Background: an optimization exercise with open tools, aiming at small area. Do not read the settings as production practice.
RTL that was checked went through simulation tests only; none was proved equivalent to the original.
The series may have gaps, and a smaller design here may also do less where the tests do not look.
Function not checked in run 2: the RTL went through the layout flow alone.
The flow treats the clock pin as an ideal source, which a real chip does not have.

### Signal wires on met1, run 1

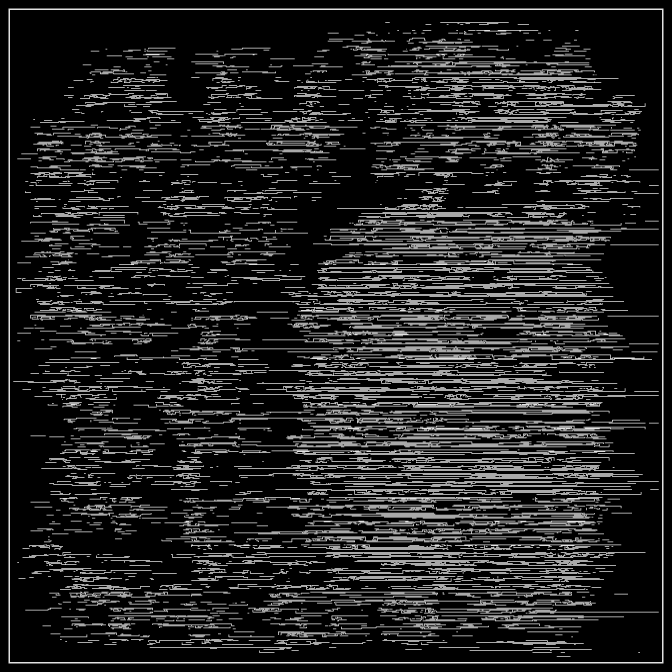
### A small window of the routed layout, run 1

Scale bar: 10 um. Window x 97 to 127, y 142 to 172 um. Cells in gray, sequential cells in the stronger gray; small squares are vias.
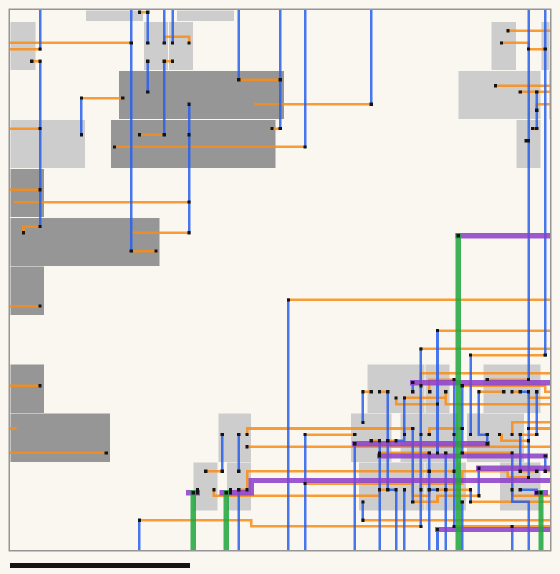
### I/O pins on the die edge, run 1

Scale bar: 50 um. Pins as bars across the die edge, other pins in gray.
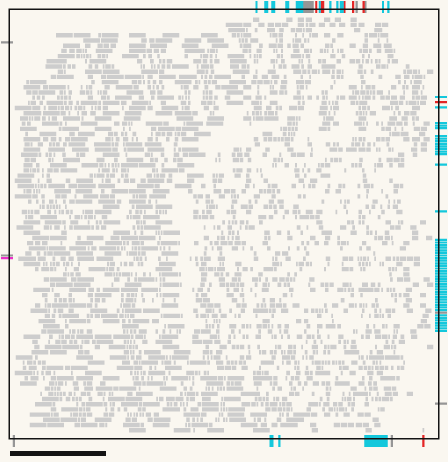
==> flow/design.v <==
module clk_divider (
    input sys_clk_in,
    input reset,
    output new_clk_out
);
parameter clk_freq = 28'd100_000000;  
parameter Hz = 28'd100_000000;  
localparam timeCount = clk_freq / Hz;  
parameter dutyCycle = timeCount / 2;  
reg [28:0] count;  
reg freq;  
always @(posedge sys_clk_in or negedge reset) 
begin
        if(!reset)  
            count <= 28'd1;  
        else if(count == timeCount && timeCount != dutyCycle)
            count <= 28'd1;
        else if(timeCount != dutyCycle)
            count <= count + 28'd1;  
        else if(timeCount == dutyCycle)
            count <= 28'd1;
end    
always @(posedge sys_clk_in or negedge reset)
begin
        if(!reset)  
            freq <= 1'b0;  
        else if(count > dutyCycle && timeCount != dutyCycle)  
            freq <= 1'b0;  
        else if(timeCount != dutyCycle)  
            freq <= 1'b1;  
        else if(timeCount == dutyCycle)  
            freq <= ~freq;   
end
assign new_clk_out = freq;  
endmodule
module bcd_decoder(
    input [3:0] bcd_in,
    output reg [6:0] seg_out
);
always @(*) begin
    case (bcd_in)
        4'b0000: seg_out = 7'b0000001;  
        4'b0001: seg_out = 7'b1001111;  
        4'b0010: seg_out = 7'b0010010;  
        4'b0011: seg_out = 7'b0000110;  
        4'b0100: seg_out = 7'b1001100;  
        4'b0101: seg_out = 7'b0100100;  
        4'b0110: seg_out = 7'b0100000;  
        4'b0111: seg_out = 7'b0001111;  
        4'b1000: seg_out = 7'b0000000;  
        4'b1001: seg_out = 7'b0000100;  
        4'b1010: seg_out = 7'b1111110;  
        default: seg_out = 7'b1111111;  
    endcase
end
endmodule
module bcd_display(
    input sys_clk_in,
    input reset,
    input [7:0] display0,
    input [7:0] display1,
    input [7:0] display2,
    input [7:0] display3,
    input [7:0] display4,
    input [7:0] display5,
    input [7:0] display6,
    input [7:0] display7,
    output reg [7:0] display_out,
    output reg [7:0] seg_control
);
parameter clk_freq = 28'd100_000000;  
parameter refresh_rate_Hz = 28'd1000;  
parameter single_display_refresh_rate = refresh_rate_Hz * 8;  
parameter maximum_count = 4'd8;  
wire clk_out;
reg [3:0] count;
reg clk_out_q;  
wire refresh_tick;
clk_divider #(
    .clk_freq(clk_freq),
    .Hz(single_display_refresh_rate)
)clk(
    .sys_clk_in(sys_clk_in),
    .reset(reset),
    .new_clk_out(clk_out)
);
always @(posedge sys_clk_in or negedge reset)
begin
    if (!reset)
        clk_out_q <= 1'b0;
    else
        clk_out_q <= clk_out;
end
assign refresh_tick = clk_out & ~clk_out_q;
always @(posedge sys_clk_in or negedge reset) 
begin
    if (!reset)  
        count <= 4'd0;  
    else if(!refresh_tick)
        count <= count;
    else if(count == maximum_count)
        count <= 4'd1;  
    else
        count <= count + 1'd1;  
end
always @(*)
begin
    case (count)
        4'd1: 
        begin 
            display_out = display0;  
            seg_control = 8'b0111_1111;  
        end
        4'd2: 
        begin
            display_out = display1;  
            seg_control = 8'b1011_1111;  
        end
        4'd3: 
        begin
            display_out = display2;  
            seg_control = 8'b1101_1111;  
        end
        4'd4: 
        begin
            display_out = display3;  
            seg_control = 8'b1110_1111;  
        end
        4'd5: 
        begin 
            display_out = display4;  
            seg_control = 8'b1111_0111;  
        end
        4'd6: 
        begin
            display_out = display5;  
            seg_control = 8'b1111_1011;  
        end
        4'd7: 
        begin
            display_out = display6;  
            seg_control = 8'b1111_1101;  
        end
        4'd8: 
        begin
            display_out = display7;  
            seg_control = 8'b1111_1110;  
        end
        default: 
        begin
            display_out = 8'b11111111;  
            seg_control = 8'b1111_1111;  
        end
    endcase
end
endmodule
module bcd_display_module(
    input sys_clk_in,
    input reset,
    input [31:0] binary_in,
    input [7:0] dp,
    output [7:0] display_out,
    output [7:0] seg_control
);
wire [3:0] bcd_in [7:0];
wire [6:0] seg_out [7:0];
wire [7:0] display [7:0];
assign {bcd_in[0], bcd_in[1], bcd_in[2], bcd_in[3], bcd_in[4], bcd_in[5], bcd_in[6], bcd_in[7]} = binary_in;
genvar bcd_count;
generate
    for(bcd_count = 0; bcd_count < 8; bcd_count = bcd_count + 1) 
    begin : bcd_decoder
        bcd_decoder bcd_dec(
            .bcd_in(bcd_in[bcd_count]),
            .seg_out(seg_out[bcd_count])
        );
    end
endgenerate
genvar display_count;
generate
    for(display_count = 0; display_count < 8; display_count = display_count + 1) 
    begin : segments_info_compose
        assign display[display_count] = {seg_out[display_count], dp[7 - display_count]};
    end
endgenerate
bcd_display bcd_display1(
    .sys_clk_in(sys_clk_in),
    .reset(reset),
    .display0(display[0]),
    .display1(display[1]),
    .display2(display[2]),
    .display3(display[3]),
    .display4(display[4]),
    .display5(display[5]),
    .display6(display[6]),
    .display7(display[7]),
    .display_out(display_out),
    .seg_control(seg_control)
);
endmodule
module circulate_shift_ver2(
    input sys_clk_in,  
    input reset,  
    input pause,  
    input direction,  
    input [4:0] shifting_bits,  
    input [binary_in_length - 1:0] binary_in,  
    output reg [binary_in_length - 1:0] binary_out,  
    output clk_out  
);
parameter clk_freq = 28'd100_000000;  
parameter shift_freqHz = 28'd1;  
parameter binary_in_length = 32;  
reg [6:0] shift_count;
reg clk_out_q;  
wire shift_tick;
clk_divider #(
    .clk_freq(clk_freq),
    .Hz(shift_freqHz)
) clk_div (
    .sys_clk_in(sys_clk_in),
    .reset(reset),
    .new_clk_out(clk_out)
);
always @(posedge sys_clk_in or negedge reset)
begin
    if (!reset)
        clk_out_q <= 1'b0;
    else
        clk_out_q <= clk_out;
end
assign shift_tick = clk_out & ~clk_out_q;
always @(posedge sys_clk_in or negedge reset)
begin
    if (!reset)
    begin
        shift_count <= 1'd0;
    end
    else if(shift_tick && !pause)
    begin
        if (direction == 1'b0) 
        begin  
            if (shift_count >= binary_in_length - 4'd4)
                shift_count <= 4'd0;
            else 
                shift_count <= shift_count + shifting_bits;
        end
        else if (direction == 1'b1) 
        begin  
             if (shift_count <= 4'd0)
                shift_count <= binary_in_length - 4'd4;
             else 
                shift_count <= shift_count - shifting_bits;
        end
    end
end
always @(*)
begin
    binary_out = (binary_in << shift_count) | (binary_in >> (binary_in_length - shift_count));
end
endmodule
module digital_clock(
    input sys_clk_in,
    input reset,
    input switch,
    input freq_switch1,
    input freq_switch2,
    input pause_switch,
    input direction_switch,
    output [83:0] binary_out,
    output [7:0] display_out,
    output [7:0] seg_control
);
parameter clk_freq = 28'd172_800;  
parameter shift_freqHz = 2'd2;
parameter binary_in_length = 84;
parameter timer_freqHz = 28'd1;  
reg [3:0] year [3:0];
reg [3:0] month [1:0];
reg [3:0] day [1:0];
reg [3:0] hour [1:0];
reg [3:0] minute [1:0];
reg [3:0] second [1:0];
reg [83:0] binary_in;
reg clock_clk;
reg clock_clk_q;  
wire clock_tick;
wire slow_clk_out;
wire mid_clk_out;
wire fast_clk_out;
wire super_clk_out;
wire clk_out;
circulate_shift_ver2 #(
    .clk_freq(clk_freq), 
    .shift_freqHz(shift_freqHz),
    .binary_in_length(binary_in_length) 
) circulate_shift1(
    .sys_clk_in(sys_clk_in),
    .reset(reset),
    .pause(pause_switch),
    .direction(direction_switch), 
    .shifting_bits(5'b0_0100),
    .binary_in(binary_in),
    .binary_out(binary_out),
    .clk_out(clk_out)
);
bcd_display_module bcd_display1(
    .sys_clk_in(sys_clk_in),
    .reset(reset),
    .binary_in(binary_out),
    .dp(8'b1111_1111),
    .display_out(display_out),
    .seg_control(seg_control)
);
clk_divider #(
    .clk_freq(clk_freq),
    .Hz(timer_freqHz)
) clk_div_slow (
    .sys_clk_in(sys_clk_in),
    .reset(reset),
    .new_clk_out(slow_clk_out)
);
clk_divider #(
    .clk_freq(clk_freq),
    .Hz(timer_freqHz*60)
) clk_div_mid (
    .sys_clk_in(sys_clk_in),
    .reset(reset),
    .new_clk_out(mid_clk_out)
);
clk_divider #(
    .clk_freq(clk_freq),
    .Hz(timer_freqHz*60*60)
) clk_div_fast (
    .sys_clk_in(sys_clk_in),
    .reset(reset),
    .new_clk_out(fast_clk_out)
);
clk_divider #(
    .clk_freq(clk_freq),
    .Hz(timer_freqHz*60*60*24)
) clk_div_super (
    .sys_clk_in(sys_clk_in),
    .reset(reset),
    .new_clk_out(super_clk_out)
);
always@(*)
begin
    case({freq_switch2, freq_switch1})
        2'b00: clock_clk = slow_clk_out;
        2'b01: clock_clk = mid_clk_out;
        2'b10: clock_clk = fast_clk_out;
        default: clock_clk = super_clk_out;
    endcase
end
always@(posedge sys_clk_in or negedge reset)
begin
    if(!reset)
        clock_clk_q <= 1'b0;
    else
        clock_clk_q <= clock_clk;
end
assign clock_tick = clock_clk & ~clock_clk_q;
always@(posedge sys_clk_in or negedge reset)
begin
    if(!reset)
    begin    
        year[3] <= 4'd2;
        year[2] <= 4'd0;
        year[1] <= 4'd2;
        year[0] <= 4'd5;
        month[1] <= 4'd0;
        month[0] <= 4'd5;
        day[1] <= 4'd0;
        day[0] <= 4'd1;
        hour[1] <= 4'd0;
        hour[0] <= 4'd0;
        minute[1] <= 4'd0;
        minute[0] <= 4'd0;
        second[1] <= 4'd0;
        second[0] <= 4'd0;
        binary_in <= 4'd0;
    end
    else if(clock_tick)
    begin
        if(second[0] < 4'd9)
            second[0] <= second[0] + 4'd1;
        else 
        begin
            second[0] <= 4'd0;
            if(second[1] < 4'd5)
                second[1] <= second[1] + 4'd1;
            else
            begin
                second[1] <= 4'd0;
                if(minute[0] < 4'd9)
                    minute[0] <= minute[0] + 4'd1;
                else
                begin
                    minute[0] <= 4'd0;
                    if(minute[1] < 4'd5)
                        minute[1] <= minute[1] + 4'd1;
                    else
                    begin
                        minute[1] <= 4'd0;
                        if(!((hour[1] == 4'd2 && hour[0] == 4'd3) || hour[0] >= 4'd9))
                            hour[0] <= hour[0] + 4'd1;
                        else
                        begin
                            hour[0] <= 4'd0;
                            if(!(hour[1] >= 4'd2))
                                hour[1] <= hour[1] + 4'd1;
                            else
                            begin 
                                hour[1] <= 4'd0;
                                if(!((day[1] == 4'd3 && day[0] == 4'd1) || day[0] >= 4'd9))
                                    day[0] <= day[0] + 4'd1;
                                else
                                begin
                                    day[0] <= 4'd1;
                                    if(!(day[1] >= 4'd3))
                                        day[1] <= day[1] + 4'd1;
                                    else
                                        day[1] <= 4'd0;
                                end
                            end
                        end
                    end
                end
            end
        end
        binary_in <= {year[3],year[2],year[1],year[0],4'd10,
                      month[1],month[0],4'd10,
                      day[1],day[0],4'd10,
                      hour[1],hour[0],4'd10,
                      minute[1],minute[0],4'd10,
                      second[1],second[0],4'd10,
                      4'd15};
    end
end
endmodule
==> flow/run.sh <==
#!/bin/bash
# synth_recipe.tcl (not shown) runs the flow's synth.tcl, then flattens the netlist and writes it again
# the make line also repeats each setting of config.mk as NAME=value (left out here)
make -C /OpenROAD-flow-scripts/flow DESIGN_CONFIG=/design/flow/config.mk WORK_HOME=/design/flow/orfs CLKGATE_MAP_FILE= SYNTH_SCRIPT=/design/flow/synth_recipe.tcl finish
==> flow/config.mk <==
export PLATFORM = sky130hd
export DESIGN_NAME = digital_clock
export DESIGN_NICKNAME = digital_clock
export VERILOG_FILES = /design/flow/design.v
export SDC_FILE = /design/flow/constraint.sdc
export NUM_CORES = 4
export LEC_CHECK = 0
export CAP_MARGIN = 20
export CORE_MARGIN = 2
export CORE_UTILIZATION = 40
export SLEW_MARGIN = 20
==> flow/constraint.sdc <==
create_clock -name core_clock -period 10.0 [get_ports {sys_clk_in}]
set_input_delay 2.0000 -clock core_clock [delete_from_list [all_inputs] [get_ports {sys_clk_in}]]
set_output_delay 2.0000 -clock core_clock [all_outputs]
set_load 0.01 [all_outputs]
==> impl_metrics.ini, run 1 <==
[floorplanning]
start_util_pct = 40.6
fp-row-count = 80
pin_count = 107
die_area_mm2 = 0.0502

[global_routing]
grt_pass1_vias = 17800
antenna_found_initial = 2
grt_max_degree = 113

[yosys]
synth_mux_area_share_pct = 5.90
synthTopCellsByArea = dfrtp_1, nand2_1, xnor2_1, ha_1, o21ai_0
synth_nets = 2414
synth_compound_area_share_pct = 19.4
ys_top_cells_by_count = nand2_1, dfrtp_1, nor2_1

[timing]
setup_viol = 0
finalWorstSetupSlack_ns = 1.54
hold_ws_ns = 0.374
tightest_slew_ns = 1.11
rsz0062_at_grt = false
fin_crit_sh_pct = 84.6
clock_skew_ns = 0.0130

[route]
dr_wl_met2_um = 31300
drt-met1-wl_um = 30200
viasPerCell = 6.10
first_iter_violations = 2080
highest_layer = met4

[cells_and_area]
inv_count = 97
nFillCells = 4743
multi_input_area_share_pct = 54.6
largest_class = multi-input combinational cells
register_area_mm2 = 0.00645
antenna_cells = 2
largest_reg_flops = 33
nonClkBufAreaFrac_pct = 6.41
design_area_mm2 = 0.0219
finish.net_count = 2470
clock_cell_area_share_pct = 4.32
num-nonclk-buffers = 150

[worst_setup_path]
crit_required_ns = 8.00
r2r_slack_ns = 6.83
cp_slowest_cell = a211oi_2
path_cells = inv_2, ha_1, nor3_2, a211oi_2, a21oi_1, o21ai_0, nor2_1, o21ai_0, inv_1, ha_1, a211oi_1, o221ai_1, or4_1, clkdlybuf4s50_1
critPathLaunch = circulate_shift1.shift_count[3]
criticalPathCategory = flip-flop to output port
reg2regPathDepth = 9

[place]
dpl-instance-area_mm2 = 0.0209
hpwl_um = 53900
gp_congestion = 1.06

[outcome]
status = finished clean

[clock_network]
cts_tree = yes
htreeDepth = 1
hold_buffers = 0

[worst_hold_path]
hold_path_depth = 0
whs_endpoint = bcd_display1.bcd_display1.clk_out_q
hold_start = bcd_display1.bcd_display1.clk.freq
About 'Signal wires on met1':
wire length on this layer = 30.2 mm
nets with wire on the layer = 2269
share of all routed wire = 42%
main direction = horizontal
longest straight run = 62.6 um

About 'A small window of the routed layout':
orange -> met1
purple -> met3
blue -> met2
green -> met4
netlist names of flops here include = bcd_display1.bcd_display1.clk.count (3), clk_div_super.count (1)
cells with their middle in the window = 21
most frequent = dfrtp_1 (4), nor2_1 (3)
sequential cells in the window = 4

About 'I/O pins on the die edge':
red -> display_out  # pins 8, direction output, edge 6 north, 1 south, 1 east
cyan -> binary_out  # pins 84, direction output, edge 50 east, 18 north, 16 south
magenta -> freq_switch2  # pins 1, direction input, edge west
Die Span Y: 224 um
PortBufs: 104
die width: 224 um

### Routed metal, one color a layer, run 1

Scale bar: 50 um.
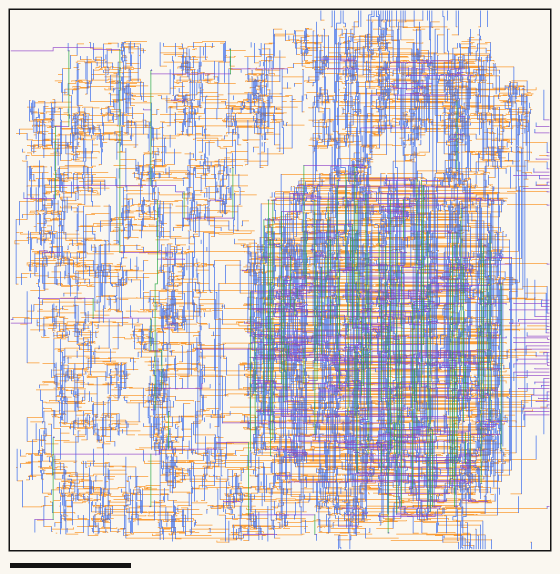

==> run 2: a larger rewrite; changed files in full <==
==> flow/design.v <==
module digital_clock(
    input sys_clk_in,
    input reset,
    input switch,
    input freq_switch1,
    input freq_switch2,
    input pause_switch,
    input direction_switch,
    output [83:0] binary_out,
    output [7:0] display_out,
    output [7:0] seg_control
);
reg [4:0] c24;
reg [5:0] c60;
reg [4:0] c30;
reg [1:0] c4;
wire t24 = (c24 == 5'd23);
wire t60 = t24 & (c60 == 6'd59);
wire t30 = t60 & (c30 == 5'd29);
always @(posedge sys_clk_in or negedge reset)
    if (!reset) begin
        c24 <= 5'd23;
        c60 <= 6'd59;
        c30 <= 5'd29;
        c4  <= 2'd3;
    end else begin
        c24 <= t24 ? 5'd0 : c24 + 5'd1;
        if (t24) c60 <= (c60 == 6'd59) ? 6'd0 : c60 + 6'd1;
        if (t60) c30 <= (c30 == 5'd29) ? 5'd0 : c30 + 5'd1;
        if (t30) c4 <= c4 + 2'd1;
    end
wire super_f = ~c24[0];
wire fast_f  = ~c60[0];
wire mid_f   = ~c30[0];
wire rot_f_n = c4[0];
wire slow_f  = ~c4[1];
reg sel;
always @(*)
    case ({freq_switch2, freq_switch1})
        2'b00: sel = slow_f;
        2'b01: sel = mid_f;
        2'b10: sel = fast_f;
        default: sel = super_f;
    endcase
reg sel_q;
reg rot_tick;
always @(posedge sys_clk_in or negedge reset)
    if (!reset) begin
        sel_q <= 1'b0;
        rot_tick <= 1'b0;
    end else begin
        sel_q <= sel;
        rot_tick <= t30 & rot_f_n;
    end
wire tick = sel & ~sel_q;
reg [1:0] d1;
reg [3:0] d0;
reg [1:0] h1;
reg [3:0] h0;
reg [2:0] m1;
reg [3:0] m0;
reg [2:0] s1;
reg [3:0] s0;
wire loaded = |d0;
wire s0w = (s0 == 4'd9);
wire s1w = s0w & (s1 == 3'd5);
wire m0w = s1w & (m0 == 4'd9);
wire m1w = m0w & (m1 == 3'd5);
wire h0w = m1w & ((h1 == 2'd2 && h0 == 4'd3) || h0 == 4'd9);
wire h1w = h0w & (h1 == 2'd2);
wire d0w = h1w & ((d1 == 2'd3 && d0 == 4'd1) || d0 == 4'd9);
wire [3:0] s0n = s0w ? 4'd0 : s0 + 4'd1;
wire [3:0] d0n = d0w ? 4'd1 : d0 + 4'd1;
always @(posedge sys_clk_in or negedge reset)
    if (!reset) begin
        d1 <= 2'd0; d0 <= 4'd0; h1 <= 2'd0; h0 <= 4'd0;
        m1 <= 3'd0; m0 <= 4'd0; s1 <= 3'd0; s0 <= 4'd0;
    end else if (tick) begin
        s0 <= {s0n[3:1], s0n[0] & loaded};
        if (s0w) s1 <= (s1 == 3'd5) ? 3'd0 : s1 + 3'd1;
        if (s1w) m0 <= (m0 == 4'd9) ? 4'd0 : m0 + 4'd1;
        if (m0w) m1 <= (m1 == 3'd5) ? 3'd0 : m1 + 3'd1;
        if (m1w) h0 <= h0w ? 4'd0 : h0 + 4'd1;
        if (h0w) h1 <= (h1 == 2'd2) ? 2'd0 : h1 + 2'd1;
        if (h1w) d0 <= d0n;
        else if (!loaded) d0 <= 4'd1;
        if (d0w) d1 <= (d1 == 2'd3) ? 2'd0 : d1 + 2'd1;
    end
wire [3:0] A = {4{loaded}} & 4'hA;
wire [83:0] word = {{16{loaded}} & 16'h2025, A, {8{loaded}} & 8'h05, A,
                    2'b00, d1, d0, A, 2'b00, h1, h0, A,
                    1'b0, m1, m0, A, 1'b0, s1, s0, A, {4{loaded}} & 4'hF};
reg [2:0] q;
reg [1:0] r;
always @(posedge sys_clk_in or negedge reset)
    if (!reset) begin
        q <= 3'd0;
        r <= 2'd0;
    end else if (rot_tick && !pause_switch) begin
        if (!direction_switch) begin
            r <= (r == 2'd2) ? 2'd0 : r + 2'd1;
            if (r == 2'd2) q <= (q == 3'd6) ? 3'd0 : q + 3'd1;
        end else begin
            r <= (r == 2'd0) ? 2'd2 : r - 2'd1;
            if (r == 2'd0) q <= (q == 3'd0) ? 3'd6 : q - 3'd1;
        end
    end
reg [83:0] sa;
reg [83:0] rot;
integer i, j, s;
always @(*) begin
    sa = 84'd0;
    for (i = 0; i < 21; i = i + 1)
        for (s = 0; s < 7; s = s + 1)
            if (q == s) sa[4*i +: 4] = sa[4*i +: 4] | word[4*((i + 21 - 3*s) % 21) +: 4];
    rot = 84'd0;
    for (j = 0; j < 21; j = j + 1)
        for (s = 0; s < 3; s = s + 1)
            if (r == s) rot[4*j +: 4] = rot[4*j +: 4] | sa[4*((j + 21 - s) % 21) +: 4];
end
assign binary_out = rot;
reg [13:0] w;
reg [2:0] k;
reg started;
wire stick = (w == 14'd0);
always @(posedge sys_clk_in or negedge reset)
    if (!reset) begin
        w <= 14'd1;
        k <= 3'd7;
        started <= 1'b0;
    end else begin
        w <= stick ? 14'd12499 : w - 14'd1;
        if (stick) begin
            k <= k + 3'd1;
            started <= 1'b1;
        end
    end
wire [3:0] nib = binary_out[31 - 4*k -: 4];
reg [6:0] seg;
always @(*)
    case (nib)
        4'd0: seg = 7'b0000001;
        4'd1: seg = 7'b1001111;
        4'd2: seg = 7'b0010010;
        4'd3: seg = 7'b0000110;
        4'd4: seg = 7'b1001100;
        4'd5: seg = 7'b0100100;
        4'd6: seg = 7'b0100000;
        4'd7: seg = 7'b0001111;
        4'd8: seg = 7'b0000000;
        4'd9: seg = 7'b0000100;
        4'd10: seg = 7'b1111110;
        default: seg = 7'b1111111;
    endcase
assign display_out = started ? {seg, 1'b1} : 8'hFF;
assign seg_control = started ? ~(8'b1000_0000 >> k) : 8'hFF;
endmodule
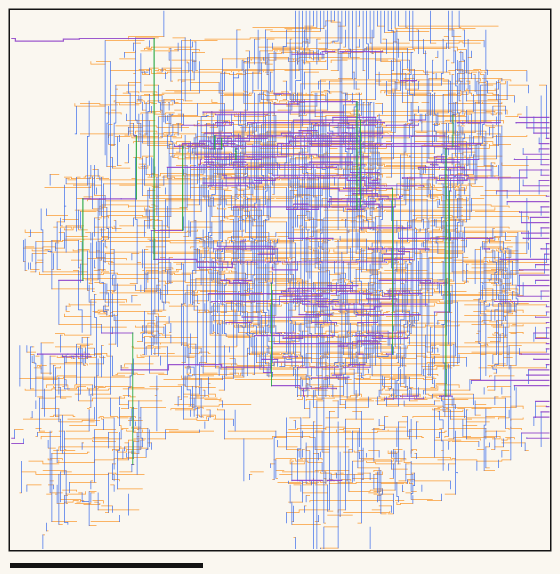
*Routed metal, one color a layer, run 2*
Scale bar: 50 um.
purple -> met3  # wire length 2180 um
green -> met4  # wire length 382 um
orange -> met1  # wire length 11000 um
blue -> met2  # wire length 10800 um

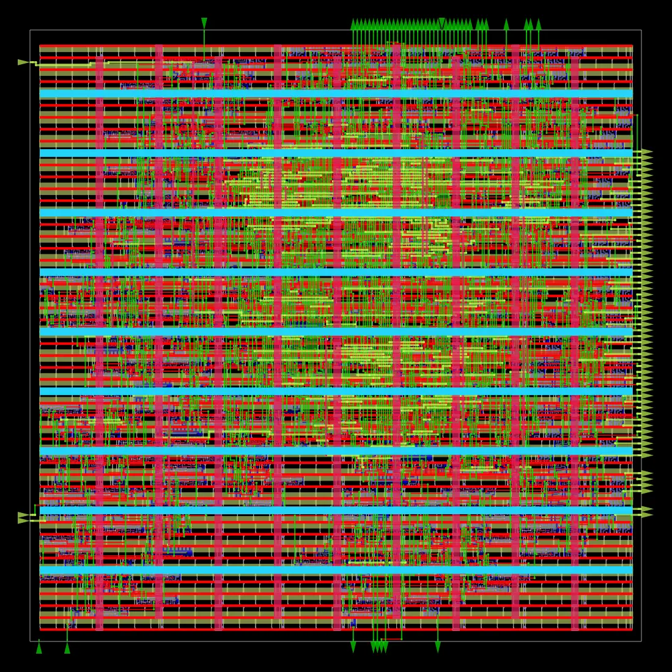
*Top view of the die, run 2*
I/O Pins: 107
FP Rows: 49
die area: 0.0195 mm2
final instance area: 0.00846 mm2
Die Span Y: 140 um

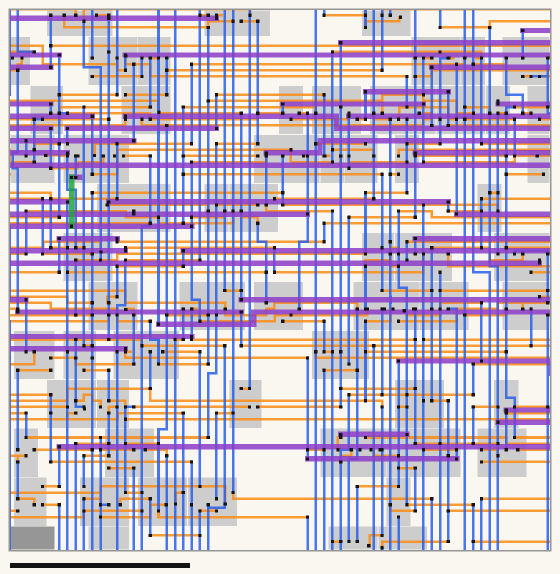
*A small window of the routed layout, run 2*
Scale bar: 10 um. Window x 55 to 85, y 83 to 113 um. Cells in gray, sequential cells in the stronger gray; small squares are vias.
green -> met4
purple -> met3
orange -> met1
blue -> met2
sequential cells in the window = 0
most frequent = a22oi_1 (14), nand2_1 (8)
cells with their middle in the window = 57

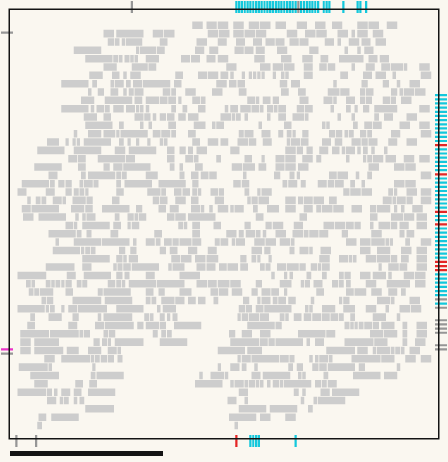
*I/O pins on the die edge, run 2*
Scale bar: 50 um. Pins as bars across the die edge, other pins in gray.
cyan -> binary_out  # pins 84, direction output, edge 43 east, 36 north, 5 south
magenta -> freq_switch2  # pins 1, direction input, edge west
red -> display_out  # pins 8, direction output, edge 7 east, 1 south
all pins by edge = 58 east, 38 north, 8 south, 3 west
die width: 140 um

==> impl_metrics.ini, run 2 <==
[cells_and_area]
inv_count = 41
nFillCells = 1857
num-nonclk-buffers = 119
multi_input_area_share_pct = 57.2
largest_class = multi-input combinational cells
antenna_cells = 0
clock_cell_area_share_pct = 3.33
largest_reg_flops = 14
nonClkBufAreaFrac_pct = 13.6

[yosys]
ys_top_cells_by_count = nand2_1, clkbuf_1, dfrtp_1
synth_mux_area_share_pct = 3.09
synthTopCellsByArea = dfrtp_1, dfstp_2, ha_1, a22o_1, a22oi_1
synth_nets = 941
syn-instance-count = 899

[worst_hold_path]
whs_endpoint = w[12]
hold_start = w[12]

[timing]
tightest_slew_ns = 0.984
rsz0062_at_grt = false
clock_skew_ns = 0.00932
finalWorstSetupSlack_ns = 2.35
hold_ws_ns = 0.468
setup_viol = 0
fin_crit_sh_pct = 76.5

[global_routing]
grt_pass1_vias = 6764
antenna_found_initial = 0
grt_max_degree = 70

[clock_network]
htreeDepth = 3
hold_buffers = 0
cts_tree = yes

[outcome]
status = finished clean

[route]
first_iter_violations = 1046
highest_layer = met4
drt-met1-wl_um = 11000
viasPerCell = 6.46

[worst_setup_path]
critPathLaunch = q[2]
reg2regPathDepth = 6
crit_required_ns = 8.00
criticalPathCategory = flip-flop to output port
cp_slowest_cell = or4_4
path_max_fanout = 58

[place]
dpl-instance-area_mm2 = 0.00818
hpwl_um = 17400
gp_congestion = 0.944
portBuffers = 104
### Signal wires on met1, run 2

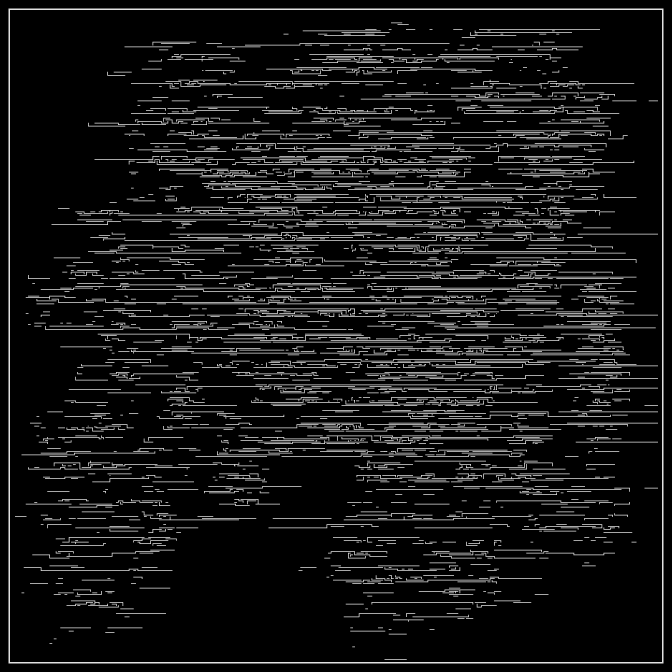

## Run 3: files that changed since run 2, shown whole
==> flow/design.v <==
module digital_clock(
    input sys_clk_in,
    input reset,
    input switch,
    input freq_switch1,
    input freq_switch2,
    input pause_switch,
    input direction_switch,
    output [83:0] binary_out,
    output [7:0] display_out,
    output [7:0] seg_control
);
reg [17:0] tb;
wire [4:0] c24 = tb[4:0];     
wire [5:0] c60 = tb[10:5];    
wire [4:0] c30 = tb[15:11];   
wire [1:0] c4  = tb[17:16];
wire t24 = &c24;
wire t60 = t24 & (&c60);
wire t30 = t60 & (&c30);
wire [17:0] tb_inc = tb + 18'd1;
always @(posedge sys_clk_in or negedge reset)
    if (!reset)
        tb <= 18'h3FFFF;
    else
        tb <= tb_inc | {2'b00, 3'b000, t30, 1'b0, 3'b000, t60, 2'b00, 1'b0, t24, 3'b000};
wire super_f = ~c24[0];
wire fast_f  = ~c60[0];
wire mid_f   = ~c30[0];
wire slow_f  = ~c4[1];
reg sel;
always @(*)
    case ({freq_switch2, freq_switch1})
        2'b00: sel = slow_f;
        2'b01: sel = mid_f;
        2'b10: sel = fast_f;
        default: sel = super_f;
    endcase
reg sel_q;
reg rot_tick;
always @(posedge sys_clk_in or negedge reset)
    if (!reset) begin
        sel_q <= 1'b0;
        rot_tick <= 1'b0;
    end else begin
        sel_q <= sel;
        rot_tick <= t30 & c4[0];
    end
wire tick = sel & ~sel_q;
reg [1:0] d1;
reg [3:0] d0;
reg [1:0] h1;
reg [3:0] h0;
reg [2:0] m1;
reg [3:0] m0;
reg [2:0] s1;
reg [3:0] s0;
wire loaded = |d0;
wire e0 = tick & loaded;
wire e1 = e0 & s0[3] & s0[0];
wire e2 = e1 & s1[2] & s1[0];
wire e3 = e2 & m0[3] & m0[0];
wire e4 = e3 & m1[2] & m1[0];
wire e5 = e4 & h0[0] & (h0[3] | (h1[1] & h0[1]));
wire e6 = e5 & h1[1];
wire d1_3 = d1[1] & d1[0];
wire e6d = e6 & ~d1_3;
wire e7 = e6 & (d1_3 | (d0[3] & d0[0]));
always @(posedge sys_clk_in or negedge reset)
    if (!reset) begin
        d1 <= 2'd0; d0 <= 4'd0; h1 <= 2'd0; h0 <= 4'd0;
        m1 <= 3'd0; m0 <= 4'd0; s1 <= 3'd0; s0 <= 4'd0;
    end else begin
        s0[0] <= s0[0] ^ e0;
        s0[1] <= s0[1] ^ (e0 & s0[0] & ~s0[3]);
        s0[2] <= s0[2] ^ (e0 & s0[0] & s0[1]);
        s0[3] <= s0[3] ^ (e0 & s0[0] & (s0[3] | (s0[1] & s0[2])));
        s1[0] <= s1[0] ^ e1;
        s1[1] <= s1[1] ^ (e1 & s1[0] & ~s1[2]);
        s1[2] <= s1[2] ^ (e1 & s1[0] & (s1[1] | s1[2]));
        m0[0] <= m0[0] ^ e2;
        m0[1] <= m0[1] ^ (e2 & m0[0] & ~m0[3]);
        m0[2] <= m0[2] ^ (e2 & m0[0] & m0[1]);
        m0[3] <= m0[3] ^ (e2 & m0[0] & (m0[3] | (m0[1] & m0[2])));
        m1[0] <= m1[0] ^ e3;
        m1[1] <= m1[1] ^ (e3 & m1[0] & ~m1[2]);
        m1[2] <= m1[2] ^ (e3 & m1[0] & (m1[1] | m1[2]));
        h0[0] <= h0[0] ^ e4;
        h0[1] <= h0[1] ^ (e4 & h0[0] & ~h0[3]);
        h0[2] <= h0[2] ^ (e4 & h0[0] & h0[1] & ~h1[1]);
        h0[3] <= h0[3] ^ (e4 & h0[0] & (h0[3] | (h0[1] & h0[2])));
        h1[0] <= h1[0] ^ (e5 & ~h1[1]);
        h1[1] <= h1[1] ^ (e5 & (h1[0] | h1[1]));
        d0[0] <= (d0[0] ^ (e6d & ~(d0[3] & d0[0]))) | (tick & ~loaded);
        d0[1] <= d0[1] ^ (e6d & d0[0] & ~d0[3]);
        d0[2] <= d0[2] ^ (e6d & d0[0] & d0[1]);
        d0[3] <= d0[3] ^ (e6d & d0[0] & (d0[3] | (d0[1] & d0[2])));
        d1[0] <= d1[0] ^ e7;
        d1[1] <= d1[1] ^ (e7 & d1[0]);
    end
wire [3:0] A = {4{loaded}} & 4'hA;
wire [83:0] word = {{16{loaded}} & 16'h2025, A, {8{loaded}} & 8'h05, A,
                    2'b00, d1, d0, A, 2'b00, h1, h0, A,
                    1'b0, m1, m0, A, 1'b0, s1, s0, A, {4{loaded}} & 4'hF};
reg [1:0] pa;    
reg [2:0] pb;    
wire pstep = rot_tick & ~pause_switch;
always @(posedge sys_clk_in or negedge reset)
    if (!reset) begin
        pa <= 2'b01;
        pb <= 3'b001;
    end else if (pstep) begin
        if (!direction_switch) begin
            pa <= {pa[0], pa[1] ^ pa[0]};
            pb <= {pb[1], pb[0], pb[2] ^ pb[1]};
        end else begin
            pa <= {pa[1] ^ pa[0], pa[1]};
            pb <= {pb[0] ^ pb[2], pb[2], pb[1]};
        end
    end
reg [2:0] ah;    
reg [6:0] bh;    
always @(*) begin
    ah = 3'd0;
    case (pa)
        2'b01: ah[0] = 1'b1;
        2'b11: ah[1] = 1'b1;
        default: ah[2] = 1'b1;
    endcase
    bh = 7'd0;
    case (pb)
        3'd1: bh[0] = 1'b1;
        3'd2: bh[1] = 1'b1;
        3'd5: bh[2] = 1'b1;
        3'd3: bh[3] = 1'b1;
        3'd7: bh[4] = 1'b1;
        3'd6: bh[5] = 1'b1;
        default: bh[6] = 1'b1;
    endcase
end
reg [83:0] sa;
reg [83:0] rot;
integer i, j, s;
always @(*) begin
    sa = 84'd0;
    for (i = 0; i < 21; i = i + 1)
        for (s = 0; s < 7; s = s + 1)
            if (bh[s]) sa[4*i +: 4] = sa[4*i +: 4] | word[4*((i + 21 - 3*((5*s) % 7)) % 21) +: 4];
    rot = 84'd0;
    for (j = 0; j < 21; j = j + 1)
        for (s = 0; s < 3; s = s + 1)
            if (ah[s]) rot[4*j +: 4] = rot[4*j +: 4] | sa[4*((j + 21 - 7*s) % 21) +: 4];
end
assign binary_out = rot;
reg [11:0] x;
wire x_end = (x[11:8] == 4'b0011) & (x[6:3] == 4'b0101) & (x[1:0] == 2'b10);
wire stick = x_end & (c24[1:0] == 2'b00);
reg [2:0] k;
reg started;
always @(posedge sys_clk_in or negedge reset)
    if (!reset) begin
        x <= 12'd2455;
        k <= 3'd7;
        started <= 1'b0;
    end else begin
        x <= {x[10:1], x[0] | x_end, x[0] ^ x[11]};
        if (stick) begin
            k <= k + 3'd1;
            started <= 1'b1;
        end
    end
reg [3:0] nib;
always @(*)
    case (k)
        3'd0: nib = binary_out[31:28];
        3'd1: nib = binary_out[27:24];
        3'd2: nib = binary_out[23:20];
        3'd3: nib = binary_out[19:16];
        3'd4: nib = binary_out[15:12];
        3'd5: nib = binary_out[11:8];
        3'd6: nib = binary_out[7:4];
        default: nib = binary_out[3:0];
    endcase
reg [6:0] seg;
always @(*)
    case (nib)
        4'd0: seg = 7'b0000001;
        4'd1: seg = 7'b1001111;
        4'd2: seg = 7'b0010010;
        4'd3: seg = 7'b0000110;
        4'd4: seg = 7'b1001100;
        4'd5: seg = 7'b0100100;
        4'd6: seg = 7'b0100000;
        4'd7: seg = 7'b0001111;
        4'd8: seg = 7'b0000000;
        4'd9: seg = 7'b0000100;
        4'd10: seg = 7'b1111110;
        default: seg = 7'b1111111;
    endcase
assign display_out = started ? {seg, 1'b1} : 8'hFF;
reg [7:0] sc;
always @(*)
    case (k)
        3'd0: sc = 8'b0111_1111;
        3'd1: sc = 8'b1011_1111;
        3'd2: sc = 8'b1101_1111;
        3'd3: sc = 8'b1110_1111;
        3'd4: sc = 8'b1111_0111;
        3'd5: sc = 8'b1111_1011;
        3'd6: sc = 8'b1111_1101;
        default: sc = 8'b1111_1110;
    endcase
assign seg_control = started ? sc : 8'hFF;
endmodule
==> flow/config.mk <==
export PLATFORM = sky130hd
export DESIGN_NAME = digital_clock
export DESIGN_NICKNAME = digital_clock
export VERILOG_FILES = /design/flow/design.v
export SDC_FILE = /design/flow/constraint.sdc
export NUM_CORES = 4
export LEC_CHECK = 0
export ABC_AREA = 1
export CAP_MARGIN = 20
export CORE_MARGIN = 2
export CORE_UTILIZATION = 40
export SLEW_MARGIN = 20
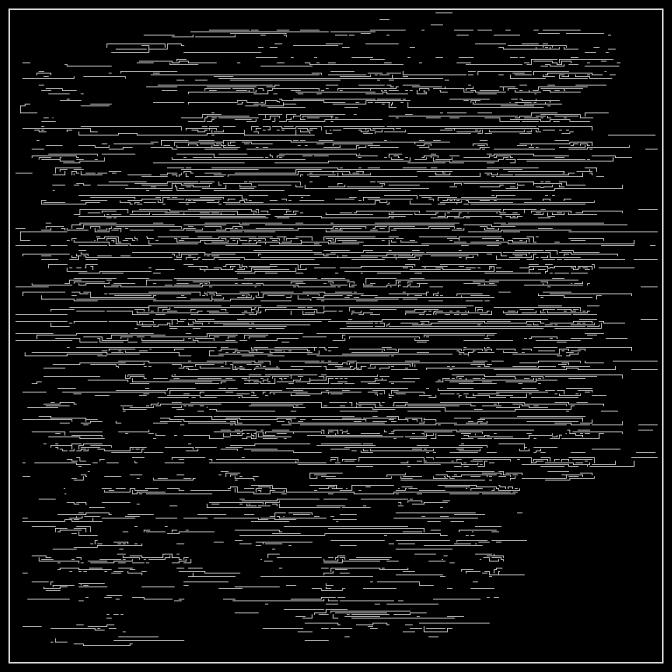
*Signal wires on met1, run 3*
nets with wire on the layer = 1013
wire length on this layer = 10700 um
main direction = horizontal
share of all routed wire = 47%
longest straight run = 44.2 um

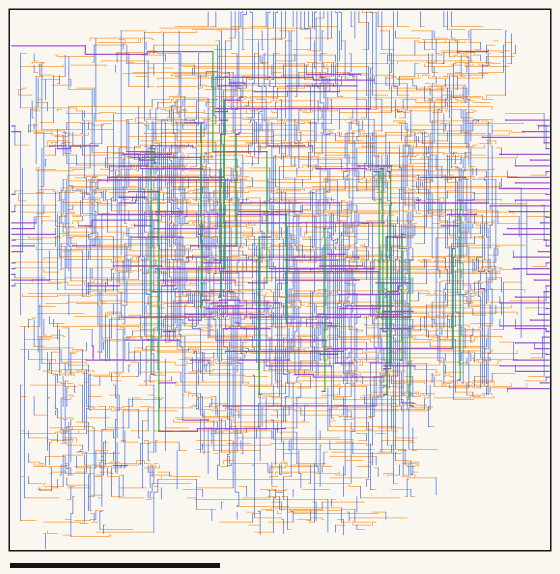
*Routed metal, one color a layer, run 3*
Scale bar: 50 um.
purple -> met3  # wire length 1740 um
orange -> met1  # wire length 10700 um
green -> met4  # wire length 711 um
blue -> met2  # wire length 9780 um

==> impl_metrics.ini, run 3 <==
[worst_hold_path]
hold_path_depth = 0

[worst_setup_path]
path_max_fanout = 22
path_cells = inv_1, nor2_2, nand2_1, nand2_1, nor2_1, o21ai_0, nand2_1, nand2_1, nand2_1, nand2_1, nor2_1, nand3_1, inv_1, ha_1, inv_1, nand4_1, nand2_1, nand2_1, nand3_1, clkdlybuf4s50_1
critPathLaunch = pb[0]
r2r_slack_ns = 6.09
crit_required_ns = 8.00

[place]
portBuffers = 104

[cells_and_area]
largest_class = multi-input combinational cells
design_area_mm2 = 0.00763
finish.net_count = 1119
antenna_cells = 0
num-nonclk-buffers = 113
inv_count = 118

[floorplanning]
pin_count = 107
start_util_pct = 40.8

[yosys]
ys_top_cells_by_count = nand2_1, inv_1, nor2_1
synthTopCellsByArea = nand2_1, dfrtp_1, dfstp_2, inv_1, o21ai_0
syn-instance-count = 1018

[timing]
finalWorstSetupSlack_ns = 3.06
hold_ws_ns = 0.360
rsz0062_at_grt = false
clock_skew_ns = 0.00839
setup_viol = 0

[outcome]
status = finished clean

[global_routing]
antenna_found_initial = 0
grt_max_degree = 68

[route]
first_iter_violations = 818
highest_layer = met4

[clock_network]
htreeDepth = 3
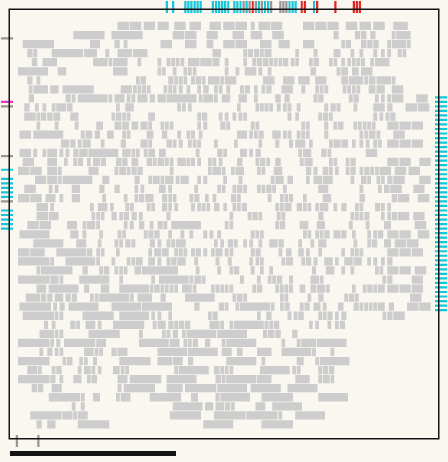
*I/O pins on the die edge, run 3*
Scale bar: 50 um. Pins as bars across the die edge, other pins in gray.
red -> display_out  # pins 8, direction output, edge north
magenta -> freq_switch2  # pins 1, direction input, edge west
cyan -> binary_out  # pins 84, direction output, edge 48 east, 25 north, 11 west
Die Span Y: 129 um
die width: 129 um

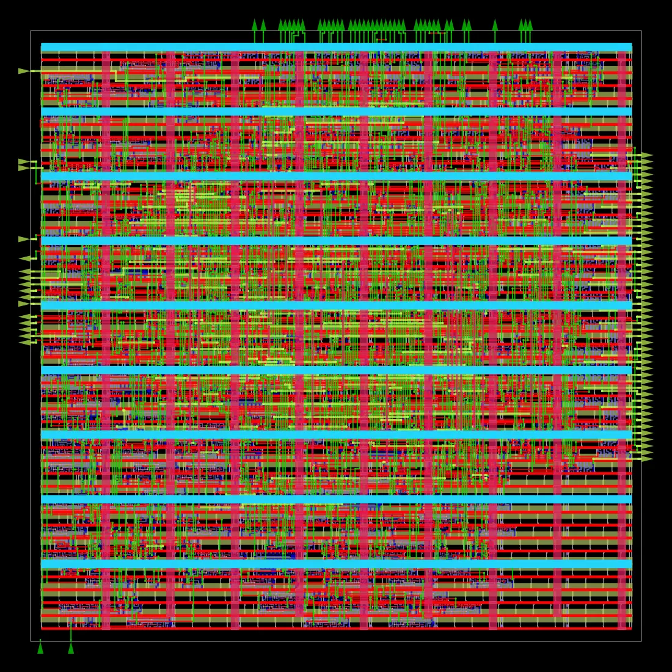
*Top view of the die, run 3*
fin util: 50.2%
Finished Layout Cells: 1283
die area: 0.0165 mm2
FP Rows: 45

### A small window of the routed layout, run 3

Scale bar: 10 um. Window x 49 to 79, y 75 to 105 um. Cells in gray, sequential cells in the stronger gray; small squares are vias.
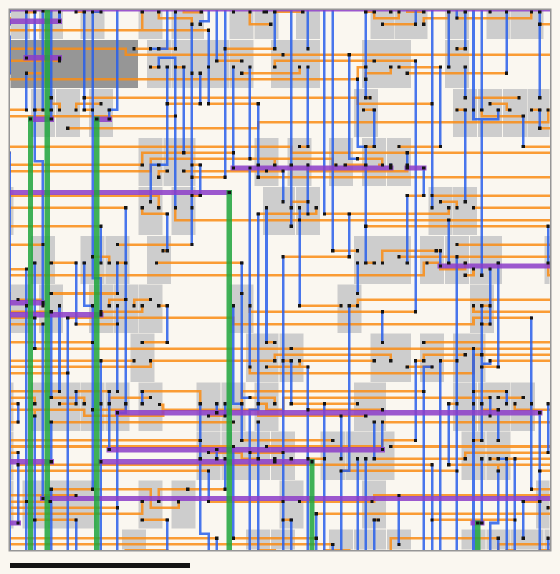

## Run 4: files that changed since run 3, shown whole
removed: flow/run.sh
==> flow/design.v <==
module digital_clock(
    input sys_clk_in,
    input reset,
    input switch,
    input freq_switch1,
    input freq_switch2,
    input pause_switch,
    input direction_switch,
    output [83:0] binary_out,
    output [7:0] display_out,
    output [7:0] seg_control
);
reg [17:0] tbn;                 
wire [17:0] tb = ~tbn;
wire [4:0] c24 = tb[4:0];     
wire [5:0] c60 = tb[10:5];    
wire [4:0] c30 = tb[15:11];   
wire [1:0] c4  = tb[17:16];
wire t24 = &c24;
wire t60 = t24 & (&c60);
wire t30 = t60 & (&c30);
wire [17:0] tb_inc = tb + 18'd1;
always @(posedge sys_clk_in or negedge reset)
    if (!reset)
        tbn <= 18'h00000;
    else
        tbn <= ~tb_inc & ~{2'b00, 3'b000, t30, 1'b0, 3'b000, t60, 2'b00, 1'b0, t24, 3'b000};
wire super_f = ~c24[0];
wire fast_f  = ~c60[0];
wire mid_f   = ~c30[0];
wire slow_f  = ~c4[1];
reg sel;
always @(*)
    case ({freq_switch2, freq_switch1})
        2'b00: sel = slow_f;
        2'b01: sel = mid_f;
        2'b10: sel = fast_f;
        default: sel = super_f;
    endcase
reg sel_q;
reg rot_tick;
always @(posedge sys_clk_in or negedge reset)
    if (!reset) begin
        sel_q <= 1'b0;
        rot_tick <= 1'b0;
    end else begin
        sel_q <= sel;
        rot_tick <= t30 & c4[0];
    end
wire tick = sel & ~sel_q;
reg [1:0] d1;
reg [3:0] d0;
reg [1:0] h1;
reg [3:0] h0;
reg [2:0] m1;
reg [3:0] m0;
reg [2:0] s1;
reg [3:0] s0;
wire loaded = |d0;
wire e0 = tick & loaded;
wire e1 = e0 & s0[3] & s0[0];
wire e2 = e1 & s1[2] & s1[0];
wire e3 = e2 & m0[3] & m0[0];
wire e4 = e3 & m1[2] & m1[0];
wire e5 = e4 & h0[0] & (h0[3] | (h1[1] & h0[1]));
wire e6 = e5 & h1[1];
wire d1_3 = d1[1] & d1[0];
wire e6d = e6 & ~d1_3;
wire e7 = e6 & (d1_3 | (d0[3] & d0[0]));
always @(posedge sys_clk_in or negedge reset)
    if (!reset) begin
        d1 <= 2'd0; d0 <= 4'd0; h1 <= 2'd0; h0 <= 4'd0;
        m1 <= 3'd0; m0 <= 4'd0; s1 <= 3'd0; s0 <= 4'd0;
    end else begin
        s0[0] <= s0[0] ^ e0;
        s0[1] <= s0[1] ^ (e0 & s0[0] & ~s0[3]);
        s0[2] <= s0[2] ^ (e0 & s0[0] & s0[1]);
        s0[3] <= s0[3] ^ (e0 & s0[0] & (s0[3] | (s0[1] & s0[2])));
        s1[0] <= s1[0] ^ e1;
        s1[1] <= s1[1] ^ (e1 & s1[0] & ~s1[2]);
        s1[2] <= s1[2] ^ (e1 & s1[0] & (s1[1] | s1[2]));
        m0[0] <= m0[0] ^ e2;
        m0[1] <= m0[1] ^ (e2 & m0[0] & ~m0[3]);
        m0[2] <= m0[2] ^ (e2 & m0[0] & m0[1]);
        m0[3] <= m0[3] ^ (e2 & m0[0] & (m0[3] | (m0[1] & m0[2])));
        m1[0] <= m1[0] ^ e3;
        m1[1] <= m1[1] ^ (e3 & m1[0] & ~m1[2]);
        m1[2] <= m1[2] ^ (e3 & m1[0] & (m1[1] | m1[2]));
        h0[0] <= h0[0] ^ e4;
        h0[1] <= h0[1] ^ (e4 & h0[0] & ~h0[3]);
        h0[2] <= h0[2] ^ (e4 & h0[0] & h0[1] & ~h1[1]);
        h0[3] <= h0[3] ^ (e4 & h0[0] & (h0[3] | (h0[1] & h0[2])));
        h1[0] <= h1[0] ^ (e5 & ~h1[1]);
        h1[1] <= h1[1] ^ (e5 & (h1[0] | h1[1]));
        d0[0] <= (d0[0] ^ (e6d & ~(d0[3] & d0[0]))) | (tick & ~loaded);
        d0[1] <= d0[1] ^ (e6d & d0[0] & ~d0[3]);
        d0[2] <= d0[2] ^ (e6d & d0[0] & d0[1]);
        d0[3] <= d0[3] ^ (e6d & d0[0] & (d0[3] | (d0[1] & d0[2])));
        d1[0] <= d1[0] ^ e7;
        d1[1] <= d1[1] ^ (e7 & d1[0]);
    end
wire [3:0] A = {4{loaded}} & 4'hA;
wire [83:0] word = {{16{loaded}} & 16'h2025, A, {8{loaded}} & 8'h05, A,
                    2'b00, d1, d0, A, 2'b00, h1, h0, A,
                    1'b0, m1, m0, A, 1'b0, s1, s0, A, {4{loaded}} & 4'hF};
reg [1:0] pa;    
reg [2:0] pb;    
wire pstep = rot_tick & ~pause_switch;
always @(posedge sys_clk_in or negedge reset)
    if (!reset) begin
        pa <= 2'b00;
        pb <= 3'b000;
    end else if (pstep) begin
        if (!direction_switch) begin
            pa <= {pa[0], ~(pa[1] ^ pa[0])};
            pb <= {pb[1], pb[0], ~(pb[2] ^ pb[1])};
        end else begin
            pa <= {~(pa[0] ^ pa[1]), pa[1]};
            pb <= {~(pb[0] ^ pb[2]), pb[2], pb[1]};
        end
    end
reg [2:0] ah;    
reg [6:0] bh;    
always @(*) begin
    ah = 3'd0;
    case (pa)
        2'b00: ah[0] = 1'b1;
        2'b01: ah[1] = 1'b1;
        default: ah[2] = 1'b1;
    endcase
    bh = 7'd0;
    case (pb)
        3'd0: bh[0] = 1'b1;
        3'd1: bh[1] = 1'b1;
        3'd3: bh[2] = 1'b1;
        3'd6: bh[3] = 1'b1;
        3'd5: bh[4] = 1'b1;
        3'd2: bh[5] = 1'b1;
        default: bh[6] = 1'b1;
    endcase
end
reg [83:0] sa;
reg [83:0] rot;
integer i, j, s;
always @(*) begin
    sa = 84'd0;
    for (i = 0; i < 21; i = i + 1)
        for (s = 0; s < 7; s = s + 1)
            if (bh[s]) sa[4*i +: 4] = sa[4*i +: 4] | word[4*((i + 21 - 3*((5*s) % 7)) % 21) +: 4];
    rot = 84'd0;
    for (j = 0; j < 21; j = j + 1)
        for (s = 0; s < 3; s = s + 1)
            if (ah[s]) rot[4*j +: 4] = rot[4*j +: 4] | sa[4*((j + 21 - 7*s) % 21) +: 4];
end
assign binary_out = rot;
reg [11:0] x;
wire x_end = (x[11:8] == 4'b0011) & (x[6:3] == 4'b0101) & (x[1:0] == 2'b10);
wire stick = x_end & (c24[1:0] == 2'b00);
reg [2:0] kk;    
reg started;
always @(posedge sys_clk_in or negedge reset)
    if (!reset) begin
        x <= 12'd2455;
        kk <= 3'd0;
        started <= 1'b0;
    end else begin
        x <= {x[10:1], x[0] | x_end, x[0] ^ x[11]};
        if (stick) begin
            kk <= kk + 3'd1;
            started <= 1'b1;
        end
    end
reg [3:0] nib;
always @(*)
    case (kk)
        3'd1: nib = binary_out[31:28];
        3'd2: nib = binary_out[27:24];
        3'd3: nib = binary_out[23:20];
        3'd4: nib = binary_out[19:16];
        3'd5: nib = binary_out[15:12];
        3'd6: nib = binary_out[11:8];
        3'd7: nib = binary_out[7:4];
        default: nib = binary_out[3:0];
    endcase
reg [6:0] seg;
wire [3:0] nibg = nib | {4{~started}};
always @(*)
    case (nibg)
        4'd0: seg = 7'b0000001;
        4'd1: seg = 7'b1001111;
        4'd2: seg = 7'b0010010;
        4'd3: seg = 7'b0000110;
        4'd4: seg = 7'b1001100;
        4'd5: seg = 7'b0100100;
        4'd6: seg = 7'b0100000;
        4'd7: seg = 7'b0001111;
        4'd8: seg = 7'b0000000;
        4'd9: seg = 7'b0000100;
        4'd10: seg = 7'b1111110;
        default: seg = 7'b1111111;
    endcase
assign display_out = {seg, 1'b1};
reg [7:0] sc;
always @(*)
    case (kk)
        3'd1: sc = 8'b0111_1111;
        3'd2: sc = 8'b1011_1111;
        3'd3: sc = 8'b1101_1111;
        3'd4: sc = 8'b1110_1111;
        3'd5: sc = 8'b1111_0111;
        3'd6: sc = 8'b1111_1011;
        3'd7: sc = 8'b1111_1101;
        default: sc = 8'b1111_1110;
    endcase
assign seg_control = started ? sc : 8'hFF;
endmodule
==> flow/flow/run.sh <==
#!/bin/bash
# Own flow: the standard layout (standard.sh), with the synthesis's
# technology mapping done by an area-oriented ABC script (flow/area.abc) in
# place of ORFS's. Everything else, including every register, is the
# standard synthesis's. Ports are buffered with buf_1, and the clock tree is
# built from clkbuf_4 without dummy loads. Each tool's full output is kept in the work folder:
# ORFS's per-step logs under orfs/logs/, and make's output in flow_make.log.
set -euo pipefail
W=$(pwd)
cat > "$W/area_synth.tcl" <<EOF
proc abc {args} {
  set i [lsearch -exact \$args -script]
  if {\$i >= 0} { lset args [expr {\$i + 1}] {$W/flow/area.abc} }
  yosys abc {*}\$args
}
source {$W/synth_recipe.tcl}
EOF
bash "$W/standard.sh" "SYNTH_SCRIPT=$W/area_synth.tcl" \
  "BUFFER_PORTS_ARGS=-buffer_cell sky130_fd_sc_hd__buf_1" \
  "CTS_ARGS=-sink_clustering_enable -repair_clock_nets -buf_list sky130_fd_sc_hd__clkbuf_4 -dont_use_dummy_load" \
  finish > "$W/flow_make.log" 2>&1
==> flow/flow/area.abc <==
strash
dch -f
amap
topo
==> flow/standard.sh <==
#!/bin/bash
# synth_recipe.tcl (not shown) runs the flow's synth.tcl, then flattens the netlist and writes it again
# the make line also repeats each setting of config.mk as NAME=value (left out here)
make -C /OpenROAD-flow-scripts/flow DESIGN_CONFIG=/design/flow/config.mk WORK_HOME=/design/flow/orfs CLKGATE_MAP_FILE= SYNTH_SCRIPT=/design/flow/synth_recipe.tcl "${@:-finish}"
==> flow/config.mk <==
export PLATFORM = sky130hd
export DESIGN_NAME = digital_clock
export DESIGN_NICKNAME = digital_clock
export VERILOG_FILES = /design/flow/design.v
export SDC_FILE = /design/flow/constraint.sdc
export NUM_CORES = 4
export LEC_CHECK = 0
export CAP_MARGIN = 20
export CORE_MARGIN = 2
export CORE_UTILIZATION = 40
export SLEW_MARGIN = 20
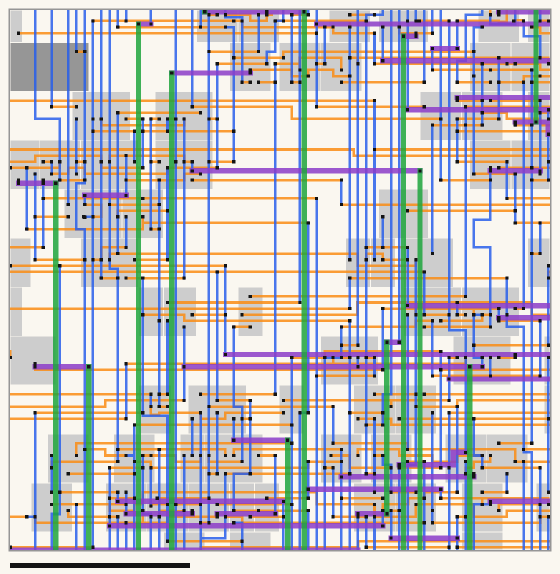
*A small window of the routed layout, run 4*
Scale bar: 10 um. Window x 43 to 73, y 67 to 97 um. Cells in gray, sequential cells in the stronger gray; small squares are vias.
orange -> met1
green -> met4
blue -> met2
purple -> met3
cells with their middle in the window = 59
most frequent = o22ai_1 (23), o221ai_1 (7), nor4_1 (5)
sequential cells in the window = 0

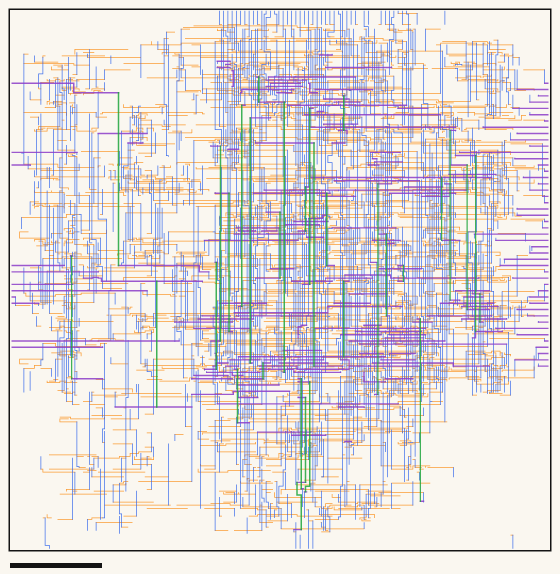
*Routed metal, one color a layer, run 4*
Scale bar: 20 um.
orange -> met1  # wire length 8260 um
purple -> met3  # wire length 1800 um
blue -> met2  # wire length 8920 um
green -> met4  # wire length 821 um
DR WL/cell: 21.0 um
via count: 6171
Total Wirelength: 19800 um
GRT Util Overall: 28.6%

==> impl_metrics.ini, run 4 <==
[outcome]
status = finished clean

[cells_and_area]
antenna_cells = 0
largest_class = multi-input combinational cells
multi_input_area_share_pct = 52.9
nFillCells = 1323
nonClkBufAreaFrac_pct = 8.22
clock_cell_area_share_pct = 1.15
finish.net_count = 801
design_area_mm2 = 0.00586
largest_reg_flops = 18
inv_count = 83

[timing]
timing.fmax_mhz = 128
finalWorstSetupSlack_ns = 2.19
clock_skew_ns = 0.0403
fin_crit_sh_pct = 78.1
rsz0062_at_grt = false
hold_ws_ns = 0.366
tightest_slew_ns = 1.02
setup_viol = 0

[route]
viasPerCell = 6.56
highest_layer = met4
first_iter_violations = 800
dr_wl_met2_um = 8920

[floorplanning]
start_util_pct = 40.7

[yosys]
synth_nets = 675
syn-instance-count = 645
synth_mux_area_share_pct = 0
netlist.area_leader.share_pct = 29.5
synthTopCellsByArea = dfrtp_1, o22ai_1, o221ai_1, clkinv_1, nor2_1
synth_compound_area_share_pct = 36.7
yosysTopAreaCell = dfrtp_1
ys_top_cells_by_count = o22ai_1, clkinv_1, nor2_1

[worst_setup_path]
criticalPathCategory = flip-flop to output port
path_cells = clkinv_1, nor2_1, clkinv_1, nor2_1, buf_4, clkinv_1, nor2_1, clkinv_1, nand3_1, nor4_1, or3_1, o221ai_1, nor2_1, a41oi_1, clkinv_1, ha_1, nor2b_1, o31ai_1, buf_1
cp_slowest_cell = nor2_1
reg2regPathDepth = 17
path_max_fanout = 20
crit_required_ns = 8.00

[worst_hold_path]
hold_path_depth = 0
whs_endpoint = x[8]
hold_start = x[7]

[clock_network]
hold_buffers = 0
cts_made_buffers = 9
cts_tree = yes
htreeDepth = 3

[global_routing]
top_usage_layer = met2
grt_pass1_vias = 5374
antenna_found_initial = 0
grt_max_degree = 69

[place]
gp_congestion = 0.969
dpl-instance-area_mm2 = 0.00579
portBuffers = 104
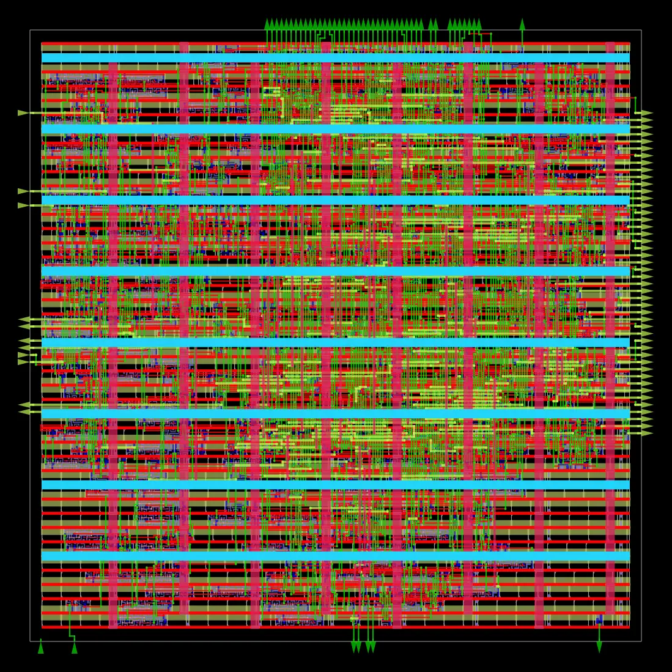
*Top view of the die, run 4*
FP Rows: 41
die area: 0.0136 mm2
Finished Layout Cells: 941
fin util: 46.8%
die width: 117 um

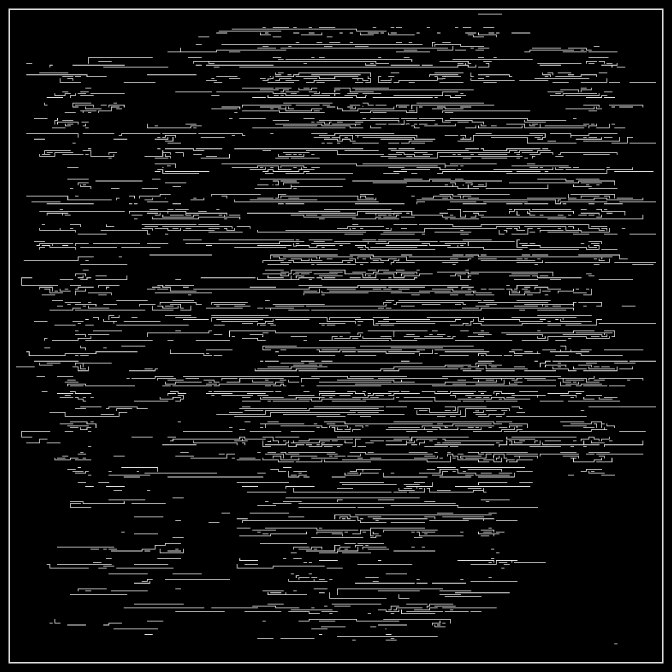
*Signal wires on met1, run 4*
longest straight run = 39.1 um
nets with wire on the layer = 714
wire length on this layer = 8260 um
main direction = horizontal
share of all routed wire = 42%

### I/O pins on the die edge, run 4

Scale bar: 20 um. Pins as bars across the die edge, other pins in gray.
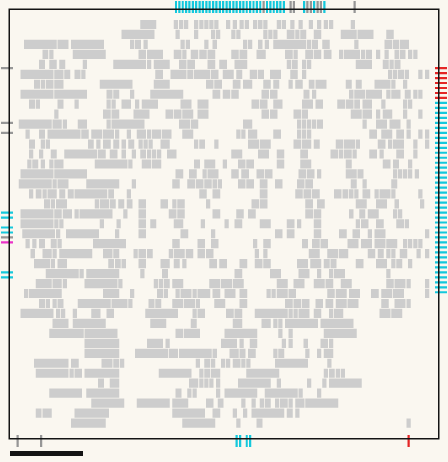

==> run 4 -> run 5 <==
--- a/flow/flow/run.sh
+++ b/flow/flow/run.sh
@@ -3,7 +3,9 @@
 # technology mapping done by an area-oriented ABC script (flow/area.abc) in
 # place of ORFS's. Everything else, including every register, is the
 # standard synthesis's. Ports are buffered with buf_1, and the clock tree is
-# built from clkbuf_4 without dummy loads. Each tool's full output is kept in the work folder:
+# built from clkbuf_4 without dummy loads. Adders are left to ABC (no
+# extract_fa), placement is not timing-driven, and repair aims at the
+# library's own slew and capacitance limits. Each tool's full output is kept in the work folder:
 # ORFS's per-step logs under orfs/logs/, and make's output in flow_make.log.
 set -euo pipefail
 W=$(pwd)
@@ -18,4 +20,5 @@
 bash "$W/standard.sh" "SYNTH_SCRIPT=$W/area_synth.tcl" \
   "BUFFER_PORTS_ARGS=-buffer_cell sky130_fd_sc_hd__buf_1" \
   "CTS_ARGS=-sink_clustering_enable -repair_clock_nets -buf_list sky130_fd_sc_hd__clkbuf_4 -dont_use_dummy_load" \
+  "ADDER_MAP_FILE=" GPL_TIMING_DRIVEN=0 CAP_MARGIN=0 SLEW_MARGIN=0 \
   finish > "$W/flow_make.log" 2>&1
==> flow/flow/area.abc (replaced) <==
strash
dc2
dch -f
amap -m -F 4 -A 10
strash
dc2
dch -f
amap -m -F 4 -A 10
strash
dc2
dch -f
amap -m -F 4 -A 10
topo
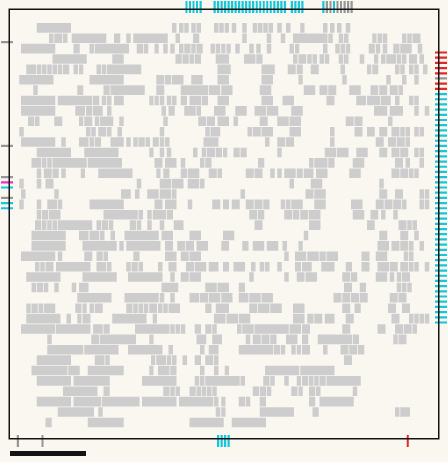
*I/O pins on the die edge, run 5*
Scale bar: 20 um. Pins as bars across the die edge, other pins in gray.
red -> display_out  # pins 8, direction output, edge 7 east, 1 south
cyan -> binary_out  # pins 84, direction output, edge 45 east, 32 north, 4 south, 3 west
magenta -> freq_switch2  # pins 1, direction input, edge west
all pins by edge = 53 east, 39 north, 8 west, 7 south
Die Span Y: 112 um
die width: 112 um

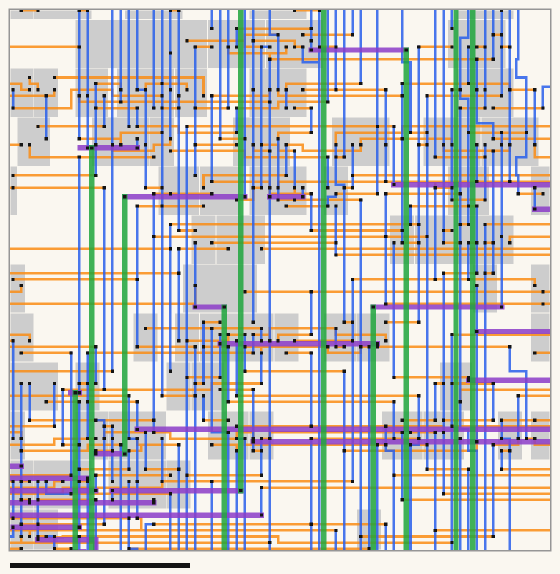
*A small window of the routed layout, run 5*
Scale bar: 10 um. Window x 41 to 71, y 63 to 93 um. Cells in gray, sequential cells in the stronger gray; small squares are vias.
orange -> met1
blue -> met2
purple -> met3
green -> met4
cells with their middle in the window = 58
sequential cells in the window = 0
most frequent = o221ai_1 (16), clkinv_1 (10), nor2_1 (7)

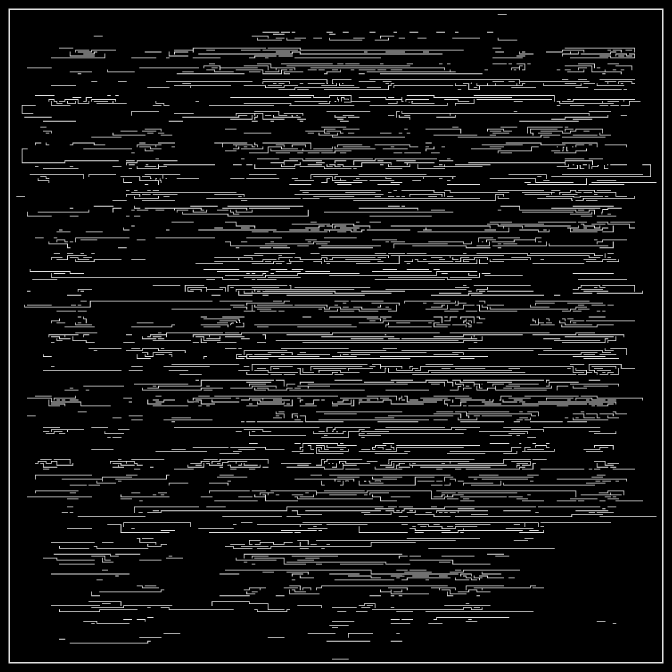
*Signal wires on met1, run 5*
wire length on this layer = 7910 um
longest straight run = 40.5 um
Total Wirelength: 18500 um
via count: 5731
met1 GRT Util: 40.2%

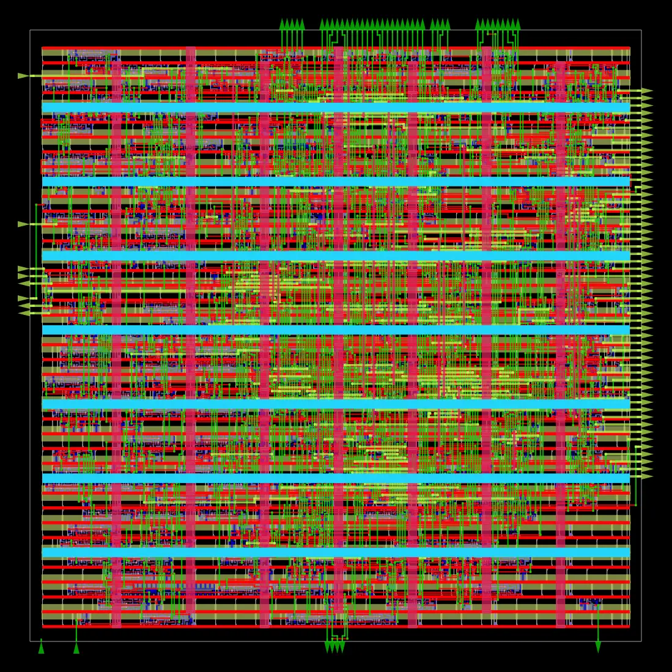
*Top view of the die, run 5*
fin util: 47.6%
final instance area: 0.00543 mm2
FP Rows: 39
Finished Layout Cells: 864

==> impl_metrics.ini, run 5 <==
[outcome]
status = finished clean

[yosys]
synth_mux_area_share_pct = 0
yosysTopAreaCell = dfrtp_1
syn-instance-count = 601
netlist.area_leader.share_pct = 32.1

[timing]
fin_crit_sh_pct = 79.3
timing.fmax_mhz = 126
tightest_slew_ns = 1.27
hold_ws_ns = 0.368
setup_viol = 0

[route]
first_iter_violations = 891
wl_per_cell_um = 21.4

[cells_and_area]
clock_cell_area_share_pct = 1.24
nFillCells = 1207
largest_class = multi-input combinational cells
inv_count = 77
register_area_mm2 = 0.00169
finish.net_count = 730
nonClkBufAreaFrac_pct = 9.21
antenna_cells = 0

[worst_setup_path]
crit_required_ns = 8.00
critPathLaunch = pb[1]
path_max_fanout = 16
criticalPathCategory = flip-flop to output port
path_cells = clkinv_1, nor2_1, clkinv_1, nor2_1, clkinv_1, nor2_1, nor2_1, o221ai_1, a221oi_1, o221ai_1, a222oi_1, nand3_1, o22ai_1, clkinv_1, nor2_1, nor2_1, clkinv_1, o22ai_1, nand2b_1, buf_1
reg2regPathDepth = 25

[floorplanning]
die_area_mm2 = 0.0126

[clock_network]
htreeDepth = 3
cts_made_buffers = 9

[place]
portBuffers = 104
gp_congestion = 0.990
dpl-instance-area_mm2 = 0.00536

[worst_hold_path]
hold_path_depth = 0

[global_routing]
antenna_found_initial = 0
### Routed metal, one color a layer, run 5

Scale bar: 20 um.
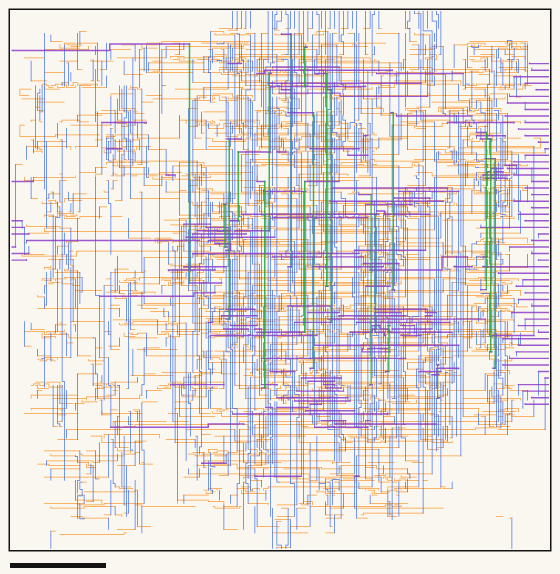

==> run 5 -> run 6 <==
==> flow/flow/run.sh (replaced) <==
#!/bin/bash
# Own flow: the standard layout (standard.sh), with the synthesis's
# technology mapping done by an area-oriented ABC script (flow/area.abc) in
# place of ORFS's. Everything else, including every register, is the
# standard synthesis's. Ports are buffered with buf_1, and the clock tree is
# built from clkbuf_4 without dummy loads; after CTS, flow/clock_fix.tcl swaps
# the clock buffers whose loads would see too slow a slew for clkbuf_8. Adders are left to ABC (no
# extract_fa), placement is not timing-driven, and repair aims at the
# library's own slew and capacitance limits. Each tool's full output is kept in the work folder:
# ORFS's per-step logs under orfs/logs/, and make's output in flow_make.log.
set -euo pipefail
W=$(pwd)
cat > "$W/area_synth.tcl" <<EOF
proc abc {args} {
  set i [lsearch -exact \$args -script]
  if {\$i >= 0} { lset args [expr {\$i + 1}] {$W/flow/area.abc} }
  yosys abc {*}\$args
}
source {$W/synth_recipe.tcl}
EOF
ARGS=("SYNTH_SCRIPT=$W/area_synth.tcl"
  "BUFFER_PORTS_ARGS=-buffer_cell sky130_fd_sc_hd__buf_1"
  "CTS_ARGS=-sink_clustering_enable -repair_clock_nets -buf_list sky130_fd_sc_hd__clkbuf_4 -dont_use_dummy_load"
  "ADDER_MAP_FILE=" GPL_TIMING_DRIVEN=0 CAP_MARGIN=0 SLEW_MARGIN=0)
bash "$W/standard.sh" "${ARGS[@]}" cts > "$W/flow_make_cts.log" 2>&1
RES="$W/orfs/results/$FLOW_PLATFORM/digital_clock/base" \
LIB="$FLOW_HOME/platforms/$FLOW_PLATFORM/lib/sky130_fd_sc_hd__tt_025C_1v80.lib" \
PLATFORM_DIR="$FLOW_HOME/platforms/$FLOW_PLATFORM" \
  openroad -no_init -exit "$W/flow/clock_fix.tcl" > "$W/clock_fix.log" 2>&1
bash "$W/standard.sh" "${ARGS[@]}" finish > "$W/flow_make.log" 2>&1
==> flow/flow/clock_fix.tcl (new file) <==
# After CTS: every clock buffer whose load pins see a slew over 95 ps (with
# placement parasitics) is swapped for the stronger clkbuf_8 of the same
# kind, then the placement is legalised again. Only drive strength changes;
# the tree, its nets and every register stay as CTS made them.
set res $::env(RES)
read_db $res/4_cts.odb
read_liberty $::env(LIB)
read_sdc $res/4_cts.sdc
source $::env(PLATFORM_DIR)/setRC.tcl
set_propagated_clock [all_clocks]
estimate_parasitics -placement
set swapped 0
foreach inst [get_cells -filter "ref_name == sky130_fd_sc_hd__clkbuf_4"] {
  set out [get_pins -of_objects $inst -filter "direction == output"]
  set net [get_nets -of_objects $out]
  set worst 0
  foreach p [get_pins -of_objects $net -filter "direction == input"] {
    foreach e {rise fall} {
      foreach a {min max} {
        set worst [expr {max($worst, [get_property $p slew_${a}_$e])}]
      }
    }
  }
  set name [get_full_name $inst]
  if {$worst > 0.095} {
    replace_cell $inst sky130_fd_sc_hd__clkbuf_8
    incr swapped
    puts "clock_fix: $name slew $worst -> clkbuf_8"
  } else {
    puts "clock_fix: $name slew $worst kept"
  }
}
puts "clock_fix: swapped $swapped"
detailed_placement
check_placement -verbose
estimate_parasitics -placement
foreach inst [get_cells -filter "ref_name =~ sky130_fd_sc_hd__clkbuf_*"] {
  set out [get_pins -of_objects $inst -filter "direction == output"]
  set net [get_nets -of_objects $out]
  set worst 0
  foreach p [get_pins -of_objects $net -filter "direction == input"] {
    foreach e {rise fall} { foreach a {min max} { set worst [expr {max($worst, [get_property $p slew_${a}_$e])}] } }
  }
  puts "clock_fix: after [get_full_name $inst] [get_property $inst ref_name] slew $worst"
}
write_db $res/4_cts.odb
--- a/flow/config.mk
+++ b/flow/config.mk
@@ -7,5 +7,5 @@
 export LEC_CHECK = 0
 export CAP_MARGIN = 20
 export CORE_MARGIN = 2
-export CORE_UTILIZATION = 40
+export CORE_UTILIZATION = 65
 export SLEW_MARGIN = 20
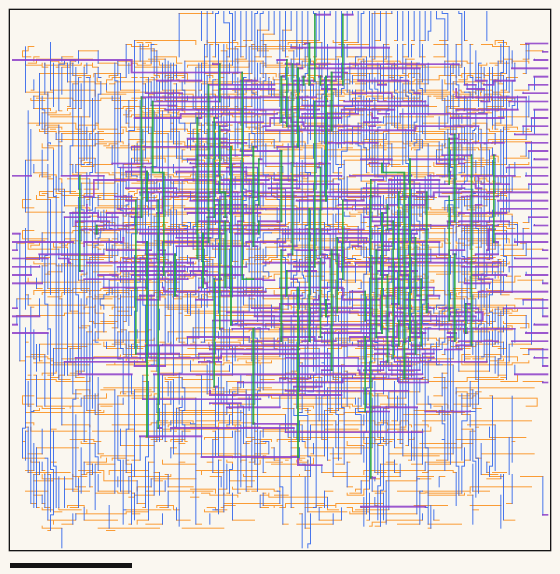
*Routed metal, one color a layer, run 6*
Scale bar: 20 um.
purple -> met3  # wire length 2630 um
blue -> met2  # wire length 7640 um
orange -> met1  # wire length 6170 um
green -> met4  # wire length 1120 um
GRT Util Overall: 44.3%
DR WL/cell: 21.6 um

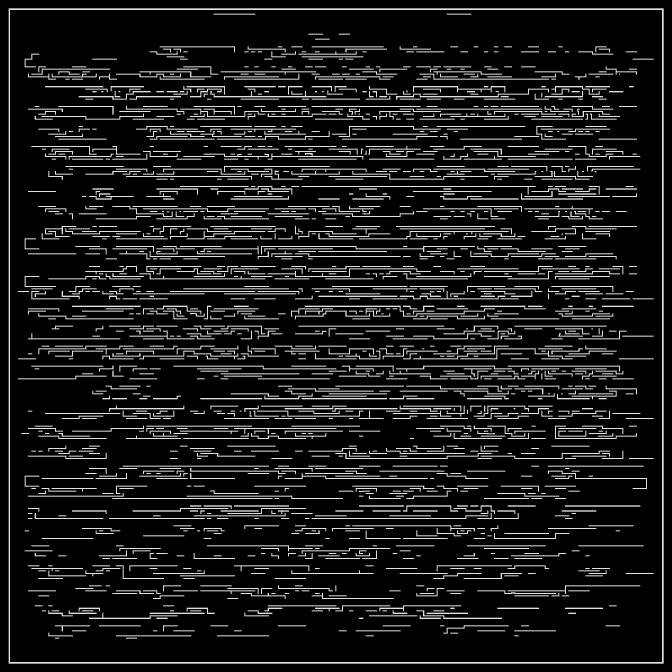
*Signal wires on met1, run 6*
main direction = horizontal
nets with wire on the layer = 674
share of all routed wire = 35%
wire length on this layer = 6170 um

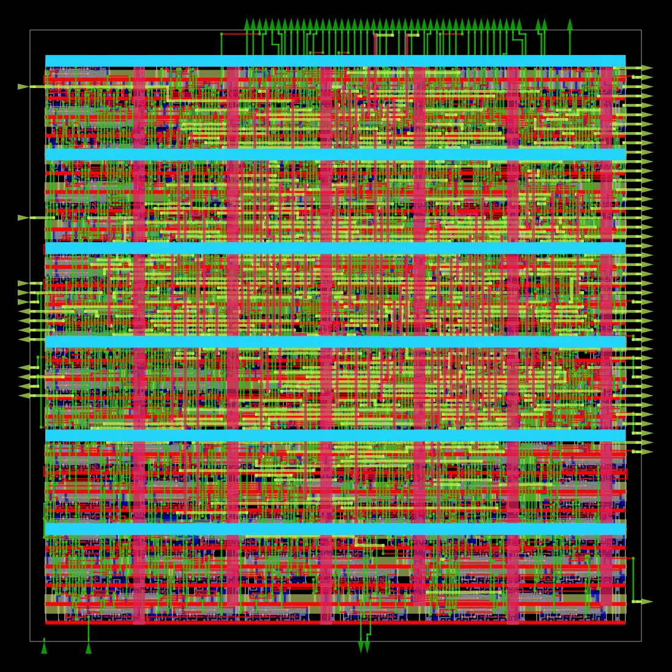
*Top view of the die, run 6*
die width: 88.8 um
FP Rows: 30
die area: 0.00789 mm2

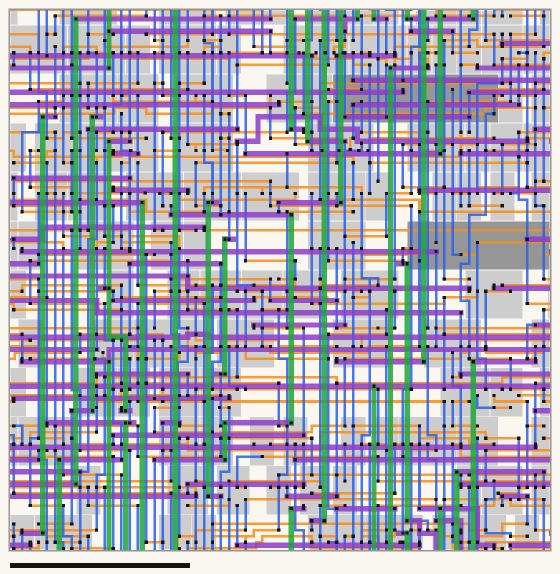
*A small window of the routed layout, run 6*
Scale bar: 10 um. Window x 29 to 59, y 47 to 77 um. Cells in gray, sequential cells in the stronger gray; small squares are vias.
blue -> met2
orange -> met1
purple -> met3
green -> met4
cells with their middle in the window = 96
netlist names of flops here include = kk (1), started (1)
sequential cells in the window = 2
most frequent = o221ai_1 (19), clkinv_1 (14), o22ai_1 (13)

==> impl_metrics.ini, run 6 <==
[route]
drt-met1-wl_um = 6170
dr_wl_met2_um = 7640
via_count = 6091
wirelength_um = 17600
first_iter_violations = 1352

[worst_setup_path]
crit_required_ns = 8.00
critPathLaunch = pb[1]

[timing]
timing.fmax_mhz = 126
finalWorstSetupSlack_ns = 2.05
fin_crit_sh_pct = 79.5
clock_skew_ns = 0.0353

[cells_and_area]
nonClkBufAreaFrac_pct = 8.27
fin_cells = 814
clock_cell_area_share_pct = 1.73
finish.net_count = 727
antenna_cells = 0
inv_count = 77
utilization_pct = 77.8

[global_routing]
grt_max_degree = 63
grtUsageMet1_pct = 57.9

[yosys]
netlist.area_leader.share_pct = 32.1
synthTopCellsByArea = dfrtp_1, o22ai_1, o221ai_1, nor2_1, clkinv_1
synth_mux_area_share_pct = 0
synth_nets = 608
syn-instance-count = 601

[outcome]
status = finished clean

[clock_network]
hold_buffers = 0
cts_made_buffers = 9

[worst_hold_path]
whs_endpoint = x[8]

[floorplanning]
pin_count = 107

[place]
portBuffers = 104
dpl-instance-area_mm2 = 0.00525

[re-timing with driven ports]
Ports are ideal in the flow. The routed layouts listed here were re-timed in OpenROAD. Step 1 sets driving cells, clkbuf_16 on the clock port and buf_2 on the other inputs (assumed; they add their load-dependent delay and slew). Step 2 moves the port delays by t, midway between the first and last clock arrival at a register: inputs arrive t later, outputs are due t later. That takes back most of the time a late clock gives input paths. Three values: no drivers, after step 1, after step 2; two values: the first two.
| run | t, ns | setup slack, ns | hold slack, ns |
|---|---|---|---|
| run 1 | 0.579 | 1.537 / 1.487 / 2.066 | 0.374 / 0.374 / 0.374 |
| run 2 | 0.384 | 2.347 / 2.305 / 2.688 | 0.468 / 0.468 / 0.468 |
| run 3 | 0.381 | 3.064 / 3.018 / 3.399 | 0.360 / 0.360 / 0.360 |
| run 4 | 0.425 | 2.190 / 2.159 / 2.584 | 0.366 / 0.366 / 0.366 |
| run 5 | 0.401 | 2.072 / 2.040 / 2.441 | 0.368 / 0.368 / 0.368 |
| run 6 | 0.379 | 2.046 / 2.013 / 2.391 | 0.359 / 0.359 / 0.359 |
After both steps every run listed still meets setup and hold.
